What follows belongs to an exercise in optimizing a design on an open flow for small area, a short achievable clock period and few clock cycles per item; a production flow would make more cautious choices.
Where RTL was checked, it was by simulation tests only, not by an equivalence proof against the original.
Not every run is shown, and edits may drop behaviour that the tests do not exercise.
The RTL of runs 2 to 4 was laid out without a check of its function.

[flow/design.v]
module mux(R1, R2, R3, R4, R5, R6, R7, RegAddr, RegOut);
	input [15:0]R1, R2, R3, R4, R5, R6, R7;
	input [2:0]RegAddr;
	output reg [15:0]RegOut;
  always@(*)
  begin
    case(RegAddr)
      3'b001: RegOut = R1;
      3'b010: RegOut = R2;
      3'b011: RegOut = R3;
      3'b100: RegOut = R4;
      3'b101: RegOut = R5;
      3'b110: RegOut = R6;
      3'b111: RegOut = R7;
      default: RegOut = 16'd0;    
    endcase
  end
endmodule
module BancoRegistradores(clock, reset, data, address, write, R1, R2, R3, R4, R5, R6, R7);
	input clock, reset;
	input [15:0]data;
	input write;
	input [2:0]address;
	output reg[15:0]R1,R2,R3,R4,R5,R6,R7;
	always@(posedge clock)
	begin
		if(reset)
		begin
		  R1 <= 1; R2 <= 1; R3 <= 1; R4 <= 2; R5 <= 0; R6 <= 1; R7 <= 0;
		end
		else if(write==1'b1)
		begin
		  if(address == 3'b001)
			 R1 <= data;
		  if(address == 3'b010)
			 R2 <= data;
		  if(address == 3'b011)
			 R3 <= data;
		  if(address == 3'b100)
			 R4 <= data;
		  if(address == 3'b101)
			 R5 <= data;
		  if(address == 3'b110)
			 R6 <= data;
		  if(address == 3'b111)
			 R7 <= data;
		end
	end
endmodule
module FilaInstrucao(clock, reset, inValid, inInstr, inReady, outLiberado, instructionOut, disponibilidade);
  input clock, reset, inValid, disponibilidade;
  input [15:0] inInstr;
  output inReady;
  output reg outLiberado;
  output reg[15:0]instructionOut;
  assign inReady = ~outLiberado | disponibilidade;
	always @ (posedge clock)
	begin
	  if(reset)
	    outLiberado <= 1'b0;
	  else if(inReady)
	  begin
	    outLiberado <= inValid;
	    if(inValid)
	      instructionOut <= inInstr;
	  end
	end
endmodule
module UnidadeFuncional(clock, reset, iIn, opIn, Vj, Vk, instructionIn, instructionOut, done, out, disponivelUnidadeFuncional);
	input clock, reset, iIn;
	input [3:0] opIn;
	input [15:0] Vj, Vk;
	input [2:0] instructionIn;
	output done;
	output reg [15:0] out;
	output reg [2:0] instructionOut;
	output disponivelUnidadeFuncional;
	reg busy, Latencia;
	reg [15:0] result;
	always @(*)
	begin
		case(opIn)
			4'b0000: result = Vj + Vk;
			4'b0001: result = Vj - Vk;
			4'b0100: result = Vj * Vk;
			4'b0101: result = (Vk == 16'd0) ? 16'hFFFF : Vj / Vk;
			default: result = 16'd0;
		endcase
	end
	assign disponivelUnidadeFuncional = ~busy;
	assign done = busy & ~Latencia;
	always @(posedge clock)
	begin
		if(reset)
			busy <= 1'b0;
		else if(iIn && !busy)
		begin
			busy <= 1'b1;
			Latencia <= (opIn == 4'b0100 || opIn == 4'b0101);
			instructionOut <= instructionIn;
			out <= result;
		end
		else if(busy)
		begin
			if(Latencia)
				Latencia <= 1'b0;
			else
				busy <= 1'b0;
		end
	end
endmodule
module estacaoReserva(instruction, Clock, reset, enableInstr, R1, R2, R3, R4, R5, R6, R7,
                      disponivel, write, address, data, busyAny);
   input[15:0] R1, R2, R3, R4, R5, R6, R7;
   input Clock, reset, enableInstr;
   input [15:0] instruction;
   output disponivel;
   output write;
   output [2:0] address;
   output [15:0] data;
   output busyAny;
   reg [7:1] Busy;
   reg [7:1] Disp;
   reg [3:0] OP [7:1];
   reg [2:0] Dst [7:1];
   reg [15:0] Vj [7:1];
   reg [15:0] Vk [7:1];
   reg [2:0] Qj [7:1];
   reg [2:0] Qk [7:1];
   reg [2:0] regList [7:1];
   wire [15:0] regY, regX;
   wire [2:0] ry = instruction[9:7];
   wire [2:0] rx = instruction[6:4];
   wire [2:0] rz = instruction[12:10];
   wire [3:0] opc = instruction[3:0];
   wire isArith = (opc == 4'b0000 || opc == 4'b0001 || opc == 4'b0100 || opc == 4'b0101) && (rz != 3'b000);
   wire cdbValid;
   wire [2:0] cdbTag;
   wire [15:0] cdbVal;
   wire disponivelUF;
   assign disponivel = ~&Busy;
   assign busyAny = |Busy;
   wire issue = enableInstr & disponivel;
   wire alloc = issue & isArith;
   reg [2:0] freeTag;
   integer j;
   always @(*)
   begin
      freeTag = 3'd0;
      for(j=7; j>=1; j=j-1)
         if(!Busy[j]) freeTag = j;
   end
   mux SelecRy(R1, R2, R3, R4, R5, R6, R7, ry, regY);
   mux SelecRx(R1, R2, R3, R4, R5, R6, R7, rx, regX);
   wire [2:0] tagY = (ry == 3'b000) ? 3'd0 : regList[ry];
   wire [2:0] tagX = (rx == 3'b000) ? 3'd0 : regList[rx];
   wire fwdY = cdbValid && tagY != 3'd0 && tagY == cdbTag;
   wire fwdX = cdbValid && tagX != 3'd0 && tagX == cdbTag;
   wire [2:0] newQj = fwdY ? 3'd0 : tagY;
   wire [2:0] newQk = fwdX ? 3'd0 : tagX;
   wire [15:0] newVj = fwdY ? cdbVal : regY;
   wire [15:0] newVk = fwdX ? cdbVal : regX;
   reg [2:0] selTag;
   integer i;
   always @(*)
   begin
      selTag = 3'd0;
      for(i=1; i<=7; i=i+1)
         if(Busy[i] && !Disp[i] && Qj[i] == 3'd0 && Qk[i] == 3'd0) selTag = i;
   end
   wire dispatch = disponivelUF && selTag != 3'd0;
   wire [3:0] selOp = (selTag == 3'd0) ? 4'd0 : OP[selTag];
   wire [15:0] selVj = (selTag == 3'd0) ? 16'd0 : Vj[selTag];
   wire [15:0] selVk = (selTag == 3'd0) ? 16'd0 : Vk[selTag];
   UnidadeFuncional UnFuncional(Clock, reset, dispatch, selOp, selVj, selVk, selTag,
                                cdbTag, cdbValid, cdbVal, disponivelUF);
   wire [2:0] wbDst = (cdbTag == 3'd0) ? 3'd0 : Dst[cdbTag];
   assign address = wbDst;
   assign data = cdbVal;
   assign write = cdbValid && wbDst != 3'd0 && regList[wbDst] == cdbTag;
   integer k;
   always @(posedge Clock)
   begin
      if(reset)
      begin
         Busy <= 7'd0;
         Disp <= 7'd0;
         for(k=1; k<=7; k=k+1)
            regList[k] <= 3'd0;
      end
      else
      begin
         for(k=1; k<=7; k=k+1)
         begin
            if(alloc && rz == k)
               regList[k] <= freeTag;
            else if(cdbValid && regList[k] == cdbTag)
               regList[k] <= 3'd0;
            if(alloc && freeTag == k)
            begin
               Busy[k] <= 1'b1;
               Disp[k] <= 1'b0;
               OP[k] <= opc;
               Dst[k] <= rz;
               Qj[k] <= newQj;
               Qk[k] <= newQk;
               Vj[k] <= newVj;
               Vk[k] <= newVk;
            end
            else if(Busy[k])
            begin
               if(cdbValid && cdbTag == k)
                  Busy[k] <= 1'b0;
               if(dispatch && selTag == k)
                  Disp[k] <= 1'b1;
               if(cdbValid && Qj[k] != 3'd0 && Qj[k] == cdbTag)
               begin
                  Qj[k] <= 3'd0;
                  Vj[k] <= cdbVal;
               end
               if(cdbValid && Qk[k] != 3'd0 && Qk[k] == cdbTag)
               begin
                  Qk[k] <= 3'd0;
                  Vk[k] <= cdbVal;
               end
            end
         end
      end
   end
endmodule
module CDB(clock, reset, instr_valid, instr, instr_ready, idle,
           R1, R2, R3, R4, R5, R6, R7);
  input clock, reset, instr_valid;
  input [15:0] instr;
  output instr_ready, idle;
  output [15:0] R1, R2, R3, R4, R5, R6, R7;
  wire [15:0] instructionNext, CDBIn;
  wire instructionNextUsando, disponibilidade, busyAny;
  wire [2:0] address;
  wire wEnable;
  FilaInstrucao fila(clock, reset, instr_valid, instr, instr_ready,
                     instructionNextUsando, instructionNext, disponibilidade);
  estacaoReserva controleFuncional(instructionNext, clock, reset, instructionNextUsando,
                                   R1, R2, R3, R4, R5, R6, R7,
                                   disponibilidade, wEnable, address, CDBIn, busyAny);
  BancoRegistradores bancoRegistradores(clock, reset, CDBIn, address, wEnable,
                                        R1, R2, R3, R4, R5, R6, R7);
  assign idle = ~instructionNextUsando & ~busyAny;
endmodule
module pratica3(clock, reset, instr_valid, instr, instr_ready, idle,
                R1, R2, R3, R4, R5, R6, R7);
	input clock, reset;
	input instr_valid;
	input [15:0] instr;
	output instr_ready, idle;
	output [15:0] R1, R2, R3, R4, R5, R6, R7;
	CDB cdb(clock, reset, instr_valid, instr, instr_ready, idle,
	        R1, R2, R3, R4, R5, R6, R7);
endmodule
[flow/run.sh]
#!/bin/bash
# synth_recipe.tcl (not shown) runs the flow's synth.tcl, then flattens the netlist and writes it again
# the make line also repeats each setting of config.mk as NAME=value (left out here)
make -C /OpenROAD-flow-scripts/flow DESIGN_CONFIG=/design/flow/config.mk WORK_HOME=/design/flow/orfs CLKGATE_MAP_FILE= SYNTH_SCRIPT=/design/flow/synth_recipe.tcl finish
[flow/config.mk]
export PLATFORM = sky130hd
export DESIGN_NAME = pratica3
export DESIGN_NICKNAME = pratica3
export VERILOG_FILES = /design/flow/design.v
export SDC_FILE = /design/flow/constraint.sdc
export NUM_CORES = 4
export LEC_CHECK = 0
export CAP_MARGIN = 20
export CORE_MARGIN = 2
export CORE_UTILIZATION = 40
export SLEW_MARGIN = 20
[flow/constraint.sdc]
create_clock -name core_clock -period 33.0 [get_ports {clock}]
set_input_delay 6.6000 -clock core_clock [delete_from_list [all_inputs] [get_ports {clock}]]
set_output_delay 6.6000 -clock core_clock [all_outputs]
set_load 0.01 [all_outputs]
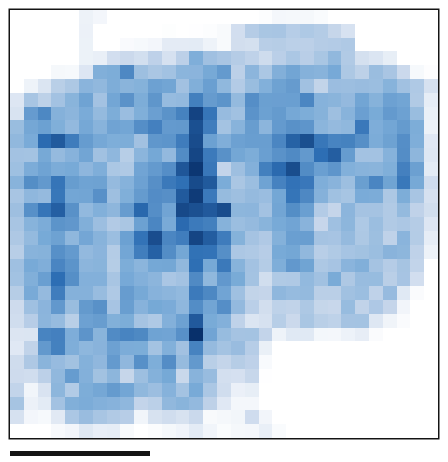
Figure 1: run 1, wiring heat map.
Bar = 100 µm. The die is cut into 31 by 31 equal tiles; white is low, dark blue is high, scaled to the fullest tile. Values are wire area over tile area, all layers added.
- tiles over half the peak: 26%
- emptiest ninth of the die: bottom right
- mean over tiles: 0.23
- nearly empty tiles: 18%
GRT Util Overall: 27.6%
wire per inst: 23.0 µm

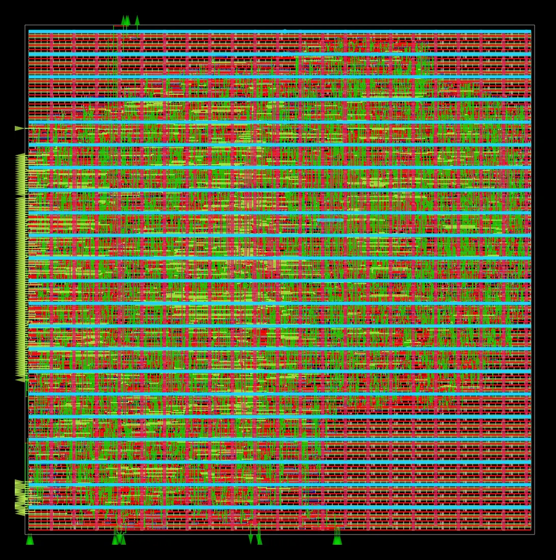
Figure 2: run 1, the whole layout, all layers.
Non-Filler Instances: 5734
Routed WL: 132000 µm
Die H: 306 µm
Total Die Area: 0.0935 mm²

==> summary.txt, run 1 <==
Yosys
  • Top-count cell post-synth: nor2_1
  • Simple-Gate Fraction of Synth Area: roughly a fifth
  • Syn nets: about 4400
  • Post-Syn Area per Cell: 8.95 µm²
  • Leading area contributor after synthesis: edfxtp_1
  • Main combinational cell family by area after synthesis: simple AND/OR/NAND/NOR gates
  • Adder-cell share of the synthesized area: 11.5%
  • Asr flop ratio synth: 0%
  • Post-synth top cells: nor2_1, nand2_1, edfxtp_1, ha_1
  • Synthesis Warnings: 54
  • Top post-synthesis cells by area: edfxtp_1, dfxtp_1, nor2_1
  • Post-synthesis compound-gate area fraction: between 10% and 20%
  • Ys flop type: edfxtp_1
  • Synthesized cell area: 0.0364 mm²
  • EDFF count, synth: approximately 350
  • Seq/Total Area, Yosys: 36.9%
  • Mux contribution to synthesized area: roughly 7.6%
  • Synthesis-stage register bit count: around 500
  • Gate Count Post-Synth: between 4000 and 5000
  • Unique masters post-synth: around 100
  • Post-synthesis xor/xnor area fraction: between 4 and 5%
  • Top cell type's share of synthesized area: about 29%

Detailed routing
  • Initial DRC Count: a little over 3000
  • DRC: 0
  • First-pass detailed-route iteration total: 7
  • Via/cell ratio: slightly below 6
  • Final ANT Viol Nets: 0

Floorplan
  • Cell Rows: 110
  • Die X: 306 µm
  • Initial Util: about two fifths
  • Core ar.: ~0.090 mm²
  • I/O pin total: 133

Timing
  • Final worst slack: between 1.5 and 2 ns
  • Max-slew violations: 0
  • Hold Vio Cnt, Final: 0
  • Min Tclk post-route: between 30 and 40 ns
  • Worst Skew: approximately 0.022 ns
  • Least-Margin Pin Slew: 1.19 ns
  • Fmax: around 32 MHz
  • Final Cycle Share: approximately 95%
  • Slew HR: 20.3%
  • Setup violators final: 0

Setup path
  • CP Class: flop to flop
  • CP max FO: 8
  • Crit-path slowest cell: or4_4
  • Arrival time at the worst endpoint: between 30 and 40 ns
  • CP required: around 33 ns
  • Most used cell, CP: o21a_1
  • Endpoint class of the critical path: flop
  • Startpoint Class: flop
  • Reg2Reg Depth: about 160
  • CP peak stage delay: 0.64 ns

Layout
  • Footprint of the multi-input gates: roughly 0.022 mm²
  • Fill count: around 8600
  • Layout cell share with drive strength beyond 1: between 10% and 20%
  • Antenna cells: 0
  • Nets: 4822
  • Area Growth Syn to Fin: 22.0%

Placement
  • Final Wtd Congestion: between 0.9 and 1
  • PortBufs: approximately 130
  • DP Worst Slack: -0.205 ns
  • Final HPWL DP: ~95000 µm

Min path
  • WHS Path Cells: 2
  • HP Class: flop to flop

Global route
  • Initial antenna violation count: 2
  • Pin count of the biggest net entering global routing: a little under 100
  • Total gr overflow: 0
  • Met1 usage: a little over a third
  • Most used routing layer: met2
  • Vias in the first global route: between 30000 and 40000
  • Global-route wire length before repair: around 200000 µm
  • GRT met2 Usage: about 46%
  • Met3 Usage GRT: roughly 3.8%

Job
  • Max_cap viols: 0

Clock tree
  • CTS sink count: roughly 500
  • Clock root cell: clkbuf_16
  • Cts bufs inserted: 50
  • CTS tree: built
  • Hold buffers post-CTS: 0
  • Clock Path Buffers: 3
  • Max H-tree Level: 2
  • Worst-skew pair later-pin latency: about 0.61 ns
  • Clk slew on worst S/H paths: 0.06 ns

Run status
  • Outcome: no timing/DRC/antenna violations
Testbench counts for the RTL of run 1, summed over its fixed seeds: cycles 28,783, items 12,000.
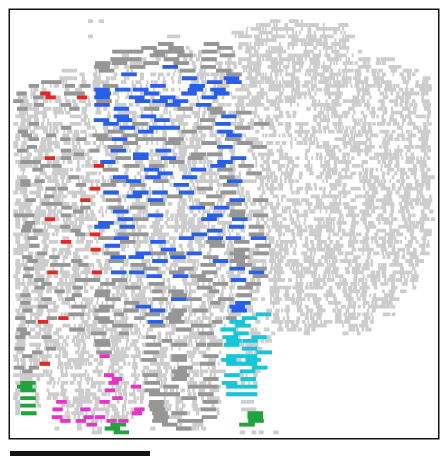
Figure 3: run 1, sequential cells grouped by signal name.
Bar = 100 µm. Other sequential cells in the stronger grey, the rest of the logic in the fainter grey.
- magenta: cdb.controleFuncional.regList (flops 21; where bottom left)
- cyan: cdb.controleFuncional.OP (flops 28; where bottom middle)
- red: cdb.bancoRegistradores.R1 (flops 16)
- green: cdb.fila.instructionOut (flops 13)
- blue: cdb.controleFuncional.Vk (flops 112)
- not coloured: 307
sequential cell area share: 30.2%
Core Util, Final: 49.3%
storage element area: 0.0134 mm²

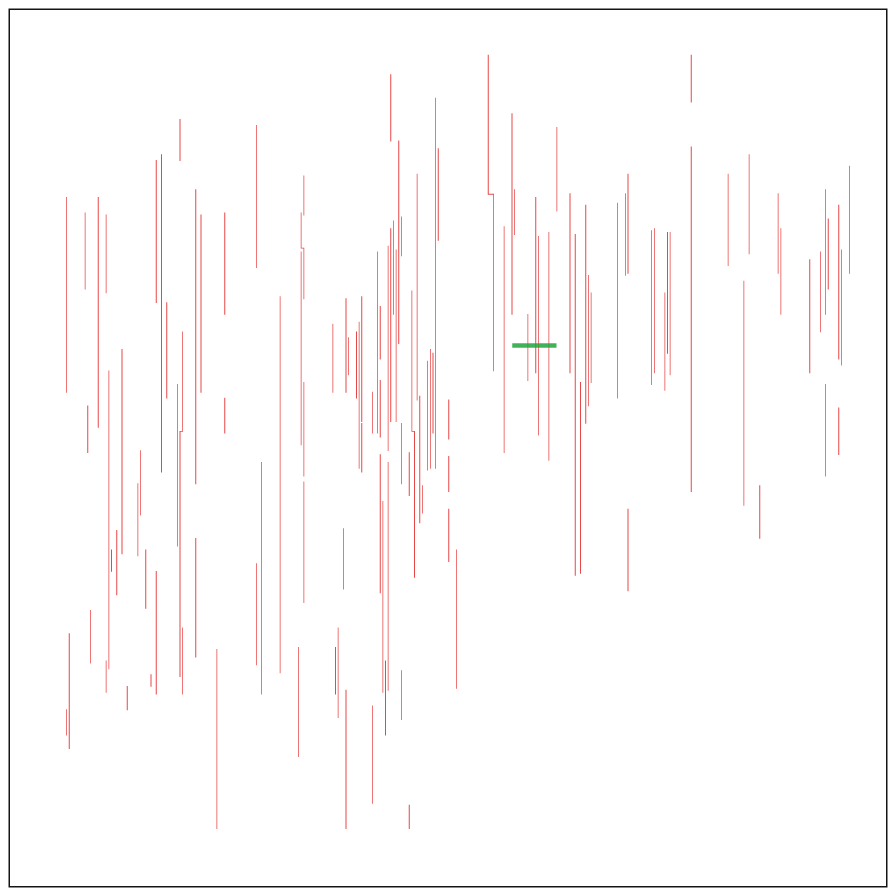
Figure 4: run 1, routed metal, one colour a layer.
Two of the layers only.
- green: M5 (wire length 13.8 µm)
- red: M4 (wire length 5560 µm)
vias: 33420

## run 1: registers in the layout, indices dropped and copies added, names as in the netlist, 21 cells and up
signal	count
cdb.controleFuncional.Qj	21
cdb.controleFuncional.Vk	112
cdb.controleFuncional.Dst	21
cdb.controleFuncional.Vj	112
cdb.controleFuncional.OP	28
cdb.controleFuncional.Qk	21
cdb.controleFuncional.regList	21
## run 1: layout make-up
cell class                 count  share of cell area, %
multi-input combinational   3153                   49.7
inverter                     181                   1.54
tap                         1176                   3.31
timing repair buffer         634                   11.5
sequential                   497                   30.2
clock buffer                  69                   3.14
clock inverter                24                  0.594
## run 1: placed cells by master (no fill, tap or decap), types with 13 or more instances in the layout
cell type	netlist	layout
a21o_1	32	32
a21oi_1	193	169
a21oi_2	0	17
a221o_1	32	32
a221oi_1	32	32
a22oi_1	50	47
a31oi_1	43	39
and2_1	32	27
and3_1	14	14
buf_4	2	501
clkbuf_1	194	13
clkbuf_16	0	51
clkdlybuf4s50_1	0	128
clkinv_1	3	14
dfxtp_1	149	149
edfxtp_1	348	348
fa_1	81	81
ha_1	205	204
inv_1	177	176
mux2_2	62	61
mux2i_1	143	142
mux4_2	29	29
nand2_1	403	401
nand2b_1	31	28
nand3_1	81	80
nand4_1	34	34
nor2_1	743	733
nor2b_1	43	40
nor3_1	98	87
nor3b_1	21	20
o211ai_1	31	31
o21a_1	55	54
o21ai_0	194	178
o22ai_1	18	17
o31ai_1	32	26
or2_2	15	15
or3_1	18	16
xnor2_1	120	120
xor2_1	47	47
## run 1: critical path: cells and delay by family, from the launching register on
family          cells  cell delay [ns]
compound gates     94            17.02
fa+ha+maj          15             4.25
buf+inv            12             1.80
flops               1             0.44
mux                 3             0.82
simple gates       38             6.65
## run 1: path summary, 6_finish.rpt
check	startpoint	to	slack (ns)
min	cdb.controleFuncional.Disp[2]	cdb.controleFuncional.Disp[2]	0.51
max	cdb.controleFuncional.Qk[5][0]	cdb.controleFuncional.UnFuncional.out[0]	1.66
max reg2reg	cdb.controleFuncional.Qk[5][0]	cdb.controleFuncional.UnFuncional.out[0]	1.66
min reg2reg	cdb.controleFuncional.Disp[2]	cdb.controleFuncional.Disp[2]	0.51
## run 1: metrics by stage
step	TNS (ns)	instance area, µm²	hold slack, ns	std cells
after floorplan	0	36400	0.446	4071
after CTS	0	43600	0.494	5696
final	0	44500	0.509	5734
after detailed placement	-0.205	41900	0.478	5598
after global placement	0	41900	0.472	5598
after global routing	-0.182	44500	0.534	5734
## run 1: cell families after synthesis
kind of cell             after synthesis
adder cells (fa/ha/maj)              286
buffers and inverters                421
AND/OR/NAND/NOR                     1590
multiplexers                         234
flip-flops                           497
AO/OA/AOI/OAI                        874
XOR/XNOR                             169
## run 1: metal layers
| layer | wire length, µm | vias to the layer above |
|---|---|---|
| met1 | 54300 | 16192 |
| met5 | 13 | - |
| met4 | 5560 | 2 |
| met3 | 10300 | 296 |
| li1 | - | 15480 |
| met2 | 61600 | 1450 |
## run 1: repair_timing
| action | in CTS | in global routing |
|---|---|---|
| resized for setup | 5 | 121 |
| endpoints found under the setup margin | 1 | 2 |
| setup buffers | 5 | 38 |
| pin swaps | 3 | 73 |
==> run 2, diff against run 1 <==
==> flow/design.v (replaced) <==
module mux(R1, R2, R3, R4, R5, R6, R7, RegAddr, RegOut);
	input [15:0]R1, R2, R3, R4, R5, R6, R7;
	input [2:0]RegAddr;
	output reg [15:0]RegOut;
  always@(*)
  begin
    case(RegAddr)
      3'b001: RegOut = R1;
      3'b010: RegOut = R2;
      3'b011: RegOut = R3;
      3'b100: RegOut = R4;
      3'b101: RegOut = R5;
      3'b110: RegOut = R6;
      3'b111: RegOut = R7;
      default: RegOut = 16'd0;    
    endcase
  end
endmodule
module BancoRegistradores(clock, reset, data, address, write, R1, R2, R3, R4, R5, R6, R7);
	input clock, reset;
	input [15:0]data;
	input write;
	input [2:0]address;
	output reg[15:0]R1,R2,R3,R4,R5,R6,R7;
	always@(posedge clock)
	begin
		if(reset)
		begin
		  R1 <= 1; R2 <= 1; R3 <= 1; R4 <= 2; R5 <= 0; R6 <= 1; R7 <= 0;
		end
		else if(write==1'b1)
		begin
		  if(address == 3'b001)
			 R1 <= data;
		  if(address == 3'b010)
			 R2 <= data;
		  if(address == 3'b011)
			 R3 <= data;
		  if(address == 3'b100)
			 R4 <= data;
		  if(address == 3'b101)
			 R5 <= data;
		  if(address == 3'b110)
			 R6 <= data;
		  if(address == 3'b111)
			 R7 <= data;
		end
	end
endmodule
module FilaInstrucao(clock, reset, inValid, inInstr, inReady, valid, instrOut, done);
  input clock, reset, inValid, done;
  input [15:0] inInstr;
  output inReady;
  output reg valid;
  output reg [12:0] instrOut;
  assign inReady = ~valid | done;
  always @(posedge clock)
  begin
    if(reset)
      valid <= 1'b0;
    else if(inReady)
      valid <= inValid;
    if(inReady)
      instrOut <= inInstr[12:0];
  end
endmodule
module UnidadeFuncional(clock, reset, valid, op, rz, Y, X, done, we, result);
	input clock, reset, valid;
	input [3:0] op;
	input [2:0] rz;
	input [15:0] Y, X;
	output done, we;
	output reg [15:0] result;
	wire isAdd = (op == 4'b0000);
	wire isSub = (op == 4'b0001);
	wire isMul = (op == 4'b0100);
	wire isDiv = (op == 4'b0101);
	reg [1:0] cnt;
	reg [15:0] rem;
	reg [11:0] quo;
	wire last = (cnt == 2'd3);
	assign done = ~isDiv | last;
	assign we = valid & (rz != 3'd0) & (isAdd | isSub | isMul | (isDiv & last));
	wire [16:0] sumW = {Y, 1'b1} + {X ^ {16{isSub}}, isSub};
	wire [15:0] prod = Y * X;
	reg [3:0] ybits;
	always @(*)
	begin
		case(cnt)
			2'd0: ybits = Y[15:12];
			2'd1: ybits = Y[11:8];
			2'd2: ybits = Y[7:4];
			default: ybits = Y[3:0];
		endcase
	end
	reg [15:0] r;
	reg [16:0] t, d;
	reg [3:0] qb;
	integer b;
	always @(*)
	begin
		r = (cnt == 2'd0) ? 16'd0 : rem;
		for(b=3; b>=0; b=b-1)
		begin
			t = {r, ybits[b]};
			d = t - {1'b0, X};
			qb[b] = ~d[16];
			r = d[16] ? t[15:0] : d[15:0];
		end
	end
	always @(*)
	begin
		if(isMul)
			result = prod;
		else if(isDiv)
			result = {quo, qb};
		else
			result = sumW[16:1];
	end
	always @(posedge clock)
	begin
		if(reset)
			cnt <= 2'd0;
		else if(valid & isDiv)
			cnt <= cnt + 2'd1;
		rem <= r;
		quo <= {quo[7:0], qb};
	end
endmodule
module pratica3(clock, reset, instr_valid, instr, instr_ready, idle,
                R1, R2, R3, R4, R5, R6, R7);
	input clock, reset;
	input instr_valid;
	input [15:0] instr;
	output instr_ready, idle;
	output [15:0] R1, R2, R3, R4, R5, R6, R7;
	wire        v;
	wire [12:0] ir;
	wire        done;
	wire        we;
	wire [15:0] result;
	wire [15:0] regY, regX;
	FilaInstrucao fila(clock, reset, instr_valid, instr, instr_ready, v, ir, done);
	mux SelecRy(R1, R2, R3, R4, R5, R6, R7, ir[9:7], regY);
	mux SelecRx(R1, R2, R3, R4, R5, R6, R7, ir[6:4], regX);
	UnidadeFuncional uf(clock, reset, v, ir[3:0], ir[12:10], regY, regX, done, we, result);
	BancoRegistradores banco(clock, reset, result, ir[12:10], we,
	                         R1, R2, R3, R4, R5, R6, R7);
	assign idle = ~v;
endmodule
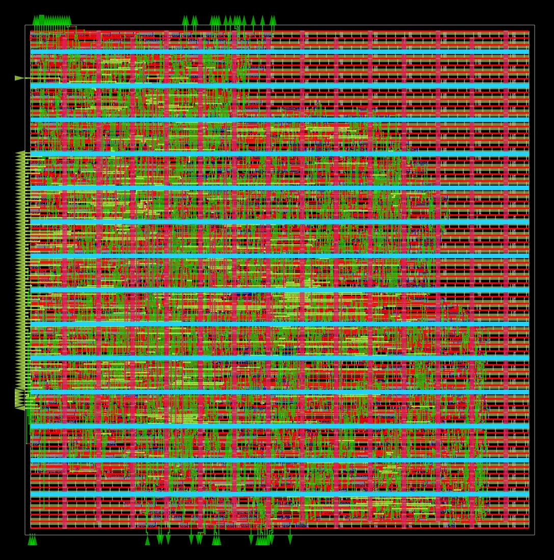
Figure 5: run 2, the whole layout, all layers.
Non-Filler Instances: 2572
Finished Cell Area: 0.0185 mm²
Cell Rows: 73
Total Die Area: 0.0415 mm²

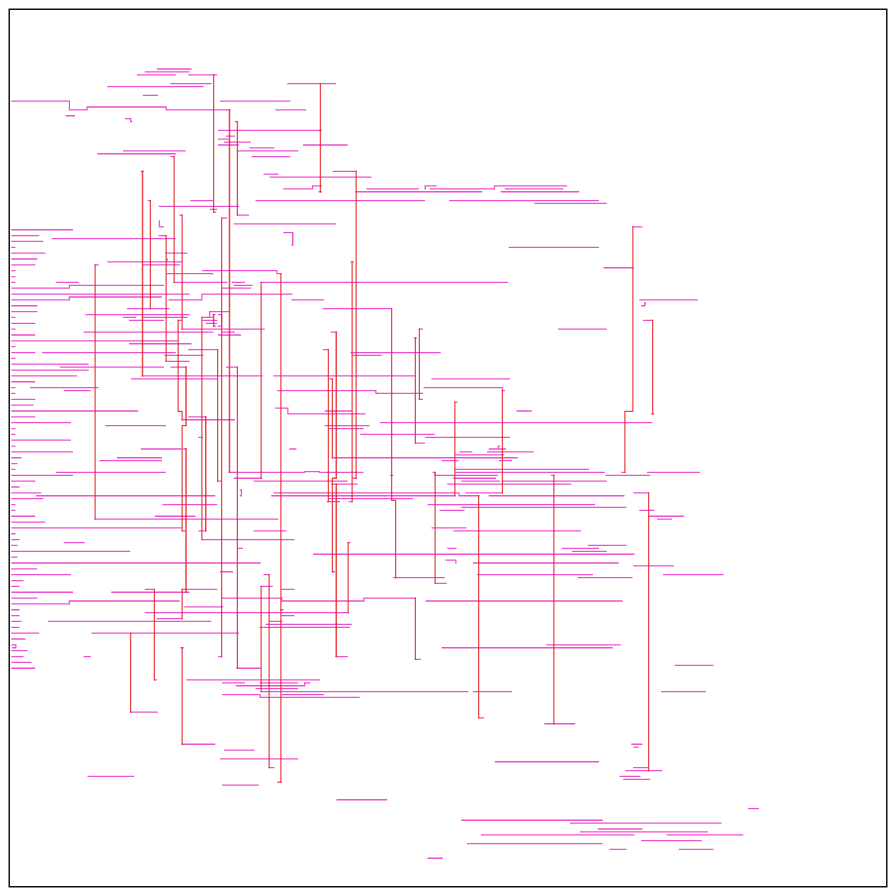
Figure 6: run 2, routed metal, one colour a layer.
Two of the layers only.
- magenta: M3 (wire length 4090 µm)
- red: M4 (wire length 1800 µm)
vias: 14804
Routed WL: 53900 µm
GRT Util Overall: 26.2%

==> run 2 against run 1 <==
Sequential share of layout area fell by 13 points; register-to-register slack improved by 15 ns; maximum frequency increased by 97%; still clean on timing, DRC and antenna; synthesized cell count decreased by 52%; die area decreased by 56%.
==> summary.txt, run 2 <==
Yosys
  • Top cell type's share of synthesized area: 17.9% (-11 points)
  • Post-Syn Area per Cell: 8.24 µm² (-7.9%)
  • Top post-synthesis cells by area: dfxtp_1, fa_1, ha_1
  • Synthesis Warnings: 4 (-93%)
  • Synthesized cell area: 0.0160 mm² (-56%)
  • Ys flop type: dfxtp_1
  • EDFF count, synth: 13 (-96%)
  • Syn nets: 2173 (-50%)
  • Post-synth top cells: nor2_1, nand2_1, inv_1, dfxtp_1, ha_1
  • Gate Count Post-Synth: 1937 (-52%)
  • Seq/Total Area, Yosys: 20.4% (-16 points)
  • Top-count cell post-synth: nor2_1
  • Leading area contributor after synthesis: dfxtp_1
  • Unique masters post-synth: 86 (-17%)

Layout
  • Most frequent cells in the layout: nor2_1, nand2_1, inv_1
  • Area Growth Syn to Fin: 15.8%
  • Core Util, Final: 46.8% (-2.5 points)
  • Nets: 2270 (-53%)
  • Antenna cells: 0 (unchanged)
  • Layout cell share with drive strength beyond 1: 8.84% (-9.6 points)

Floorplan
  • Die H: 204 µm (-33%)
  • I/O pin total: 133 (unchanged)
  • Initial Util: 40.4% (-0.054 points)
  • Core ar.: 0.0395 mm² (-56%)
  • Die X: 204 µm (-33%)

Placement
  • DP Worst Slack: 17.47 ns (+17.68 ns)
  • Final Wtd Congestion: 0.902 (-6.7%)
  • Dpl cell area: 0.0179 mm² (-57%)
  • Placed insts: 2540 (-55%)
  • PortBufs: 129 (unchanged)
  • Final HPWL DP: 39900 µm (-58%)

Setup path
  • Crit-path slowest cell: o41ai_1
  • Startpoint Class: flop
  • Most used cell, CP: ha_1
  • CP required: 33.34 ns (about the same)
  • CP max FO: 35 (+27)
  • Endpoint class of the critical path: flop

Global route
  • Vias in the first global route: 14387 (-56%)
  • Initial antenna violation count: 1 (-1)
  • Pin count of the biggest net entering global routing: 89 (-9.2%)

Clock tree
  • Worst-skew pair later-pin latency: 0.44 ns (-0.17 ns)
  • Post-CTS Setup Bufs: 0 (-5)
  • Cts bufs inserted: 17 (-66%)
  • Clock Path Buffers: 2 (-1)
  • Hold buffers post-CTS: 0 (unchanged)
  • Clk slew on worst S/H paths: 0.07 ns (about the same)
  • Max H-tree Level: 4 (+2)
  • CTS sink count: 156 (-69%)
  • Clock root cell: clkbuf_16
  • CTS tree: built

Detailed routing
  • DRC: 0 (unchanged)
  • Via/cell ratio: 5.76 (-1.2%)
  • Wire per inst: 20.9 µm (-8.9%)
  • First-pass detailed-route iteration total: 5 (-2)
  • Initial DRC Count: 1066 (-65%)
  • Final ANT Viol Nets: 0 (unchanged)

Timing
  • Slew HR: 34.7% (+14 points)
  • Max-slew violations: 0 (unchanged)
  • Least-Margin Pin Slew: 0.979 ns (-0.206 ns)
  • Hold Vio Cnt, Final: 0 (unchanged)
  • Final worst slack: 17.12 ns (+15.47 ns)
  • Worst Skew: 0.0162 ns (-0.00570 ns)
  • Final Cycle Share: 48.1% (-47 points)
  • Setup violators final: 0 (unchanged)

Min path
  • HP Class: flop to flop

Job
  • Max_cap viols: 0 (unchanged)

Run status
  • Outcome: no timing/DRC/antenna violations
==> run 2: cells by family after synthesis <==
kind of cell,share of synthesized area (%)
AOI/OAI and AO/OA,18.6
muxes,9.00
buffers and inverters,6.48
xor gates and xnor gates,6.47
DFF,20.4
and+or+nand+nor,18.1
adders and majority gates,21.0
==> run 2: layer usage <==
metal / vias up / GRT usage (%) / share of wire [%]
li1: 6954 / - / -
met1: 7166 / 35.4 / 44
met2: 583 / 41.8 / 46
met4: 0 / 9.36 / 3.3
met5: - / 0 / 0
met3: 101 / 4.65 / 7.6
==> run 2: final timing paths <==
check                         from          end  slack [ns]  cells past startpoint
hold / removal           uf.quo[6]   uf.quo[10]        0.35                      0
setup / recovery  fila.instrOut[9]  banco.R7[0]       17.12                     53
hold reg to reg          uf.quo[6]   uf.quo[10]        0.35                      0
setup reg to reg  fila.instrOut[9]  banco.R7[0]       17.12                     53
==> run 2: worst max-delay path: cells and delay by family, from the launching register on <==
family | cells | cell delay [ns]
XOR/XNOR | 2 | 0.30
multiplexers | 4 | 1.65
AO/OA/AOI/OAI | 21 | 6.04
flip-flops | 1 | 0.33
buffers and inverters | 7 | 2.27
adder cells (fa/ha/maj) | 5 | 1.76
AND/OR/NAND/NOR | 14 | 3.36
==> run 2: stage by stage <==
step | hold slack [ns]
3_5_place_dp | 0.336
4_1_cts | 0.351
3_3_place_gp | 0.336
6_report | 0.351
2_1_floorplan | 0.331
5_1_grt | 0.360
==> run 2: cell type report <==
| cell class | count | area [µm²] |
|---|---|---|
| clock buffers | 19 | 464 |
| clock inverters | 13 | 168 |
| fillers | 3846 | 21100 |
| inverters | 168 | 631 |
| multi-input cells | 1516 | 11700 |
| flip-flops and latches | 156 | 3250 |
| well taps | 525 | 657 |
| repair buffers | 175 | 1630 |
==> run 3: a larger rewrite; changed files in full <==
==> flow/design.v <==
module mux(R1, R2, R3, R4, R5, R6, R7, RegAddr, RegOut);
	input [15:0]R1, R2, R3, R4, R5, R6, R7;
	input [2:0]RegAddr;
	output reg [15:0]RegOut;
  always@(*)
  begin
    case(RegAddr)
      3'b001: RegOut = R1;
      3'b010: RegOut = R2;
      3'b011: RegOut = R3;
      3'b100: RegOut = R4;
      3'b101: RegOut = R5;
      3'b110: RegOut = R6;
      3'b111: RegOut = R7;
      default: RegOut = 16'd0;    
    endcase
  end
endmodule
module BancoRegistradores(clock, reset, data, address, write, R1, R2, R3, R4, R5, R6, R7);
	input clock, reset;
	input [15:0] data;
	input write;
	input [2:0] address;
	output reg [15:0] R1, R2, R3, R4, R5, R6, R7;
	always @(posedge clock)
	begin
		if(reset)
		begin
		  R1 <= 1; R2 <= 1; R3 <= 1; R4 <= 2; R5 <= 0; R6 <= 1; R7 <= 0;
		end
		else if(write)
		begin
		  if(address == 3'b001) R1 <= data;
		  if(address == 3'b010) R2 <= data;
		  if(address == 3'b011) R3 <= data;
		  if(address == 3'b100) R4 <= data;
		  if(address == 3'b101) R5 <= data;
		  if(address == 3'b110) R6 <= data;
		  if(address == 3'b111) R7 <= data;
		end
	end
endmodule
module FilaInstrucao(clock, reset, inValid, inInstr, inReady, idle,
                     valid, instrOut, stallNext, evNext);
  input clock, reset, inValid;
  input [15:0] inInstr;
  input stallNext;    
  input evNext;       
  output reg inReady;
  output reg idle;
  output reg valid;
  output reg [12:0] instrOut;
  wire validNext = ~inReady | inValid;
  always @(posedge clock)
  begin
    if(reset)
    begin
      valid <= 1'b0;
      inReady <= 1'b1;
      idle <= 1'b1;
    end
    else
    begin
      valid <= validNext;
      inReady <= ~validNext | ~stallNext;
      idle <= ~validNext & ~evNext;
    end
    if(inReady)
      instrOut <= inInstr[12:0];
  end
endmodule
module UnidadeFuncional(clock, reset, load, loadValid, loadOp, loadDst, Yin, Xin,
                        stall, stallNext, evNext, we, dst, result);
	input clock, reset;
	input load, loadValid;
	input [1:0] loadOp;
	input [2:0] loadDst;
	input [15:0] Yin, Xin;
	output stall, stallNext, evNext, we;
	output reg [2:0] dst;
	output reg [15:0] result;
	reg ev;
	reg [1:0] op;
	reg [1:0] cnt;
	reg [15:0] A, B, rem;
	reg [17:0] B3;
	wire isDiv = (op == 2'b11);
	wire last = (cnt == 2'd3);
	wire done = ev & (~isDiv | last);
	assign stall = ev & isDiv & ~last;
	assign we = done;
	assign evNext = load ? loadValid : (ev & ~done);
	assign stallNext = load ? (loadValid & (loadOp == 2'b11))
	                        : (ev & isDiv & ~cnt[1]);
	wire sub = op[0];
	wire [16:0] sumW = {A, 1'b1} + {B ^ {16{sub}}, sub};
	wire [15:0] prod = A * B;
	wire [3:0] a = A[15:12];
	wire ge0 = (B[15:1] == 15'd0) & ({1'b0, a[3]} >= B[0]);
	wire [0:0] r0 = ge0 ? (a[3] - B[0]) : a[3];
	wire ge1 = (B[15:2] == 14'd0) & ({r0, a[2]} >= B[1:0]);
	wire [1:0] r1 = ge1 ? ({r0, a[2]} - B[1:0]) : {r0, a[2]};
	wire ge2 = (B[15:3] == 13'd0) & ({r1, a[1]} >= B[2:0]);
	wire [2:0] r2 = ge2 ? ({r1, a[1]} - B[2:0]) : {r1, a[1]};
	wire ge3 = (B[15:4] == 12'd0) & ({r2, a[0]} >= B[3:0]);
	wire [3:0] r3 = ge3 ? ({r2, a[0]} - B[3:0]) : {r2, a[0]};
	wire [3:0] qNarrow = {ge0, ge1, ge2, ge3};
	function [17:0] r4step;      
		input [15:0] r;
		input [1:0] y;
		input [15:0] d;
		input [17:0] d3;
		reg [17:0] x;
		reg [18:0] s1, s2, s3;
		begin
			x = {r, y};
			s1 = {1'b0, x} - {3'b000, d};
			s2 = {1'b0, x} - {2'b00, d, 1'b0};
			s3 = {1'b0, x} - {1'b0, d3};
			if(~s3[18])      r4step = {2'd3, s3[15:0]};
			else if(~s2[18]) r4step = {2'd2, s2[15:0]};
			else if(~s1[18]) r4step = {2'd1, s1[15:0]};
			else             r4step = {2'd0, x[15:0]};
		end
	endfunction
	wire [17:0] st1 = r4step(rem, A[15:14], B, B3);
	wire [17:0] st2 = r4step(st1[15:0], A[13:12], B, B3);
	wire [3:0] qWide = {st1[17:16], st2[17:16]};
	wire first = (cnt == 2'd0);
	wire [3:0] qBits = first ? qNarrow : qWide;
	wire [15:0] remNext = first ? {12'd0, r3} : st2[15:0];
	wire [15:0] quotient = {A[11:0], qBits};
	always @(*)
	begin
		case(op)
			2'b10: result = prod;
			2'b11: result = quotient;
			default: result = sumW[16:1];
		endcase
	end
	always @(posedge clock)
	begin
		if(reset)
			ev <= 1'b0;
		else
			ev <= evNext;
		if(load)
		begin
			op <= loadOp;
			dst <= loadDst;
			B <= Xin;
			cnt <= 2'd0;
		end
		else
			cnt <= cnt + 2'd1;
		A <= load ? Yin : quotient;
		rem <= remNext;
		B3 <= {2'b00, B} + {1'b0, B, 1'b0};
	end
endmodule
module estacaoReserva(ir, irValid, stall, R1, R2, R3, R4, R5, R6, R7,
                      we, dst, result, adv, newValid, newOp, newY, newX);
   input [12:0] ir;
   input irValid, stall;
   input [15:0] R1, R2, R3, R4, R5, R6, R7;
   input we;
   input [2:0] dst;
   input [15:0] result;
   output adv, newValid;
   output [1:0] newOp;
   output [15:0] newY, newX;
   wire [2:0] rz = ir[12:10];
   wire [2:0] ry = ir[9:7];
   wire [2:0] rx = ir[6:4];
   wire [3:0] opc = ir[3:0];
   wire isArith = (opc == 4'b0000 || opc == 4'b0001 || opc == 4'b0100 || opc == 4'b0101);
   assign adv = irValid & ~stall;
   assign newValid = isArith & (rz != 3'd0);
   assign newOp = {opc[2], opc[0]};    
   wire [15:0] regY, regX;
   mux SelecRy(R1, R2, R3, R4, R5, R6, R7, ry, regY);
   mux SelecRx(R1, R2, R3, R4, R5, R6, R7, rx, regX);
   wire fwdY = we & (dst == ry);
   wire fwdX = we & (dst == rx);
   assign newY = fwdY ? result : regY;
   assign newX = fwdX ? result : regX;
endmodule
module CDB(clock, reset, instr_valid, instr, instr_ready, idle,
           R1, R2, R3, R4, R5, R6, R7);
  input clock, reset, instr_valid;
  input [15:0] instr;
  output instr_ready, idle;
  output [15:0] R1, R2, R3, R4, R5, R6, R7;
  wire        irValid;
  wire [12:0] ir;
  wire        stall, stallNext, evNext;
  wire        adv;           
  wire        newValid;      
  wire [1:0]  newOp;
  wire [15:0] newY, newX;
  wire        we;
  wire [2:0]  dst;
  wire [15:0] result;
  FilaInstrucao fila(clock, reset, instr_valid, instr, instr_ready, idle,
                     irValid, ir, stallNext, evNext);
  estacaoReserva operandos(ir, irValid, stall, R1, R2, R3, R4, R5, R6, R7,
                           we, dst, result, adv, newValid, newOp, newY, newX);
  UnidadeFuncional uf(clock, reset, adv, newValid, newOp, ir[12:10], newY, newX,
                      stall, stallNext, evNext, we, dst, result);
  BancoRegistradores banco(clock, reset, result, dst, we,
                           R1, R2, R3, R4, R5, R6, R7);
endmodule
module pratica3(clock, reset, instr_valid, instr, instr_ready, idle,
                R1, R2, R3, R4, R5, R6, R7);
	input clock, reset;
	input instr_valid;
	input [15:0] instr;
	output instr_ready, idle;
	output [15:0] R1, R2, R3, R4, R5, R6, R7;
	CDB cdb(clock, reset, instr_valid, instr, instr_ready, idle,
	        R1, R2, R3, R4, R5, R6, R7);
endmodule
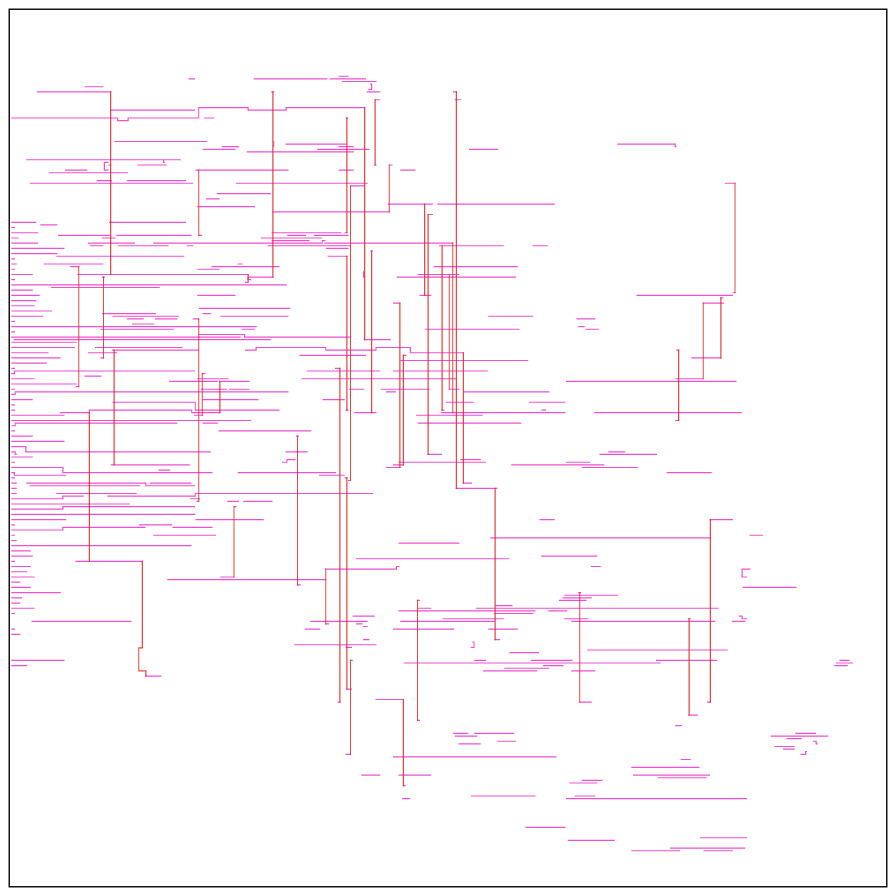
Figure 7: run 3, routed metal, one colour a layer.
Two of the layers only.
- red: M4 (wire length 1540 µm)
- magenta: M3 (wire length 4770 µm)
Routed WL: 65700 µm
wire per inst: 20.8 µm

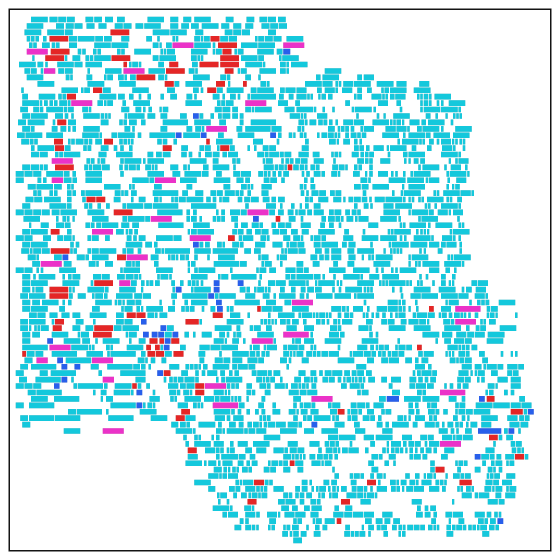
Figure 8: run 3, cells by drive strength.
- magenta: x6 and larger (cells 33; most used clkbuf_16)
- blue: x3 and x4 (cells 40; most used buf_4)
- cyan: x1 and smaller (cells 2335; most used ha_1)
- red: x2 (cells 82; most used mux2_2)
Area Growth Syn to Fin: 14.0%
non-clock buffer total of the final layout: 165

==> run 3 against run 2 <==
Sequential cell count up 46; sequential share of layout area up 1.5 points; final cell count up 23%; count of clock-buffer cells in the layout up 15; routed wire length up 22%; worst setup slack better by 7.3 ns; still clean on timing, DRC and antenna; global-route usage down 1.5 points.
==> summary.txt, run 3 <==
Timing
  • Final worst slack: 24.47 ns (+7.35 ns)
  • Hold Vio Cnt, Final: 0 (unchanged)
  • Worst Skew: 0.0140 ns (-0.00220 ns)
  • Hold_ws: 0.448 ns (+0.0973 ns)
  • Setup violators final: 0 (unchanged)
  • Max-slew violations: 0 (unchanged)
  • Final Cycle Share: 25.8% (-22 points)
  • Least-Margin Pin Slew: 1.15 ns (+0.172 ns)
  • Slew HR: 23.1% (-12 points)

Yosys
  • EDFF count, synth: 34 (+21)
  • Top cell type's share of synthesized area: 16.7% (-1.2 points)
  • Synthesis Warnings: 4 (unchanged)
  • Post-synthesis xor/xnor area fraction: 6.13% (-0.34 points)
  • Ys flop type: dfxtp_1
  • Seq/Total Area, Yosys: 21.8% (+1.4 points)
  • Main combinational cell family by area after synthesis: compound AO/OA/AOI/OAI gates
  • Synthesized cell area: 0.0201 mm² (+26%)
  • Top post-synthesis cells by area: dfxtp_1, ha_1, fa_1
  • Mux contribution to synthesized area: 6.82% (-2.2 points)
  • Top-count cell post-synth: ha_1
  • Leading area contributor after synthesis: dfxtp_1
  • Simple-Gate Fraction of Synth Area: 15.1% (-2.9 points)
  • Syn nets: 2720 (+25%)
  • Post-Syn Area per Cell: 8.38 µm² (+1.7%)
  • Unique masters post-synth: 80 (-7.0%)
  • Gate Count Post-Synth: 2403 (+24%)
  • Post-synth top cells: ha_1, inv_1, nor2_1, nand2_1, a21oi_1

Floorplan
  • Die X: 228 µm (+12%)
  • Core ar.: 0.0500 mm² (+26%)
  • Total Die Area: 0.0522 mm² (+26%)
  • Initial Util: 40.3% (-0.047 points)
  • Die H: 228 µm (+12%)

Setup path
  • Crit-path leading delay family: flip-flops
  • Setup crit start: cdb.fila.inReady
  • Critical Path End: instr_ready
  • Endpoint class of the critical path: primary output
  • Critical R2R Capture: cdb.uf.rem[10]
  • WP buf/inv: 1 (-6)
  • CP Depth: 1 (-98%)
  • Startpoint Class: flop
  • Crit-path slowest cell: dfxtp_1
  • CP required: 26.40 ns (-6.94 ns)
  • FF-to-FF setup slack: 25.19 ns (+8.07 ns)
  • CP max FO: 15 (-57%)
  • Worst r2r src: cdb.uf.B[3]
  • Reg2Reg Depth: 19 (-64%)

Placement
  • DP Worst Slack: 25.03 ns (+7.55 ns)
  • Placed insts: 3118 (+23%)
  • Dpl cell area: 0.0221 mm² (+24%)
  • Final Wtd Congestion: 0.958 (+6.3%)
  • PortBufs: 129 (unchanged)
  • Final HPWL DP: 48200 µm (+21%)

Detailed routing
  • Final ANT Viol Nets: 0 (unchanged)
  • DRC: 0 (unchanged)
  • Via/cell ratio: 5.82 (+1.1%)
  • First-pass detailed-route iteration total: 6 (+1)
  • Vias: 18399 (+24%)
  • Initial DRC Count: 1573 (+48%)

Min path
  • Hold_sp: cdb.fila.instrOut[2]
  • HP Class: flop to flop

Clock tree
  • Clock Path Buffers: 3 (+1)
  • Max H-tree Level: 1 (-3)
  • CTS tree: built
  • Hold buffers post-CTS: 0 (unchanged)
  • Clock root cell: clkbuf_16
  • Post-CTS Setup Bufs: 0 (unchanged)
  • CTS sink count: 202 (+29%)
  • Worst-skew pair later-pin latency: 0.56 ns (+0.12 ns)
  • Clk slew on worst S/H paths: 0.06 ns (about the same)
  • Cts bufs inserted: 24 (+7)

Global route
  • GRT Util Overall: 24.7% (-1.5 points)
  • Vias in the first global route: 18058 (+26%)
  • Initial antenna violation count: 0 (-1)

Layout
  • Antenna cells: 0 (unchanged)
  • Nets: 2789 (+23%)
  • Fill count: 4905 (+28%)
  • Finished Cell Area: 0.0230 mm² (+24%)
  • Core Util, Final: 46.0% (-0.81 points)
  • Most frequent cells in the layout: ha_1, inv_1, nor2_1
  • Non-Filler Instances: 3162 (+23%)
  • Layout cell share with drive strength beyond 1: 6.22% (-2.6 points)

Job
  • Max_cap viols: 0 (unchanged)

Run status
  • Outcome: no timing/DRC/antenna violations
[run 3: changes by cell type in the layout (fill, tap and decap cells not counted), sizes merged, moves of 29 or more]
cell,before,now
and2,12,60
inv,173,202
ha,133,208
nor2,240,191
o21ai,70,150
a21oi,95,172
[run 3: cell type report]
type / instances / area [µm²] / share of cell area (%)
inverters: 202 / 758 / 3.30
flip-flops and latches: 202 / 4380 / 19.1
well taps: 672 / 841 / 3.66
clock inverters: 10 / 156 / 0.681
multi-input cells: 1877 / 14600 / 63.5
repair buffers: 165 / 1560 / 6.78
clock buffers: 34 / 688 / 3.00
[run 3: worst min-delay path by stage]
stage / end / slack (ns) / cells after the start
5_1_grt: cdb.uf.op[1] / 0.47 / 0
4_1_cts: cdb.uf.op[1] / 0.45 / 0
3_5_place_dp: cdb.uf.op[1] / 0.44 / 0
6_report: cdb.uf.op[1] / 0.45 / 0
2_1_floorplan: cdb.uf.cnt[0] / 0.42 / 1
3_3_place_gp: cdb.uf.cnt[0] / 0.43 / 1
[run 3: kinds of logic (layout without fill, tap and decap cells)]
group,after synthesis,count (layout)
AO/OA/AOI/OAI,681,681
adder cells (fa/ha/maj),298,298
flip-flops,202,202
XOR/XNOR,141,141
multiplexers,109,109
AND/OR/NAND/NOR,648,648
buffers and inverters,324,411
[run 3: worst reg2reg max path, stage by stage (launching register included)]
cell and delay (ns):
edfxtp_1 0.87, inv_1 0.43, ha_1 0.46, o21a_1 0.12, o31a_1 0.13, o41a_1 0.44
a21oi_1 0.25, o21a_1 0.59, a21oi_1 0.14, o21ai_0 0.56, ha_1 0.38, o21a_1 0.13
o21ai_0 0.35, a21oi_1 0.24, o2111a_1 0.32, o31a_1 0.28, a2111oi_4 0.63, and2_1 0.70
mux2_4 0.35, a221o_1 0.34
[run 3: per-layer routing]
metal  vias up  wire (µm)  GRT usage [%]  part of all wire (%)
met5         -          0              0                     0
met4         0       1540           6.29                   2.3
met3        99       4770           4.20                   7.3
met2       649      29600           39.9                    45
met1      8956      29800           34.1                    45
li1       8695          -              -                     -
--- run 4 (changed files replaced; the others as in run 3) ---
==> flow/design.v <==
module mux(R1, R2, R3, R4, R5, R6, R7, RegAddr, RegOut);
	input [15:0]R1, R2, R3, R4, R5, R6, R7;
	input [2:0]RegAddr;
	output reg [15:0]RegOut;
  always@(*)
  begin
    case(RegAddr)
      3'b001: RegOut = R1;
      3'b010: RegOut = R2;
      3'b011: RegOut = R3;
      3'b100: RegOut = R4;
      3'b101: RegOut = R5;
      3'b110: RegOut = R6;
      3'b111: RegOut = R7;
      default: RegOut = 16'd0;    
    endcase
  end
endmodule
module BancoRegistradores(clock, reset, data, address, write, R1, R2, R3, R4, R5, R6, R7);
	input clock, reset;
	input [15:0] data;
	input write;
	input [2:0] address;
	output reg [15:0] R1, R2, R3, R4, R5, R6, R7;
	wire [15:0] d0 = data & {16{~reset}};                   
	wire [15:0] d1 = {d0[15:1], data[0] | reset};           
	wire [15:0] d2 = {d0[15:2], data[1] | reset, d0[0]};    
	wire [7:0] sel = {7'd0, write} << address;
	always @(posedge clock)
	begin
		if(reset | sel[1]) R1 <= d1;
		if(reset | sel[2]) R2 <= d1;
		if(reset | sel[3]) R3 <= d1;
		if(reset | sel[4]) R4 <= d2;
		if(reset | sel[5]) R5 <= d0;
		if(reset | sel[6]) R6 <= d1;
		if(reset | sel[7]) R7 <= d0;
	end
endmodule
module FilaInstrucao(clock, reset, inValid, inInstr, inReady, idle,
                     valid, instrOut, stall, stallNext, evNext);
  input clock, reset, inValid;
  input [15:0] inInstr;
  input stall;        
  input stallNext;    
  input evNext;       
  output reg inReady;
  output reg idle;
  output reg valid;
  output reg [12:0] instrOut;
  wire take = ~valid | ~stall;
  wire validNext = ~take | inValid;
  always @(posedge clock)
  begin
    if(reset)
    begin
      valid <= 1'b0;
      inReady <= 1'b1;
      idle <= 1'b1;
    end
    else
    begin
      valid <= validNext;
      inReady <= ~validNext | ~stallNext;
      idle <= ~validNext & ~evNext;
    end
    if(take)
      instrOut <= inInstr[12:0];
  end
endmodule
module UnidadeFuncional(clock, reset, adv, loadValid, loadDiv, fwdAny, loadOp, loadDst,
                        Yin, Xin, trivial, prepA, prepRem, prepCnt,
                        stall, pend, stallNext, evNext, A, B, we, dst, result);
	input clock, reset;
	input adv, loadValid, loadDiv, fwdAny;
	input [1:0] loadOp;
	input [2:0] loadDst;
	input [15:0] Yin, Xin;
	input trivial;
	input [15:0] prepA, prepRem;
	input [3:0] prepCnt;
	output stall, pend, stallNext, evNext, we;
	output reg [15:0] A, B;
	output reg [2:0] dst;
	output reg [15:0] result;
	localparam ADD = 3'd0, SUB = 3'd1, MUL = 3'd2, MOV = 3'd3, ITER = 3'd4, PEND = 3'd5;
	reg ev;
	reg [2:0] op;
	reg [3:0] cnt;
	reg [15:0] rem;
	wire isIter = (op == ITER);
	assign pend = ev & (op == PEND);
	wire last = (cnt == 4'd1);
	wire done = ev & ~pend & (~isIter | last);
	assign stall = ev & (pend | (isIter & ~last));
	assign we = done;
	wire loadPrep = adv & loadDiv & ~fwdAny;    
	wire prep = loadPrep | pend;
	wire [2:0] divOp = trivial ? MOV : ITER;
	wire [2:0] loadOpE = loadDiv ? (fwdAny ? PEND : divOp) : {1'b0, loadOp};
	assign evNext = adv ? loadValid : (ev & ~done);
	assign stallNext = adv ? (loadValid & loadDiv & (fwdAny | ~trivial))
	                       : (pend ? ~trivial : (ev & isIter & (cnt > 4'd2)));
	wire sub = op[0];
	wire [16:0] sumW = {A, 1'b1} + {B ^ {16{sub}}, sub};
	wire [15:0] prod = A * B;
	wire [16:0] t1 = {rem, A[15]};
	wire [16:0] d1 = t1 - {1'b0, B};
	wire q1 = ~d1[16];
	wire [15:0] r1 = q1 ? d1[15:0] : t1[15:0];
	wire [16:0] t2 = {r1, A[14]};
	wire [16:0] d2 = t2 - {1'b0, B};
	wire q2 = ~d2[16];
	wire [15:0] r2 = q2 ? d2[15:0] : t2[15:0];
	wire [15:0] shifted = {A[13:0], q1, q2};
	always @(*)
	begin
		case(op)
			ADD, SUB: result = sumW[16:1];
			MUL: result = prod;
			MOV: result = A;
			default: result = shifted;
		endcase
	end
	always @(posedge clock)
	begin
		if(reset)
			ev <= 1'b0;
		else
			ev <= evNext;
		if(adv)
		begin
			op <= loadOpE;
			dst <= loadDst;
			B <= Xin;
		end
		else if(pend)
			op <= divOp;
		A <= prep ? prepA : (adv ? Yin : shifted);
		rem <= prep ? prepRem : r2;
		cnt <= prep ? prepCnt : cnt - 4'd1;
	end
endmodule
module estacaoReserva(ir, irValid, stall, pend, A, B, R1, R2, R3, R4, R5, R6, R7,
                      we, dst, result, adv, newValid, newDiv, fwdAny, newOp, newY, newX,
                      trivial, prepA, prepRem, prepCnt);
   input [12:0] ir;
   input irValid, stall, pend;
   input [15:0] A, B;
   input [15:0] R1, R2, R3, R4, R5, R6, R7;
   input we;
   input [2:0] dst;
   input [15:0] result;
   output adv, newValid, newDiv, fwdAny;
   output [1:0] newOp;
   output [15:0] newY, newX;
   output trivial;
   output reg [15:0] prepA, prepRem;
   output reg [3:0] prepCnt;
   wire [2:0] rz = ir[12:10];
   wire [2:0] ry = ir[9:7];
   wire [2:0] rx = ir[6:4];
   wire [3:0] opc = ir[3:0];
   wire isArith = (opc == 4'b0000 || opc == 4'b0001 || opc == 4'b0100 || opc == 4'b0101);
   assign adv = irValid & ~stall;
   assign newValid = isArith & (rz != 3'd0);
   assign newDiv = (opc == 4'b0101);
   assign newOp = {opc[2], opc[0]};    
   wire [15:0] regY, regX;
   mux SelecRy(R1, R2, R3, R4, R5, R6, R7, ry, regY);
   mux SelecRx(R1, R2, R3, R4, R5, R6, R7, rx, regX);
   wire fwdY = we & (dst == ry);
   wire fwdX = we & (dst == rx);
   assign fwdAny = fwdY | fwdX;
   assign newY = fwdY ? result : regY;
   assign newX = fwdX ? result : regX;
   wire [15:0] y = pend ? A : regY;
   wire [15:0] x = pend ? B : regX;
   wire xz = (x == 16'd0);
   wire x1 = (x == 16'd1);
   wire lt0 = (y < x);
   wire lt4 = (y[15:4] < x);
   wire lt8 = (y[15:8] < x);
   wire lt12 = (y[15:12] < x);
   assign trivial = xz | x1 | lt0;
   always @(*)
   begin
      if(trivial)
      begin
         prepA = xz ? 16'hFFFF : (x1 ? y : 16'd0);
         prepRem = 16'd0;
         prepCnt = 4'd0;
      end
      else if(lt4)
      begin
         prepA = {y[3:0], 12'd0};
         prepRem = {4'd0, y[15:4]};
         prepCnt = 4'd2;
      end
      else if(lt8)
      begin
         prepA = {y[7:0], 8'd0};
         prepRem = {8'd0, y[15:8]};
         prepCnt = 4'd4;
      end
      else if(lt12)
      begin
         prepA = {y[11:0], 4'd0};
         prepRem = {12'd0, y[15:12]};
         prepCnt = 4'd6;
      end
      else
      begin
         prepA = y;
         prepRem = 16'd0;
         prepCnt = 4'd8;
      end
   end
endmodule
module CDB(clock, reset, instr_valid, instr, instr_ready, idle,
           R1, R2, R3, R4, R5, R6, R7);
  input clock, reset, instr_valid;
  input [15:0] instr;
  output instr_ready, idle;
  output [15:0] R1, R2, R3, R4, R5, R6, R7;
  wire        irValid;
  wire [12:0] ir;
  wire        stall, pend, stallNext, evNext;
  wire        adv, newValid, newDiv, fwdAny;
  wire [1:0]  newOp;
  wire [15:0] newY, newX;
  wire        trivial;
  wire [15:0] prepA, prepRem;
  wire [3:0]  prepCnt;
  wire [15:0] A, B;
  wire        we;
  wire [2:0]  dst;
  wire [15:0] result;
  FilaInstrucao fila(clock, reset, instr_valid, instr, instr_ready, idle,
                     irValid, ir, stall, stallNext, evNext);
  estacaoReserva operandos(ir, irValid, stall, pend, A, B, R1, R2, R3, R4, R5, R6, R7,
                           we, dst, result, adv, newValid, newDiv, fwdAny, newOp, newY, newX,
                           trivial, prepA, prepRem, prepCnt);
  UnidadeFuncional uf(clock, reset, adv, newValid, newDiv, fwdAny, newOp, ir[12:10],
                      newY, newX, trivial, prepA, prepRem, prepCnt,
                      stall, pend, stallNext, evNext, A, B, we, dst, result);
  BancoRegistradores banco(clock, reset, result, dst, we,
                           R1, R2, R3, R4, R5, R6, R7);
endmodule
module pratica3(clock, reset, instr_valid, instr, instr_ready, idle,
                R1, R2, R3, R4, R5, R6, R7);
	input clock, reset;
	input instr_valid;
	input [15:0] instr;
	output instr_ready, idle;
	output [15:0] R1, R2, R3, R4, R5, R6, R7;
	CDB cdb(clock, reset, instr_valid, instr, instr_ready, idle,
	        R1, R2, R3, R4, R5, R6, R7);
endmodule
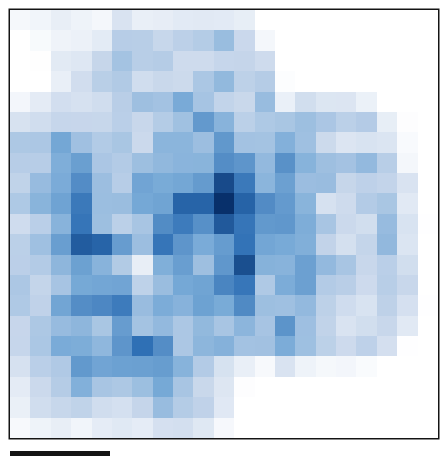
Figure 9: run 4, wiring heat map.
Bar = 50 µm. The die is cut into 21 by 21 equal tiles; white is low, dark blue is high, scaled to the fullest tile. Values are wire area over tile area, all layers added.
- tiles over half the peak: 16%
- emptiest ninth of the die: top right
- densest ninth of the die: middle
- nearly empty tiles: 20%
- mean over tiles: 0.21
- fullest tile: 0.74
wire per inst: 23.0 µm
GRT Util Overall: 26.1%

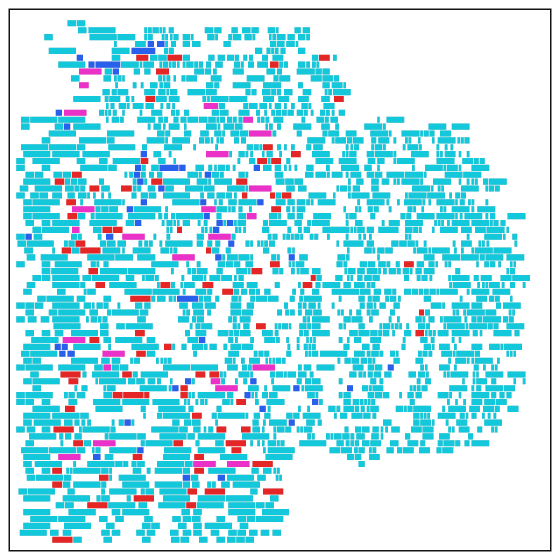
Figure 10: run 4, cells by drive strength.
- blue: x3 and x4 (cells 53; most used buf_4)
- magenta: x6 and larger (cells 25; most used clkbuf_16)
- cyan: x1 and smaller (cells 1784; most used inv_1)
- red: x2 (cells 83; most used mux2_2)
final worst slack: 24.91 ns
Area Growth Syn to Fin: 14.3%
non-clock buffer total of the final layout: 170
Finished Cell Area: 0.0200 mm²

==> run 4 against run 3 <==
Count of clock-buffer cells in the layout decreased by 17; routed wire length decreased by 12%; largest cell class unchanged.
==> summary.txt, run 4 <==
Run status
  • Outcome: no timing/DRC/antenna violations

Timing
  • Max-slew violations: 0 (unchanged)
  • RSZ-0062 raised after global routing: no
  • Final Cycle Share: 24.5% (-1.3 points)
  • Hold Vio Cnt, Final: 0 (unchanged)
  • Hold_ws: 0.453 ns (+0.00414 ns)
  • Least-Margin Pin Slew: 1.15 ns (-0.000946 ns)
  • Setup violators final: 0 (unchanged)
  • Worst Skew: 0.0191 ns (+0.00511 ns)
  • Slew HR: 22.7% (-0.42 points)
  • Fmax: ~120 MHz
  • Min Tclk post-route: 8.09 ns
  • Setup TNS: 0 ns

Placement
  • DP Worst Slack: 24.49 ns (-0.539 ns)
  • Final HPWL DP: 43200 µm (-10%)
  • Placed insts: 2498 (-20%)
  • PortBufs: 129 (unchanged)
  • Dpl cell area: 0.0195 mm² (-12%)
  • Final Wtd Congestion: 0.983 (+2.6%)

Clock tree
  • Clock root cell: clkbuf_16
  • Cts bufs inserted: 17 (-29%)
  • CTS resizes: 0
  • CTS sink count: 187 (-7.4%)
  • Clk slew on worst S/H paths: 0.08 ns (+0.02 ns)
  • Max H-tree Level: 4 (+3)
  • Clock Path Buffers: 2 (-1)
  • Hold buffers post-CTS: 0 (unchanged)
  • CTS tree: built
  • Worst-skew pair later-pin latency: 0.47 ns (-0.09 ns)
  • Post-CTS Setup Bufs: 0 (unchanged)

Floorplan
  • Cell Rows: 76
  • I/O pin total: about 130
  • Die X: 213 µm (-6.6%)
  • Total Die Area: 0.0455 mm² (-13%)
  • Core ar.: 0.0432 mm² (-14%)
  • Die H: 213 µm (-6.6%)
  • Initial Util: 40.6% (+0.28 points)

Setup path
  • FF-to-FF setup slack: 25.65 ns (+0.46 ns)
  • Endpoint class of the critical path: primary output
  • Crit-path leading delay family: buffers and inverters
  • CP Cell Sequence: clkdlybuf4s50_1
  • Arrival time at the worst endpoint: 1.49 ns
  • Crit-path slowest cell: clkdlybuf4s50_1
  • CP Class: flop to primary output
  • WP buf/inv: 1 (unchanged)
  • CP required: 26.40 ns (about the same)
  • Startpoint Class: flop
  • CP max FO: 3 (-12)
  • CP peak stage delay: between 0.5 and 0.6 ns

Layout
  • Fill count: 4134 (-16%)
  • Antenna cells: 0 (unchanged)
  • Nets: 2171 (-22%)
  • Most frequent cells in the layout: inv_1, nand2_1, edfxtp_1
  • Layout cell share with drive strength beyond 1: 8.28% (+2.1 points)
  • Core Util, Final: 46.4% (+0.45 points)
  • Non-Filler Instances: 2530 (-20%)
  • Most common cell after layout, fill and taps aside: inv_1

Detailed routing
  • Routed met2 length: 26700 µm (-9.9%)
  • First-pass detailed-route iteration total: 5 (-1)
  • Final ANT Viol Nets: 0 (unchanged)
  • Top Metal Used: met4
  • Vias: 14905 (-19%)
  • Routed WL: 58100 µm (-12%)
  • DR WL met3: 4720 µm (-0.97%)
  • Initial DRC Count: 1307 (-17%)
  • Via/cell ratio: 5.89 (+1.2%)
  • DRC: 0 (unchanged)
  • M1 WL: 24800 µm (-17%)

Yosys
  • Syn nets: 2080 (-24%)
  • Asr flop ratio synth: 0%
  • Seq/Total Area, Yosys: 29.8% (+8.0 points)
  • Post-synth top cells: inv_1, nand2_1, edfxtp_1, ha_1, nor2_1
  • Gate Count Post-Synth: 1841 (-23%)
  • Leading area contributor after synthesis: edfxtp_1
  • Post-Syn Area per Cell: 9.52 µm² (+14%)
  • Top post-synthesis cells by area: edfxtp_1, ha_1, fa_1
  • EDFF count, synth: 147 (+330%)
  • Synthesis Warnings: 5 (+1)
  • Unique masters post-synth: 88 (+10%)
  • Top-count cell post-synth: inv_1
  • Top cell type's share of synthesized area: 25.2% (+8.5 points)
  • Ys flop type: edfxtp_1
  • Synthesized cell area: 0.0175 mm² (-13%)
  • Synthesis-stage register bit count: 187

Global route
  • Vias in the first global route: 14912 (-17%)
  • Total gr overflow: 0
  • Pin count of the biggest net entering global routing: 49
  • Global-route wire length before repair: between 80000 and 90000 µm
  • Initial antenna violation count: 1 (+1)

Job
  • Max_cap viols: 0 (unchanged)

Min path
  • HP Class: flop to flop
run 4: logic make-up after synthesis:
| family | synth area share (%) |
|---|---|
| mux | 9.18 |
| fa+ha+maj | 19.2 |
| xor+xnor | 5.06 |
| simple gates | 13.4 |
| buf+inv | 6.25 |
| flops | 29.8 |
| compound gates | 17.1 |
run 4: area by class of cell:
type / instances / area, µm² / share of cell area (%)
clock buffers: 17 / 425 / 2.12
clock inverters: 15 / 154 / 0.768
inverters: 177 / 664 / 3.32
multi-input cells: 1379 / 11200 / 56.1
flip-flops and latches: 187 / 5220 / 26.0
well taps: 585 / 732 / 3.65
repair buffers: 170 / 1600 / 7.98
run 4: metal layers:
| metal | vias up | GRT usage (%) |
|---|---|---|
| met4 | 0 | 9.46 |
| met5 | - | 0 |
| met2 | 630 | 42.4 |
| met3 | 126 | 5.93 |
| met1 | 7360 | 34.1 |
| li1 | 6789 | - |
run 4: final timing paths:
check / start / end / cells after the start
worst max register to register: cdb.uf.B[3] / cdb.uf.A[12] / 19
worst max-delay path: cdb.banco.R4[13] / R4[13] / 1
worst min register to register: cdb.fila.instrOut[12] / cdb.uf.dst[2] / 0
worst min-delay path: cdb.fila.instrOut[12] / cdb.uf.dst[2] / 0
==> run 5, diff against run 4 <==
--- a/flow/design.v
+++ b/flow/design.v
@@ -17,7 +17,7 @@
   end
 endmodule
 module BancoRegistradores(clock, reset, data, address, write, R1, R2, R3, R4, R5, R6, R7);
-	input clock, reset;
+	input clock, reset;    
 	input [15:0] data;
 	input write;
 	input [2:0] address;
@@ -56,7 +56,7 @@
     begin
       valid <= 1'b0;
       inReady <= 1'b1;
-      idle <= 1'b1;
+      idle <= 1'b0;       
     end
     else
     begin
@@ -103,7 +103,8 @@
 	                       : (pend ? ~trivial : (ev & isIter & (cnt > 4'd2)));
 	wire sub = op[0];
 	wire [16:0] sumW = {A, 1'b1} + {B ^ {16{sub}}, sub};
-	wire [15:0] prod = A * B;
+	wire [15:0] prod;
+	multiplicador mul(A, B, prod);
 	wire [16:0] t1 = {rem, A[15]};
 	wire [16:0] d1 = t1 - {1'b0, B};
 	wire q1 = ~d1[16];
@@ -140,6 +141,51 @@
 		rem <= prep ? prepRem : r2;
 		cnt <= prep ? prepCnt : cnt - 4'd1;
 	end
+endmodule
+module multiplicador(a, b, p);
+	input [15:0] a, b;
+	output [15:0] p;
+	wire [16:0] bx = {b, 1'b0};
+	reg [15:0] row [0:8];
+	reg [15:0] m;
+	reg neg;
+	reg [7:0] negs;
+	integer k;
+	always @(*)
+	begin
+		for(k = 0; k < 8; k = k + 1)
+		begin
+			case(bx[2*k +: 3])
+				3'b000, 3'b111: begin m = 16'd0; neg = 1'b0; end
+				3'b001, 3'b010: begin m = a; neg = 1'b0; end
+				3'b011:         begin m = {a[14:0], 1'b0}; neg = 1'b0; end
+				3'b100:         begin m = ~{a[14:0], 1'b0}; neg = 1'b1; end
+				default:        begin m = ~a; neg = 1'b1; end
+			endcase
+			row[k] = m << (2*k);
+			negs[k] = neg;
+		end
+		for(k = 1; k < 8; k = k + 1)
+			row[k][2*k-2] = negs[k-1];
+		row[8] = {1'b0, negs[7], 14'd0};
+	end
+	function [31:0] csa;    
+		input [15:0] x, y, z;
+		reg [15:0] s, c;
+		begin
+			s = x ^ y ^ z;
+			c = (x & y) | (x & z) | (y & z);
+			csa = {c[14:0], 1'b0, s};
+		end
+	endfunction
+	wire [31:0] l1a = csa(row[0], row[1], row[2]);
+	wire [31:0] l1b = csa(row[3], row[4], row[5]);
+	wire [31:0] l1c = csa(row[6], row[7], row[8]);
+	wire [31:0] l2a = csa(l1a[15:0], l1a[31:16], l1b[15:0]);
+	wire [31:0] l2b = csa(l1b[31:16], l1c[15:0], l1c[31:16]);
+	wire [31:0] l3 = csa(l2a[15:0], l2a[31:16], l2b[15:0]);
+	wire [31:0] l4 = csa(l3[15:0], l3[31:16], l2b[31:16]);
+	assign p = l4[15:0] + l4[31:16];
 endmodule
 module estacaoReserva(ir, irValid, stall, pend, A, B, R1, R2, R3, R4, R5, R6, R7,
                       we, dst, result, adv, newValid, newDiv, fwdAny, newOp, newY, newX,
@@ -179,9 +225,9 @@
    wire xz = (x == 16'd0);
    wire x1 = (x == 16'd1);
    wire lt0 = (y < x);
-   wire lt4 = (y[15:4] < x);
-   wire lt8 = (y[15:8] < x);
-   wire lt12 = (y[15:12] < x);
+   wire lt4 = (x[15:12] != 4'd0) | (y[15:4] < x[11:0]);
+   wire lt8 = (x[15:8] != 8'd0) | (y[15:8] < x[7:0]);
+   wire lt12 = (x[15:4] != 12'd0) | (y[15:12] < x[3:0]);
    assign trivial = xz | x1 | lt0;
    always @(*)
    begin
@@ -244,7 +290,10 @@
   UnidadeFuncional uf(clock, reset, adv, newValid, newDiv, fwdAny, newOp, ir[12:10],
                       newY, newX, trivial, prepA, prepRem, prepCnt,
                       stall, pend, stallNext, evNext, A, B, we, dst, result);
-  BancoRegistradores banco(clock, reset, result, dst, we,
+  reg resetRF;
+  always @(posedge clock)
+    resetRF <= reset;
+  BancoRegistradores banco(clock, resetRF, result, dst, we,
                            R1, R2, R3, R4, R5, R6, R7);
 endmodule
 module pratica3(clock, reset, instr_valid, instr, instr_ready, idle,
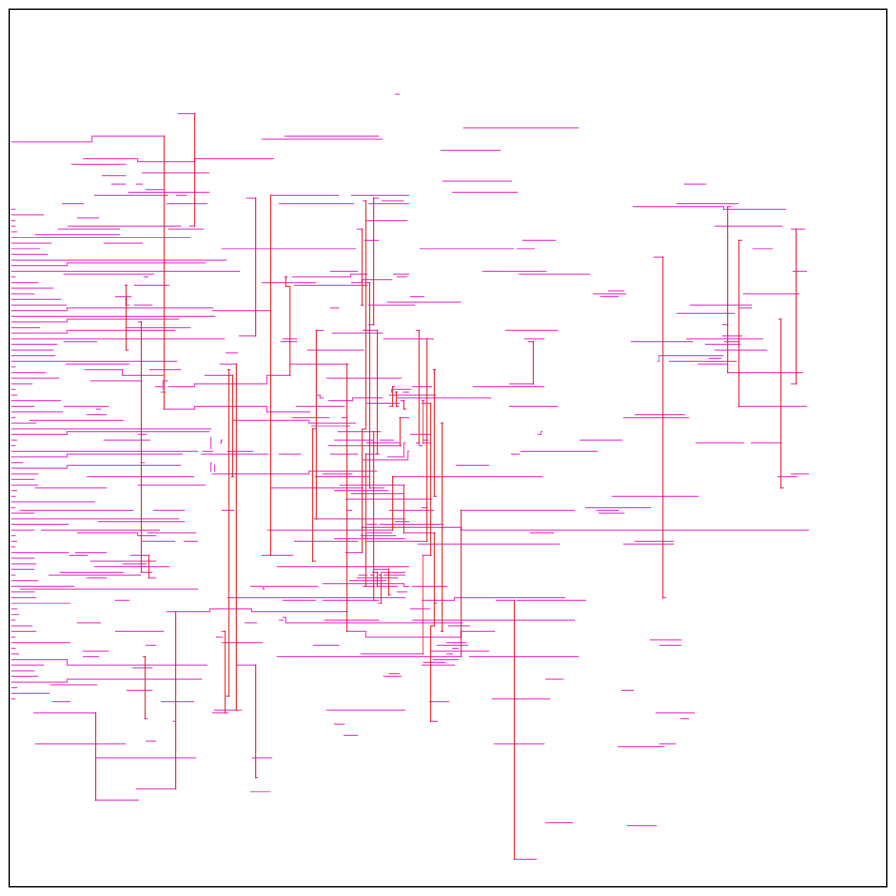
Figure 11: run 5, routed metal, one colour a layer.
Two of the layers only.
- magenta: M3 (wire length 4780 µm)
- red: M4 (wire length 1740 µm)
GRT Util Overall: 26.8%
wire per inst: 24.4 µm
vias: 15497

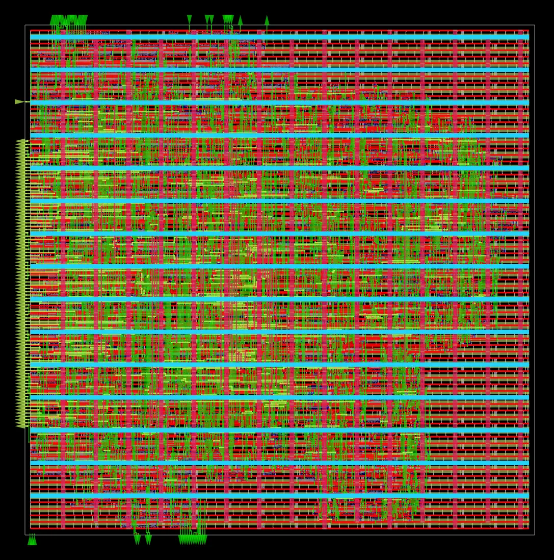
Figure 12: run 5, the whole layout, all layers.
Total Die Area: 0.0448 mm²
Finished Cell Area: 0.0196 mm²
Die X: 212 µm
Core Util, Final: 45.9%
Non-Filler Instances: 2473

==> run 5 against run 4 <==
Still clean on timing, DRC and antenna; non-clock buffer count is 8 higher; routed wire length is 3.6% higher; global-route usage is 0.72 points higher; largest cell class unchanged.
==> summary.txt, run 5 <==
Setup path
  • Crit-path slowest cell: clkdlybuf4s50_1
  • Startpoint Class: flop
  • Setup crit start: cdb.banco.R1[0]
  • Crit-path leading delay family: buffers and inverters
  • CP max FO: 3 (unchanged)
  • CP Depth: 1 (unchanged)
  • Arrival time at the worst endpoint: 1.50 ns (about the same)
  • CP peak stage delay: 0.62 ns (+0.04 ns)
  • Endpoint class of the critical path: primary output
  • CP Cell Sequence: clkdlybuf4s50_1
  • Critical Path End: R1[0]
  • FF-to-FF setup slack: 26.07 ns (+0.42 ns)
  • Critical R2R Capture: cdb.banco.R2[15]
  • Reg2Reg Depth: 17 (-2)
  • CP required: 26.40 ns (about the same)
  • CP Class: flop to primary output
  • Worst r2r src: cdb.uf.B[9]
  • WP buf/inv: 1 (unchanged)

Layout
  • Nets: 2096 (-3.5%)
  • Footprint of the multi-input gates: 0.0111 mm² (-1.1%)
  • Storage element area: 0.00524 mm² (+0.38%)
  • Most frequent cells in the layout: edfxtp_1, nor2_1, clkdlybuf4s50_1
  • Layout cell share with drive strength beyond 1: 9.03% (+0.75 points)
  • Fill count: 4102 (-0.77%)
  • Area Growth Syn to Fin: 13.8%
  • Antenna cells: 0 (unchanged)
  • Most common cell after layout, fill and taps aside: edfxtp_1

Yosys
  • Post-synth top cells: edfxtp_1, nor2_1, nand2_1, ha_1, a21oi_1
  • Synthesized cell area: 0.0173 mm² (-1.5%)
  • Top cell type's share of synthesized area: 25.6% (+0.39 points)
  • Synthesis-stage register bit count: 188 (+0.53%)
  • Post-synthesis xor/xnor area fraction: 6.81% (+1.7 points)
  • Synthesis Warnings: 8 (+3)
  • Leading area contributor after synthesis: edfxtp_1
  • Main combinational cell family by area after synthesis: compound AO/OA/AOI/OAI gates
  • Mux contribution to synthesized area: 8.55% (-0.63 points)
  • Post-synthesis compound-gate area fraction: 22.4% (+5.2 points)
  • Top post-synthesis cells by area: edfxtp_1, ha_1, fa_1
  • Top-count cell post-synth: edfxtp_1
  • EDFF count, synth: 147 (unchanged)
  • Unique masters post-synth: 91 (+3.4%)
  • Post-Syn Area per Cell: 9.33 µm² (-2.0%)
  • Seq/Total Area, Yosys: 30.3% (+0.58 points)
  • Syn nets: 2032 (-2.3%)
  • Ys flop type: edfxtp_1
  • Asr flop ratio synth: 0% (unchanged)
  • Gate Count Post-Synth: 1850 (+0.49%)
  • Simple-Gate Fraction of Synth Area: 12.8% (-0.62 points)
  • Adder-cell share of the synthesized area: 13.6% (-5.6 points)

Detailed routing
  • First-pass detailed-route iteration total: 6 (+1)
  • Routed WL: 60200 µm (+3.6%)
  • DRC: 0 (unchanged)
  • Initial DRC Count: 1474 (+13%)
  • Via/cell ratio: 6.27 (+6.4%)
  • Final ANT Viol Nets: 0 (unchanged)

Floorplan
  • I/O pin total: 133 (unchanged)
  • Core ar.: 0.0428 mm² (-0.88%)
  • Initial Util: 40.3% (-0.27 points)
  • Cell Rows: 76 (unchanged)

Timing
  • Slew HR: 27.1% (+4.4 points)
  • Least-Margin Pin Slew: 1.08 ns (-0.0658 ns)
  • Min Tclk post-route: 8.10 ns (+0.0134 ns)
  • Fmax: 123 MHz (-0.16%)
  • Hold_ws: 0.454 ns (+0.00172 ns)
  • RSZ-0062 raised after global routing: no
  • Max-slew violations: 0 (unchanged)
  • Setup violators final: 0 (unchanged)
  • Final Cycle Share: 24.5% (+0.041 points)
  • Setup TNS: 0 ns (unchanged)
  • Worst Skew: 0.00951 ns (-0.00964 ns)
  • Hold Vio Cnt, Final: 0 (unchanged)

Placement
  • PortBufs: 129 (unchanged)
  • Dpl cell area: 0.0190 mm² (-2.1%)
  • Final HPWL DP: 44700 µm (+3.3%)
  • Final Wtd Congestion: 0.995 (+1.3%)

Clock tree
  • Max H-tree Level: 4 (unchanged)
  • CTS sink count: 188 (+0.53%)
  • Clk slew on worst S/H paths: 0.08 ns (about the same)
  • Cts bufs inserted: 17 (unchanged)
  • CTS tree: built
  • Worst-skew pair later-pin latency: 0.45 ns (-0.02 ns)
  • Post-CTS Setup Bufs: 0 (unchanged)
  • Clock Path Buffers: 2 (unchanged)
  • Hold buffers post-CTS: 0 (unchanged)
  • CTS resizes: 0 (unchanged)
  • Clock root cell: clkbuf_16

Global route
  • Total gr overflow: 0 (unchanged)
  • Vias in the first global route: 14774 (-0.93%)
  • Initial antenna violation count: 0 (-1)
  • Global-route wire length before repair: 91700 µm (+2.5%)
  • Pin count of the biggest net entering global routing: 47 (-4.1%)

Job
  • Max_cap viols: 0 (unchanged)

Run status
  • Outcome: no timing/DRC/antenna violations

Min path
  • HP Class: flop to flop
Testbench counts for the RTL of run 5, summed over its fixed seeds: cycles 13,239, items 12,000.
==> run 5: cell count changes after synthesis, sizes merged, moves of 31 or more <==
cell	delta
and2	-68
inv	-78
fa	-40
a21oi	+35
xor2	+35
nand2	-31
==> run 5: metrics by stage <==
| stage | cells | setup slack [ns] | utilization, % |
|---|---|---|---|
| final | 2473 | 24.90 | 45.9 |
| after global routing | 2473 | 24.86 | 45.9 |
| after CTS | 2472 | 24.88 | 45.8 |
| after detailed placement | 2440 | 25.38 | 44.5 |
| after global placement | 2440 | 25.38 | 44.5 |
| after floorplan | 1850 | 25.97 | - |
==> run 5: area by class of cell <==
| cell class | count | share of cell area, % |
|---|---|---|
| clock buffers | 18 | 2.19 |
| clock inverters | 14 | 0.745 |
| inverters | 96 | 1.83 |
| multi-input cells | 1433 | 56.6 |
| flip-flops and latches | 188 | 26.7 |
| well taps | 546 | 3.48 |
| repair buffers | 178 | 8.49 |
==> run 5: layer usage <==
metal / global-route usage, % / share of wire [%] / wire length [µm] / up-vias
li1: - / - / - / 7055
met4: 8.69 / 2.9 / 1740 / 0
met5: 0 / 0 / 0 / -
met1: 36.2 / 43 / 25900 / 7572
met3: 4.61 / 7.9 / 4780 / 117
met2: 43.6 / 46 / 27800 / 753
==> run 5: worst min path at each step <==
stage,end,slack [ns],from,cells past startpoint
after floorplan,cdb.uf.dst[1],0.43,cdb.fila.instrOut[11],0
after global placement,cdb.uf.dst[1],0.45,cdb.fila.instrOut[11],0
after detailed placement,cdb.uf.dst[1],0.44,cdb.fila.instrOut[11],0
after CTS,cdb.uf.dst[1],0.46,cdb.fila.instrOut[11],0
after global routing,cdb.uf.dst[1],0.47,cdb.fila.instrOut[11],0
final,cdb.uf.dst[1],0.45,cdb.fila.instrOut[11],0
==> run 5: logic make-up after synthesis <==
kind of cell             after synthesis
AO/OA/AOI/OAI                        548
XOR/XNOR                             131
adder cells (fa/ha/maj)              163
buffers and inverters                229
flip-flops                           188
multiplexers                         131
AND/OR/NAND/NOR                      460
==> run 6, diff against run 5 <==
==> flow/flow/run.sh (new file) <==
#!/bin/bash
# The standard layout, except that the port buffers are sky130_fd_sc_hd__buf_2
# cells rather than the delay buffers buffer_ports picks by default.
set -euo pipefail
bash standard.sh BUFFER_PORTS_ARGS="-buffer_cell sky130_fd_sc_hd__buf_2" finish > standard.log 2>&1
==> flow/standard.sh (new file) <==
#!/bin/bash
# synth_recipe.tcl (not shown) runs the flow's synth.tcl, then flattens the netlist and writes it again
# the make line also repeats each setting of config.mk as NAME=value (left out here)
make -C /OpenROAD-flow-scripts/flow DESIGN_CONFIG=/design/flow/config.mk WORK_HOME=/design/flow/orfs CLKGATE_MAP_FILE= SYNTH_SCRIPT=/design/flow/synth_recipe.tcl "${@:-finish}"
removed: flow/run.sh
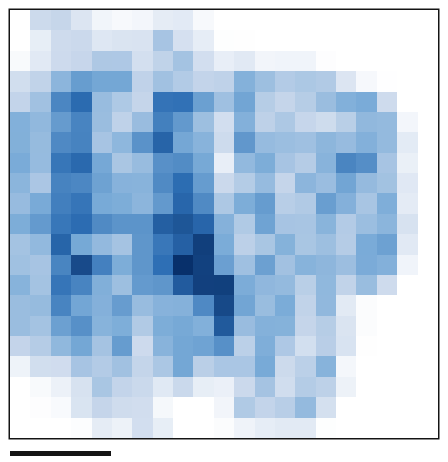
Figure 13: run 6, wiring heat map.
Bar = 50 µm. The die is cut into 21 by 21 equal tiles; white is low, dark blue is high, scaled to the fullest tile. Values are wire area over tile area, all layers added.
- emptiest ninth of the die: bottom right
- nearly empty tiles: 20%
- fullest tile: 0.69
vias: 15375
Routed WL: 59500 µm
wire per inst: 24.1 µm

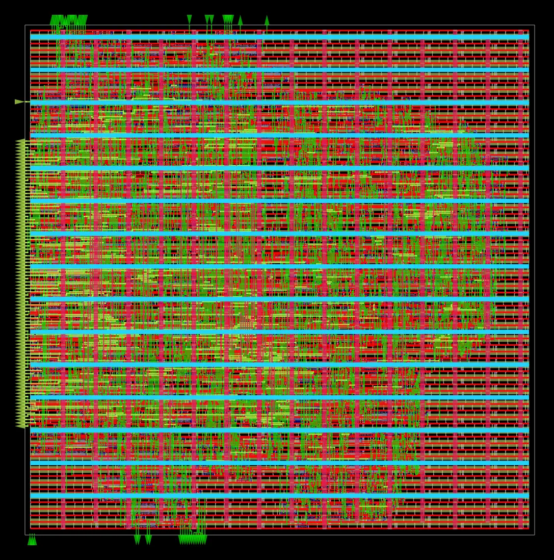
Figure 14: run 6, the whole layout, all layers.
Non-Filler Instances: 2469
Core Util, Final: 44.4%
Die H: 212 µm

==> run 6 against run 5 <==
Worst hold slack improved by 0.0087 ns; core utilization fell by 1.5 points; highest routed layer unchanged; routed wire length fell by 1.2%; final area fell by 3.3%; area after synthesis did not move; critical path type unchanged; count of clock-buffer cells in the layout fell by 1.
==> summary.txt, run 6 <==
Job
  • Max_cap viols: 0 (unchanged)

Timing
  • Min Tclk post-route: 7.73 ns (-0.373 ns)
  • Setup violators final: 0 (unchanged)
  • Worst Skew: 0.0166 ns (+0.00711 ns)
  • Hold_ws: 0.463 ns (+0.00875 ns)
  • Fmax: 129 MHz (+4.8%)
  • Hold Vio Cnt, Final: 0 (unchanged)
  • RSZ-0062 raised after global routing: no
  • Final Cycle Share: 23.4% (-1.1 points)
  • Slew HR: 19.0% (-8.1 points)
  • Least-Margin Pin Slew: 1.20 ns (+0.118 ns)
  • Max-slew violations: 0 (unchanged)
  • Setup TNS: 0 ns (unchanged)

Setup path
  • CP Class: flop to primary output
  • WP buf/inv: 1 (unchanged)
  • Setup crit start: cdb.banco.R1[0]
  • Endpoint class of the critical path: primary output
  • Critical R2R Capture: cdb.banco.R1[14]
  • CP max FO: 3 (unchanged)
  • FF-to-FF setup slack: 26.10 ns (+0.03 ns)
  • CP Cell Sequence: buf_2
  • Crit-path slowest cell: edfxtp_1
  • CP peak stage delay: 0.47 ns (-0.15 ns)
  • Worst r2r src: cdb.uf.B[2]
  • Crit-path leading delay family: flip-flops
  • CP Depth: 1 (unchanged)
  • CP required: 26.40 ns (about the same)
  • Arrival time at the worst endpoint: 1.13 ns (-0.37 ns)
  • Critical Path End: R1[0]
  • Reg2Reg Depth: 17 (unchanged)
  • Startpoint Class: flop

Layout
  • Most frequent cells in the layout: edfxtp_1, nor2_1, buf_2
  • Nets: 2092 (-0.19%)
  • Area Growth Syn to Fin: 10.0%
  • Fill count: 4097 (-0.12%)
  • Finished Cell Area: 0.0190 mm² (-3.3%)
  • Most common cell after layout, fill and taps aside: edfxtp_1
  • Antenna cells: 0 (unchanged)
  • Layout cell share with drive strength beyond 1: 15.5% (+6.5 points)

Clock tree
  • Cts bufs inserted: 17 (unchanged)
  • Hold buffers post-CTS: 0 (unchanged)
  • Post-CTS Setup Bufs: 0 (unchanged)
  • Worst-skew pair later-pin latency: 0.47 ns (+0.02 ns)
  • CTS tree: built
  • Max H-tree Level: 4 (unchanged)
  • Clk slew on worst S/H paths: 0.08 ns (about the same)
  • CTS sink count: 188 (unchanged)
  • Clock Path Buffers: 2 (unchanged)
  • CTS resizes: 0 (unchanged)
  • Clock root cell: clkbuf_16

Yosys
  • Top post-synthesis cells by area: edfxtp_1, ha_1, fa_1
  • Unique masters post-synth: 91 (unchanged)
  • Post-Syn Area per Cell: 9.33 µm² (unchanged)
  • Synthesized cell area: 0.0173 mm² (unchanged)
  • Top-count cell post-synth: edfxtp_1
  • Synthesis Warnings: 8 (unchanged)
  • Syn nets: 2032 (unchanged)
  • EDFF count, synth: 147 (unchanged)
  • Ys flop type: edfxtp_1
  • Synthesis-stage register bit count: 188 (unchanged)
  • Gate Count Post-Synth: 1850 (unchanged)
  • Top cell type's share of synthesized area: 25.6% (unchanged)
  • Asr flop ratio synth: 0% (unchanged)
  • Post-synth top cells: edfxtp_1, nor2_1, nand2_1, ha_1, a21oi_1
  • Seq/Total Area, Yosys: 30.3% (unchanged)
  • Leading area contributor after synthesis: edfxtp_1

Floorplan
  • Core ar.: 0.0428 mm² (unchanged)
  • Cell Rows: 76 (unchanged)
  • Total Die Area: 0.0448 mm² (unchanged)
  • I/O pin total: 133 (unchanged)
  • Initial Util: 40.3% (unchanged)
  • Die X: 212 µm (unchanged)

Global route
  • Initial antenna violation count: 0 (unchanged)
  • Vias in the first global route: 14781 (+0.047%)
  • GRT Util Overall: 26.4% (-0.37 points)
  • Pin count of the biggest net entering global routing: 50 (+6.4%)
  • Global-route wire length before repair: 90000 µm (-1.8%)
  • Total gr overflow: 0 (unchanged)

Run status
  • Outcome: no timing/DRC/antenna violations

Placement
  • Final HPWL DP: 44200 µm (-0.94%)
  • Dpl cell area: 0.0184 mm² (-3.5%)
  • PortBufs: 129 (unchanged)
  • Final Wtd Congestion: 1.02 (+2.8%)

Detailed routing
  • Final ANT Viol Nets: 0 (unchanged)
  • Initial DRC Count: 1300 (-12%)
  • First-pass detailed-route iteration total: 6 (unchanged)
  • Via/cell ratio: 6.23 (-0.63%)
  • DRC: 0 (unchanged)

Min path
  • HP Class: flop to flop
-- run 6: cell count changes in the layout (fill, tap and decap cells not counted), moves of 2 or more --
cell             delta
clkdlybuf4s50_1   -129
clkinv_4            -2
bufinv_16           +2
buf_4               -3
clkinvlp_4          +2
inv_8               +3
buf_2             +129
inv_6               -3
-- run 6: cells by family (layout without fill, tap and decap cells) --
kind of cell    Yosys count  after routing  synth area share [%]
compound gates          548            548                  22.4
xor+xnor                131            131                  6.81
fa+ha+maj               163            163                  13.6
buf+inv                 229            302                  5.50
flops                   188            188                  30.3
mux                     131            131                  8.55
simple gates            460            460                  12.8
-- run 6: layout make-up --
| type | count | area [µm²] | area share [%] |
|---|---|---|---|
| Clock buffer | 17 | 425 | 2.24 |
| Tap cell | 546 | 683 | 3.60 |
| Timing Repair Buffer | 174 | 983 | 5.18 |
| Sequential cell | 188 | 5240 | 27.6 |
| Clock inverter | 15 | 195 | 1.03 |
| Multi-Input combinational cell | 1433 | 11100 | 58.5 |
| Inverter | 96 | 360 | 1.90 |
-- run 6: worst min path at each step --
stage	start	end	slack (ns)	cells past startpoint
floorplan	cdb.fila.instrOut[11]	cdb.uf.dst[1]	0.43	0
global placement	cdb.fila.instrOut[10]	cdb.uf.dst[0]	0.45	0
detailed placement	cdb.fila.instrOut[11]	cdb.uf.dst[1]	0.45	0
CTS	cdb.fila.instrOut[11]	cdb.uf.dst[1]	0.46	0
global route	cdb.fila.instrOut[11]	cdb.uf.dst[1]	0.47	0
finish	cdb.fila.instrOut[11]	cdb.uf.dst[1]	0.46	0
-- run 6: through the flow --
step / instances / worst slack, ns
after floorplan: 1850 / 25.97
after global placement: 2437 / 25.77
after detailed placement: 2437 / 25.76
after CTS: 2469 / 25.26
after global routing: 2469 / 25.25
final: 2469 / 25.27
-- run 6: metal layers --
layer | global-route usage, % | vias to the layer above | routed length (µm)
li1 | - | 7045 | -
met1 | 34.0 | 7464 | 24800
met2 | 43.2 | 737 | 27500
met3 | 5.46 | 129 | 4870
met4 | 11.0 | 0 | 2290
met5 | 0 | - | 0
==> run 7, diff against run 6 <==
--- a/flow/config.mk
+++ b/flow/config.mk
@@ -8,4 +8,6 @@
 export CAP_MARGIN = 20
 export CORE_MARGIN = 2
 export CORE_UTILIZATION = 40
+export CTS_BUF_LIST = sky130_fd_sc_hd__clkbuf_8
+export CTS_CLUSTER_SIZE = 40
 export SLEW_MARGIN = 20
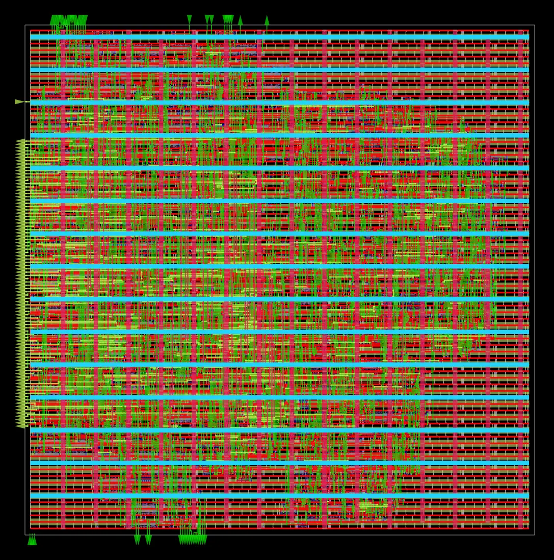
Figure 15: run 7, the whole layout, all layers.
Core Util, Final: 43.9%
I/O pin total: 133

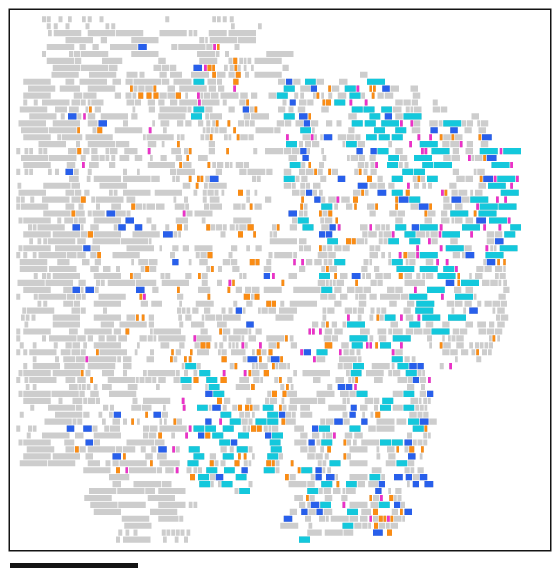
Figure 16: run 7, gate-type map.
Bar = 50 µm.
- orange: nand cells (cells 198)
- cyan: fa/ha/maj cells (cells 163)
- blue: non-inverting ao/oa cells (cells 109)
- magenta: inv cells (cells 96)
most common cell after layout, fill and taps aside: edfxtp_1
fraction of area in multi-input gates: 59.1%

==> run 7 against run 6 <==
Still clean on timing, DRC and antenna; sequential share of layout area up 0.28 points; sequential cell count stayed put; worst hold slack improved by 0.0049 ns; count of clock-buffer cells in the layout unchanged; non-clock buffer count is the same; via count down 0.51%.
==> summary.txt, run 7 <==
Timing
  • Slew HR: 20.7% (+1.7 points)
  • Final Cycle Share: 23.6% (+0.23 points)
  • Setup violators final: 0 (unchanged)
  • Worst Skew: 0.0223 ns (+0.00573 ns)
  • RSZ-0062 raised after global routing: no
  • Min Tclk post-route: 7.80 ns (+0.0756 ns)
  • Setup TNS: 0 ns (unchanged)
  • Fmax: 128 MHz (-0.97%)
  • Least-Margin Pin Slew: 1.18 ns (-0.0260 ns)
  • Final worst slack: 25.20 ns (-0.0756 ns)
  • Hold Vio Cnt, Final: 0 (unchanged)

Yosys
  • Synthesis Warnings: 8 (unchanged)
  • EDFF count, synth: 147 (unchanged)
  • Post-synth top cells: edfxtp_1, nor2_1, nand2_1, ha_1, a21oi_1
  • Synthesis-stage register bit count: 188 (unchanged)
  • Unique masters post-synth: 91 (unchanged)
  • Synthesized cell area: 0.0173 mm² (unchanged)
  • Top-count cell post-synth: edfxtp_1
  • Top post-synthesis cells by area: edfxtp_1, ha_1, fa_1
  • Gate Count Post-Synth: 1850 (unchanged)
  • Leading area contributor after synthesis: edfxtp_1
  • Ys flop type: edfxtp_1
  • Seq/Total Area, Yosys: 30.3% (unchanged)
  • Top cell type's share of synthesized area: 25.6% (unchanged)
  • Asr flop ratio synth: 0% (unchanged)
  • Syn nets: 2032 (unchanged)
  • Post-Syn Area per Cell: 9.33 µm² (unchanged)

Clock tree
  • Clk slew on worst S/H paths: 0.11 ns (+0.03 ns)
  • CTS sink count: 188 (unchanged)
  • Max H-tree Level: 4 (unchanged)
  • Cts bufs inserted: 17 (unchanged)
  • CTS resizes: 0 (unchanged)
  • Hold buffers post-CTS: 0 (unchanged)
  • Clock root cell: clkbuf_8
  • Clock Path Buffers: 2 (unchanged)
  • CTS tree: built
  • Post-CTS Setup Bufs: 0 (unchanged)

Placement
  • DP Worst Slack: 25.76 ns (unchanged)
  • PortBufs: 129 (unchanged)
  • Final HPWL DP: 44200 µm (unchanged)
  • Final Wtd Congestion: 1.02 (unchanged)

Global route
  • Pin count of the biggest net entering global routing: 50 (unchanged)
  • Total gr overflow: 0 (unchanged)
  • Vias in the first global route: 14724 (-0.39%)
  • Global-route wire length before repair: 89900 µm (about the same)
  • Initial antenna violation count: 0 (unchanged)
  • GRT Util Overall: 26.5% (+0.030 points)

Layout
  • Footprint of the multi-input gates: 0.0111 mm² (unchanged)
  • Antenna cells: 0 (unchanged)
  • Area Growth Syn to Fin: 8.91%
  • Layout cell share with drive strength beyond 1: 15.5% (unchanged)
  • Fill count: 4129 (+0.78%)
  • Most frequent cells in the layout: edfxtp_1, nor2_1, buf_2
  • Nets: 2092 (unchanged)
  • Storage element area: 0.00524 mm² (unchanged)

Setup path
  • CP max FO: 3 (unchanged)
  • CP Cell Sequence: buf_2
  • WP buf/inv: 1 (unchanged)
  • FF-to-FF setup slack: 26.11 ns (about the same)
  • CP required: 26.40 ns (about the same)
  • CP Class: flop to primary output
  • Endpoint class of the critical path: primary output
  • Arrival time at the worst endpoint: 1.20 ns (+0.07 ns)
  • Crit-path slowest cell: edfxtp_1

Detailed routing
  • Via/cell ratio: 6.20 (-0.51%)
  • Wire per inst: 24.1 µm (about the same)
  • Initial DRC Count: 1388 (+6.8%)
  • DRC: 0 (unchanged)
  • Routed WL: 59500 µm (about the same)
  • Final ANT Viol Nets: 0 (unchanged)
  • First-pass detailed-route iteration total: 5 (-1)
  • Vias: 15297 (-0.51%)

Floorplan
  • Total Die Area: 0.0448 mm² (unchanged)
  • Core ar.: 0.0428 mm² (unchanged)
  • Cell Rows: 76 (unchanged)
  • Initial Util: 40.3% (unchanged)
  • Die X: 212 µm (unchanged)

Job
  • Max_cap viols: 0 (unchanged)

Min path
  • HP Class: flop to flop

Run status
  • Outcome: no timing/DRC/antenna violations
-- run 7: cell counts after synthesis --
Identical to the previous run, type by type.
-- run 7: area by class of cell --
class,instances,share of cell area [%]
Inverter,96,1.92
Clock buffer,17,1.24
Tap cell,546,3.63
Multi-Input combinational cell,1433,59.1
Timing Repair Buffer,174,5.23
Clock inverter,15,1.04
Sequential cell,188,27.8
-- run 7: cells by family after synthesis --
logic type | after synthesis | synth area share (%)
adders and majority gates | 163 | 13.6
DFF | 188 | 30.3
xor gates and xnor gates | 131 | 6.81
muxes | 131 | 8.55
buffers and inverters | 229 | 5.50
and+or+nand+nor | 460 | 12.8
AOI/OAI and AO/OA | 548 | 22.4
-- run 7: per-stage QoR --
step,hold slack (ns),instance area (µm²),util [%],std cells
after global placement,0.445,18400,42.9,2437
after detailed placement,0.445,18400,42.9,2437
after global routing,0.484,18800,43.9,2469
after floorplan,0.427,17300,-,1850
after CTS,0.473,18800,43.9,2469
final,0.468,18800,43.9,2469
-- run 7: worst reg2reg max path: cells and delay by family (launching register included) --
kind                     cells  cell delay (ns)
flip-flops                   1             0.94
buffers and inverters        2             0.49
adder cells (fa/ha/maj)      5             2.45
AO/OA/AOI/OAI                7             1.72
XOR/XNOR                     1             0.14
AND/OR/NAND/NOR              2             0.85
-- run 7: layer usage --
layer  GRT usage (%)  wire length [µm]  vias up
li1                -                 -     7040
met1            34.1             24700     7434
met2            42.7             27300      698
met3            5.67              5070      125
met4            11.7              2380        0
met5               0                 0        -
-- run 7: worst paths after layout --
path,start,to,cells past startpoint
setup / recovery,cdb.banco.R1[0],R1[0],1
hold / removal,cdb.fila.instrOut[11],cdb.uf.dst[1],0
setup reg to reg,cdb.uf.B[9],cdb.banco.R4[15],17
hold reg to reg,cdb.fila.instrOut[11],cdb.uf.dst[1],0
==> run 8, diff against run 7 <==
==> flow/flow/run.sh (replaced) <==
#!/bin/bash
# The standard layout with two changes:
#  - ABC maps the logic with delay-targeted area recovery (map -D, then
#    buffering and gate sizing to the same target) instead of the default
#    speed script, which sizes every path for minimum delay;
#  - the port buffers are sky130_fd_sc_hd__buf_2 cells rather than the delay
#    buffers buffer_ports picks by default.
# Synthesis is otherwise ORFS's (synth_recipe.tcl, unchanged), so the
# registers and their names are the standard synthesis's.
set -euo pipefail
work=$PWD
rm -rf "$work/scripts"
cp -r "$FLOW_HOME/scripts" "$work/scripts"
cp "$work/flow/abc_area.script" "$work/scripts/abc_area.script"
bash standard.sh SCRIPTS_DIR="$work/scripts" ABC_AREA=1 \
  BUFFER_PORTS_ARGS="-buffer_cell sky130_fd_sc_hd__buf_2" finish > standard.log 2>&1
==> flow/flow/abc_area.script (new file) <==
strash
dch
map -D 5000 -B 0.9
topo
stime -c
buffer -c
upsize -c -D 5000
dnsize -c -D 5000
--- a/flow/config.mk
+++ b/flow/config.mk
@@ -8,6 +8,4 @@
 export CAP_MARGIN = 20
 export CORE_MARGIN = 2
 export CORE_UTILIZATION = 40
-export CTS_BUF_LIST = sky130_fd_sc_hd__clkbuf_8
-export CTS_CLUSTER_SIZE = 40
 export SLEW_MARGIN = 20
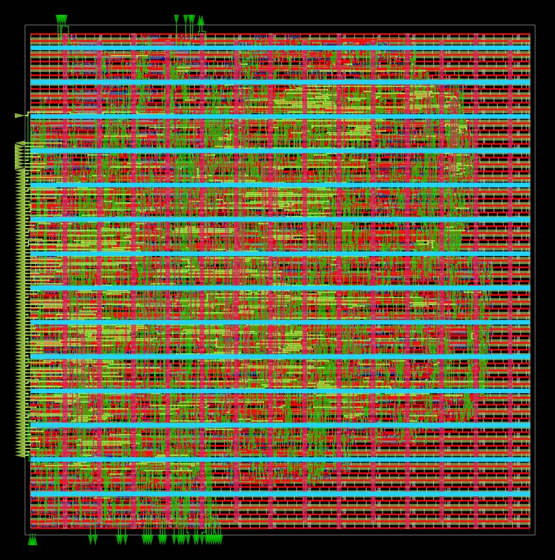
Figure 17: run 8, the whole layout, all layers.
Non-Filler Instances: 2609
Die X: 202 µm
Die H: 202 µm
Total Die Area: 0.0409 mm²
Finished Cell Area: 0.0175 mm²

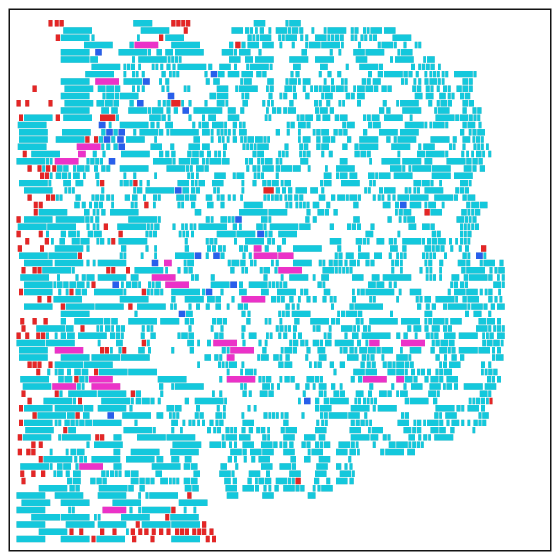
Figure 18: run 8, cells by drive strength.
- red: x2 (cells 137; most used buf_2)
- blue: x3 and x4 (cells 27; most used buf_4)
- cyan: x1 and smaller (cells 1900; most used nand2_1)
- magenta: x6 and larger (cells 27; most used clkbuf_16)
final worst slack: 25.28 ns
Area Growth Syn to Fin: 11.5%
non-clock buffer total of the final layout: 154

==> run 8 against run 7 <==
Still clean on timing, DRC and antenna; routed wire length is 0.26% lower; non-clock buffer count is 20 lower; maximum frequency is 1.1% higher; sequential share of layout area is 2.0 points higher; global-route usage is 2.4 points higher; die area is 8.8% lower; clock skew is 0.0027 ns lower; highest routed layer unchanged.
==> summary.txt, run 8 <==
Floorplan
  • Initial Util: 40.6% (+0.22 points)
  • I/O pin total: 133 (unchanged)
  • Cell Rows: 72 (-5.3%)
  • Core ar.: 0.0387 mm² (-9.5%)

Setup path
  • CP max FO: 3 (unchanged)
  • WP buf/inv: 1 (unchanged)
  • Endpoint class of the critical path: primary output
  • Crit-path slowest cell: edfxtp_1
  • Critical R2R Capture: cdb.uf.A[0]
  • Reg2Reg Depth: 42 (+25)
  • CP required: 26.40 ns (about the same)

Clock tree
  • CTS tree: built
  • CTS sink count: 188 (unchanged)
  • Cts bufs inserted: 17 (unchanged)
  • Clk slew on worst S/H paths: 0.08 ns (-0.03 ns)
  • Clock root cell: clkbuf_16
  • CTS resizes: 0 (unchanged)
  • Max H-tree Level: 4 (unchanged)
  • Hold buffers post-CTS: 0 (unchanged)

Yosys
  • Unique masters post-synth: 40 (-56%)
  • Ys flop type: edfxtp_1
  • Adder-cell share of the synthesized area: 15.0% (+1.3 points)
  • Top post-synthesis cells by area: edfxtp_1, ha_1, nand2_1
  • Mux contribution to synthesized area: 0% (-8.5 points)
  • Synthesized cell area: 0.0157 mm² (-9.0%)
  • Post-synthesis compound-gate area fraction: 25.0% (+2.6 points)
  • Syn nets: 2169 (+6.7%)
  • Leading area contributor after synthesis: edfxtp_1
  • Seq/Total Area, Yosys: 33.3% (+3.0 points)
  • Main combinational cell family by area after synthesis: compound AO/OA/AOI/OAI gates

Timing
  • Slew HR: 25.1% (+4.4 points)
  • Hold_ws: 0.451 ns (-0.0173 ns)
  • Fmax: 130 MHz (+1.1%)
  • Min Tclk post-route: 7.72 ns (-0.0841 ns)
  • Setup TNS: 0 ns (unchanged)
  • Hold Vio Cnt, Final: 0 (unchanged)
  • Worst Skew: 0.0196 ns (-0.00273 ns)
  • Final Cycle Share: 23.4% (-0.25 points)
  • Setup violators final: 0 (unchanged)

Detailed routing
  • Via/cell ratio: 5.98 (-3.4%)
  • DRC: 0 (unchanged)
  • Initial DRC Count: 1629 (+17%)
  • Vias: 15608 (+2.0%)
  • Routed WL: 59400 µm (-0.26%)
  • Final ANT Viol Nets: 0 (unchanged)

Job
  • Max_cap viols: 0 (unchanged)

Global route
  • Vias in the first global route: 15067 (+2.3%)
  • GRT Util Overall: 28.9% (+2.4 points)
  • Total gr overflow: 0 (unchanged)
  • Initial antenna violation count: 0 (unchanged)

Min path
  • HP Class: flop to flop

Run status
  • Outcome: no timing/DRC/antenna violations

Layout
  • Core Util, Final: 45.2% (+1.3 points)
  • Nets: 2261 (+8.1%)
  • Most common cell after layout, fill and taps aside: nand2_1
[run 8: cell types whose count changed in the layout (fill, tap and decap cells not counted), sizes merged, moves of 44 or more]
cell    before  now
mux2i       78    0
o21ai       99  218
o221ai       7   51
nand2      125  317
mux2        45    0
a21oi      111  157
o22ai       18   75
inv        101  297
[run 8: area by class of cell]
| class | count | area (µm²) |
|---|---|---|
| Sequential cell | 188 | 5240 |
| Multi-Input combinational cell | 1423 | 9080 |
| Clock buffer | 17 | 425 |
| Clock inverter | 14 | 184 |
| Timing Repair Buffer | 154 | 833 |
| Fill cell | 3915 | 21200 |
| Tap cell | 518 | 648 |
| Inverter | 295 | 1110 |
[run 8: kinds of logic after synthesis]
| logic type | after synthesis |
|---|---|
| compound gates | 643 |
| flops | 188 |
| simple gates | 551 |
| fa+ha+maj | 163 |
| buf+inv | 376 |
| xor+xnor | 66 |
[run 8: worst max-delay path by stage]
stage	endpoint	depth (start not counted)	startpoint
after detailed placement	cdb.banco.R1[0]	38	cdb.uf.B[1]
after CTS	R1[10]	1	cdb.banco.R1[10]
after global placement	cdb.banco.R1[0]	38	cdb.uf.B[1]
final	R1[10]	1	cdb.banco.R1[10]
after global routing	cdb.uf.A[0]	42	cdb.uf.B[1]
after floorplan	R5[15]	0	cdb.banco.R5[15]
[run 8: per-layer routing]
metal	vias up	track usage [%]	wire [µm]
li1	7177	-	-
met1	7381	37.7	24500
met2	879	45.1	26100
met3	171	6.01	5560
met4	0	15.0	3180
met5	-	0	0
[run 8: metrics by stage]
step	setup slack, ns	area (µm²)
after detailed placement	25.53	16900
after global placement	25.51	16900
after global routing	24.77	17500
after CTS	25.29	17500
final	25.28	17500
after floorplan	25.98	15700
==> run 9, diff against run 8 <==
==> flow/flow/abc_area.script (replaced) <==
strash
dch
map -D 4500 -B 0.9
topo
stime -c
buffer -c
upsize -c -D 4500
dnsize -c -D 4500
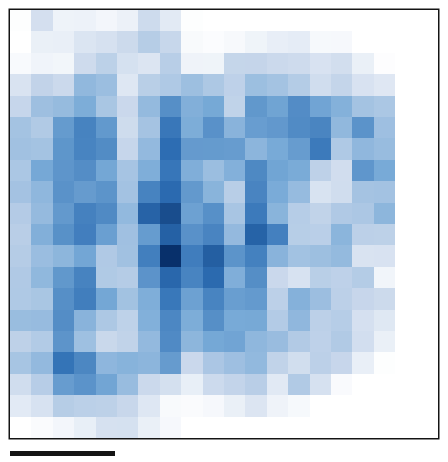
Figure 19: run 9, wiring heat map.
Bar = 50 µm. The die is cut into 20 by 20 equal tiles; white is low, dark blue is high, scaled to the fullest tile. Values are wire area over tile area, all layers added.
- densest ninth of the die: middle
- fullest tile: 0.78
- nearly empty tiles: 19%
- tiles over half the peak: 24%
- mean over tiles: 0.24
Routed WL: 59200 µm
wire per inst: 22.1 µm
vias: 15862

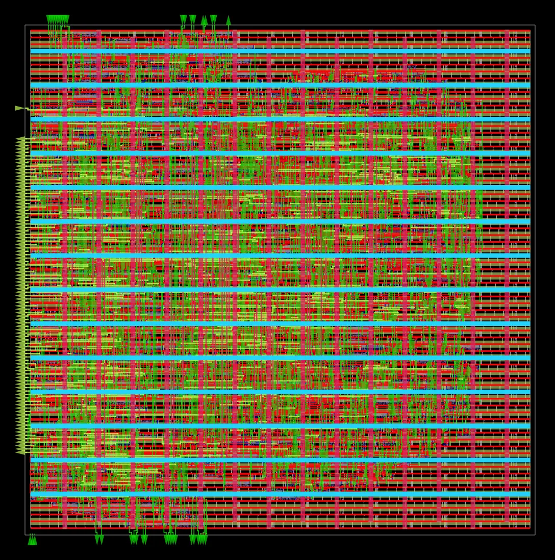
Figure 20: run 9, the whole layout, all layers.
Die H: 204 µm
Core Util, Final: 44.9%
Die X: 204 µm

==> run 9 against run 8 <==
Core utilization fell by 0.34 points; non-clock buffer count increased by 9; register-to-register slack gained 0.09 ns; critical endpoint is now R3[10].
==> summary.txt, run 9 <==
Clock tree
  • Post-CTS Setup Bufs: 0
  • Hold buffers post-CTS: 0 (unchanged)
  • CTS sink count: 188 (unchanged)
  • Clock Path Buffers: 2
  • Cts bufs inserted: 17 (unchanged)
  • Clock root cell: clkbuf_16
  • CTS resizes: 0 (unchanged)
  • Clk slew on worst S/H paths: 0.07 ns (about the same)
  • Max H-tree Level: 4 (unchanged)
  • CTS tree: built

Layout
  • Finished Cell Area: 0.0177 mm² (+1.3%)
  • Antenna cells: 0
  • Area Growth Syn to Fin: 11.4% (about the same)
  • Nets: 2328 (+3.0%)
  • Most common cell after layout, fill and taps aside: nand2_1
  • Layout cell share with drive strength beyond 1: under 10%
  • Fill count: 4004 (+2.3%)

Global route
  • Vias in the first global route: 15193 (+0.84%)
  • Most used routing layer: met2
  • Met1 usage: 36.4% (-1.3 points)
  • GRT Util Overall: 28.4% (-0.50 points)
  • GRT met2 Usage: 45.3% (+0.22 points)
  • Met3 Usage GRT: 5.85% (-0.17 points)
  • Total gr overflow: 0 (unchanged)
  • Initial antenna violation count: 0 (unchanged)

Detailed routing
  • Final ANT Viol Nets: 0 (unchanged)
  • Via/cell ratio: 5.91 (-1.2%)
  • Initial DRC Count: 1773 (+8.8%)
  • DRC: 0 (unchanged)

Placement
  • Dpl cell area: 0.0172 mm² (+1.6%)
  • DP Worst Slack: 25.58 ns (+0.0560 ns)

Yosys
  • Top-count cell post-synth: nand2_1
  • Ys flop type: edfxtp_1
  • Synthesized cell area: 0.0159 mm² (+1.4%)
  • Post-synth top cells: nand2_1, inv_1, o21ai_0, a21oi_1, edfxtp_1
  • Syn nets: 2232 (+2.9%)
  • Top post-synthesis cells by area: edfxtp_1, ha_1, nand2_1
  • Unique masters post-synth: 44 (+10%)
  • Gate Count Post-Synth: a little over 2000
  • Seq/Total Area, Yosys: 32.9% (-0.45 points)
  • Top cell type's share of synthesized area: 27.7%
  • Post-Syn Area per Cell: approximately 8 µm²
  • Leading area contributor after synthesis: edfxtp_1

Timing
  • Fmax: 130 MHz (about the same)
  • Slew HR: 17.4% (-7.7 points)
  • Worst Skew: 0.0233 ns (+0.00370 ns)
  • Final Cycle Share: 23.4% (about the same)
  • Setup TNS: 0 ns (unchanged)
  • Final worst slack: 25.28 ns (-0.00280 ns)
  • Min Tclk post-route: 7.72 ns (+0.00280 ns)
  • Max-slew violations: 0
  • Hold Vio Cnt, Final: 0 (unchanged)
  • Setup violators final: 0 (unchanged)

Floorplan
  • Total Die Area: 0.0414 mm² (+1.3%)
  • I/O pin total: 133 (unchanged)
  • Core ar.: 0.0395 mm² (+2.1%)
  • Cell Rows: 73 (+1.4%)
  • Initial Util: 40.3% (-0.29 points)

Setup path
  • Crit-path slowest cell: edfxtp_1
  • CP required: 26.40 ns (about the same)
  • Crit-path leading delay family: flip-flops
  • Endpoint class of the critical path: primary output
  • CP max FO: 3 (unchanged)
  • Startpoint Class: flop
  • WP buf/inv: 1 (unchanged)

Run status
  • Outcome: no timing/DRC/antenna violations

Job
  • Max_cap viols: 0 (unchanged)

Min path
  • HP Class: flop to flop
## run 9: changes by cell type in the layout (fill, tap and decap cells not counted), sizes merged, moves of 7 or more
cell,change
nand2,+36
o21ai,+19
a21oi,+12
o221ai,-9
buf,+8
a221oi,-7
inv,+7
## run 9: logic make-up (layout without fill, tap and decap cells)
family / after synthesis / count (layout) / synth area share (%)
AOI/OAI and AO/OA: 653 / 653 / 24.6
xor gates and xnor gates: 64 / 64 / 3.52
adders and majority gates: 163 / 163 / 14.8
buffers and inverters: 388 / 497 / 9.15
DFF: 188 / 188 / 32.9
and+or+nand+nor: 594 / 594 / 15.1
## run 9: stage by stage
stage | cells | hold WS (ns)
2_1_floorplan | 2050 | 0.426
3_3_place_gp | 2651 | 0.441
3_5_place_dp | 2651 | 0.435
4_1_cts | 2683 | 0.448
5_1_grt | 2684 | 0.460
6_report | 2684 | 0.444
## run 9: area by class of cell
class	instances	area (µm²)	share of cell area (%)
clock buffers	17	425	2.40
clock inverters	15	143	0.804
inverters	302	1130	6.39
multi-input cells	1474	9250	52.1
flip-flops and latches	188	5240	29.5
well taps	525	657	3.70
repair buffers	163	898	5.06
## run 9: worst paths after layout
path | from | to | cells after the start
min | cdb.fila.instrOut[11] | cdb.uf.dst[1] | 0
max | cdb.banco.R3[10] | R3[10] | 1
max reg2reg | cdb.uf.B[7] | cdb.banco.R1[0] | 29
min reg2reg | cdb.fila.instrOut[11] | cdb.uf.dst[1] | 0
## run 9: routing by layer
| layer | share of wire, % | up-vias |
|---|---|---|
| met5 | 0 | - |
| met1 | 41 | 7443 |
| met4 | 4.7 | 0 |
| met3 | 10 | 142 |
| met2 | 45 | 891 |
| li1 | - | 7386 |

==> layout pictures side by side <==
Cells by drive strength.
panel A
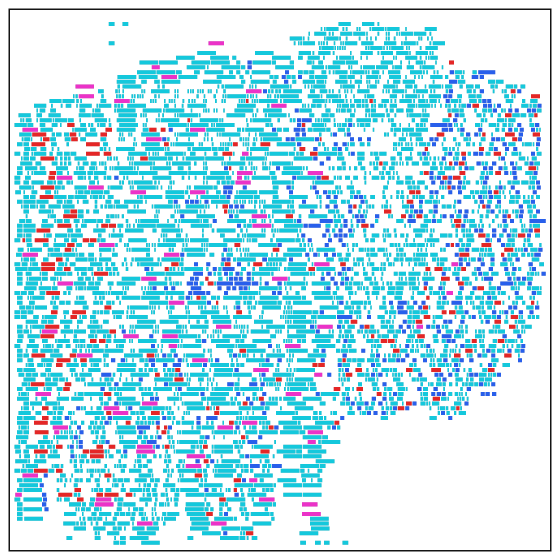
panel B
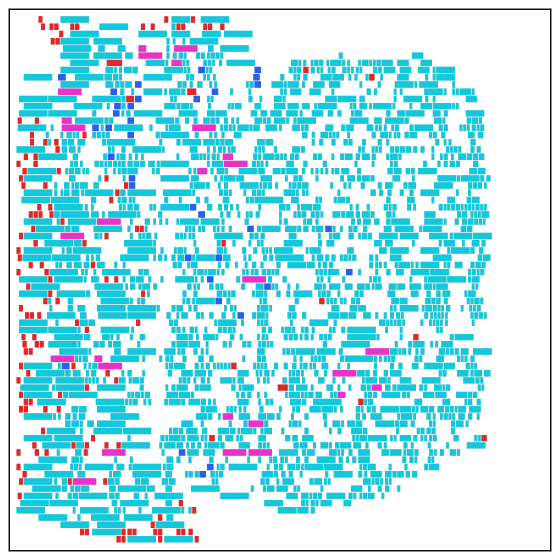
panel C
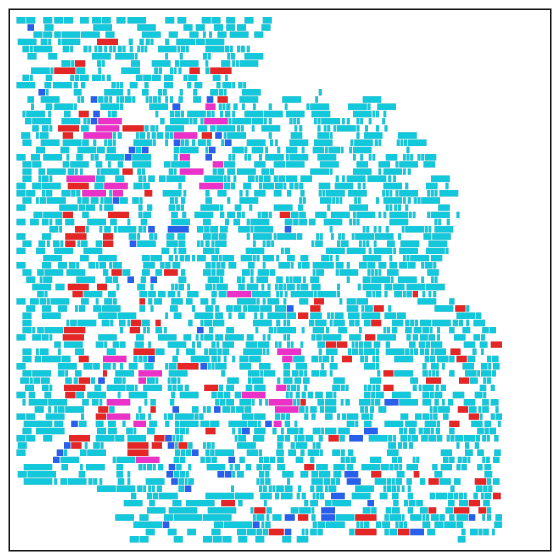
panel D
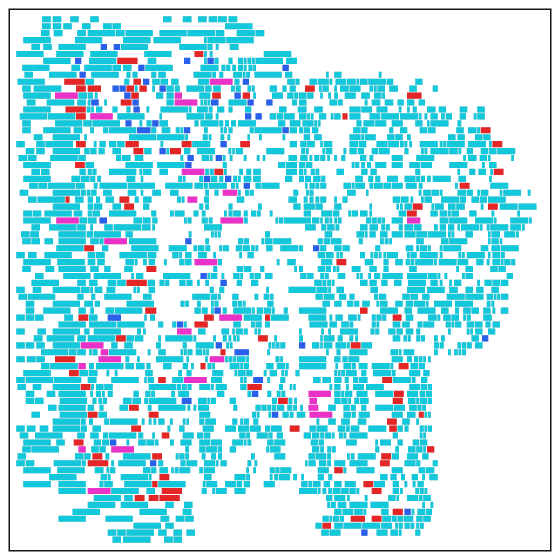
run 2 -> panel C
run 1 -> panel A
run 9 -> panel B
run 5 -> panel D
The one with the most cells is panel A.

Key to panel B:
- cyan: x1 and smaller (cells 1952; most used nand2_1)
- red: x2 (cells 145; most used buf_2)
- magenta: x6 and larger (cells 27; most used clkbuf_16)
- blue: x3 and x4 (cells 35; most used buf_4)

## port drivers added, routing unchanged
The flow's constraints put no driver on any port. The routed layouts listed below were extracted and timed again, unchanged, in two steps.
Step 1 sets driving cells, clkbuf_16 on the clock port and buf_2 on the other inputs (assumed; they add their load-dependent delay and slew).
Step 2 adds t to the input delays and takes it off the output delays; t is the mean of the earliest and latest rising clock arrival at the registers after step 1. Input paths then give back, and output paths get back, about the clock's delay inside the block.
Slacks: no drivers / after step 1 / after step 2; pairs: no drivers / after step 1.
run | t (ns) | slack for setup (ns) | worst hold slack (ns)
run 1 | 0.655 | 1.659 / 1.659 / 1.659 | 0.509 / 0.509 / 0.509
run 2 | 0.487 | 17.125 / 17.125 / 17.125 | 0.351 / 0.351 / 0.351
run 3 | 0.611 | 24.471 / 24.417 / 24.996 | 0.448 / 0.448 / 0.448
run 4 | 0.506 | 24.914 / 24.866 / 24.451 | 0.453 / 0.453 / 0.453
run 5 | 0.500 | 24.901 / 24.850 / 25.350 | 0.454 / 0.454 / 0.454
run 6 | 0.514 | 25.274 / 25.221 / 25.735 | 0.463 / 0.463 / 0.463
run 7 | 0.572 | 25.198 / 25.150 / 25.722 | 0.468 / 0.468 / 0.468
run 8 | 0.514 | 25.283 / 25.228 / 25.315 | 0.451 / 0.451 / 0.451
run 9 | 0.520 | 25.280 / 25.227 / 25.401 | 0.444 / 0.444 / 0.444
After both steps setup and hold are still met in every run listed. For run 4, which loses most, drivers alone change the setup slack by -0.048 ns; drivers and shift together by -0.463 ns.
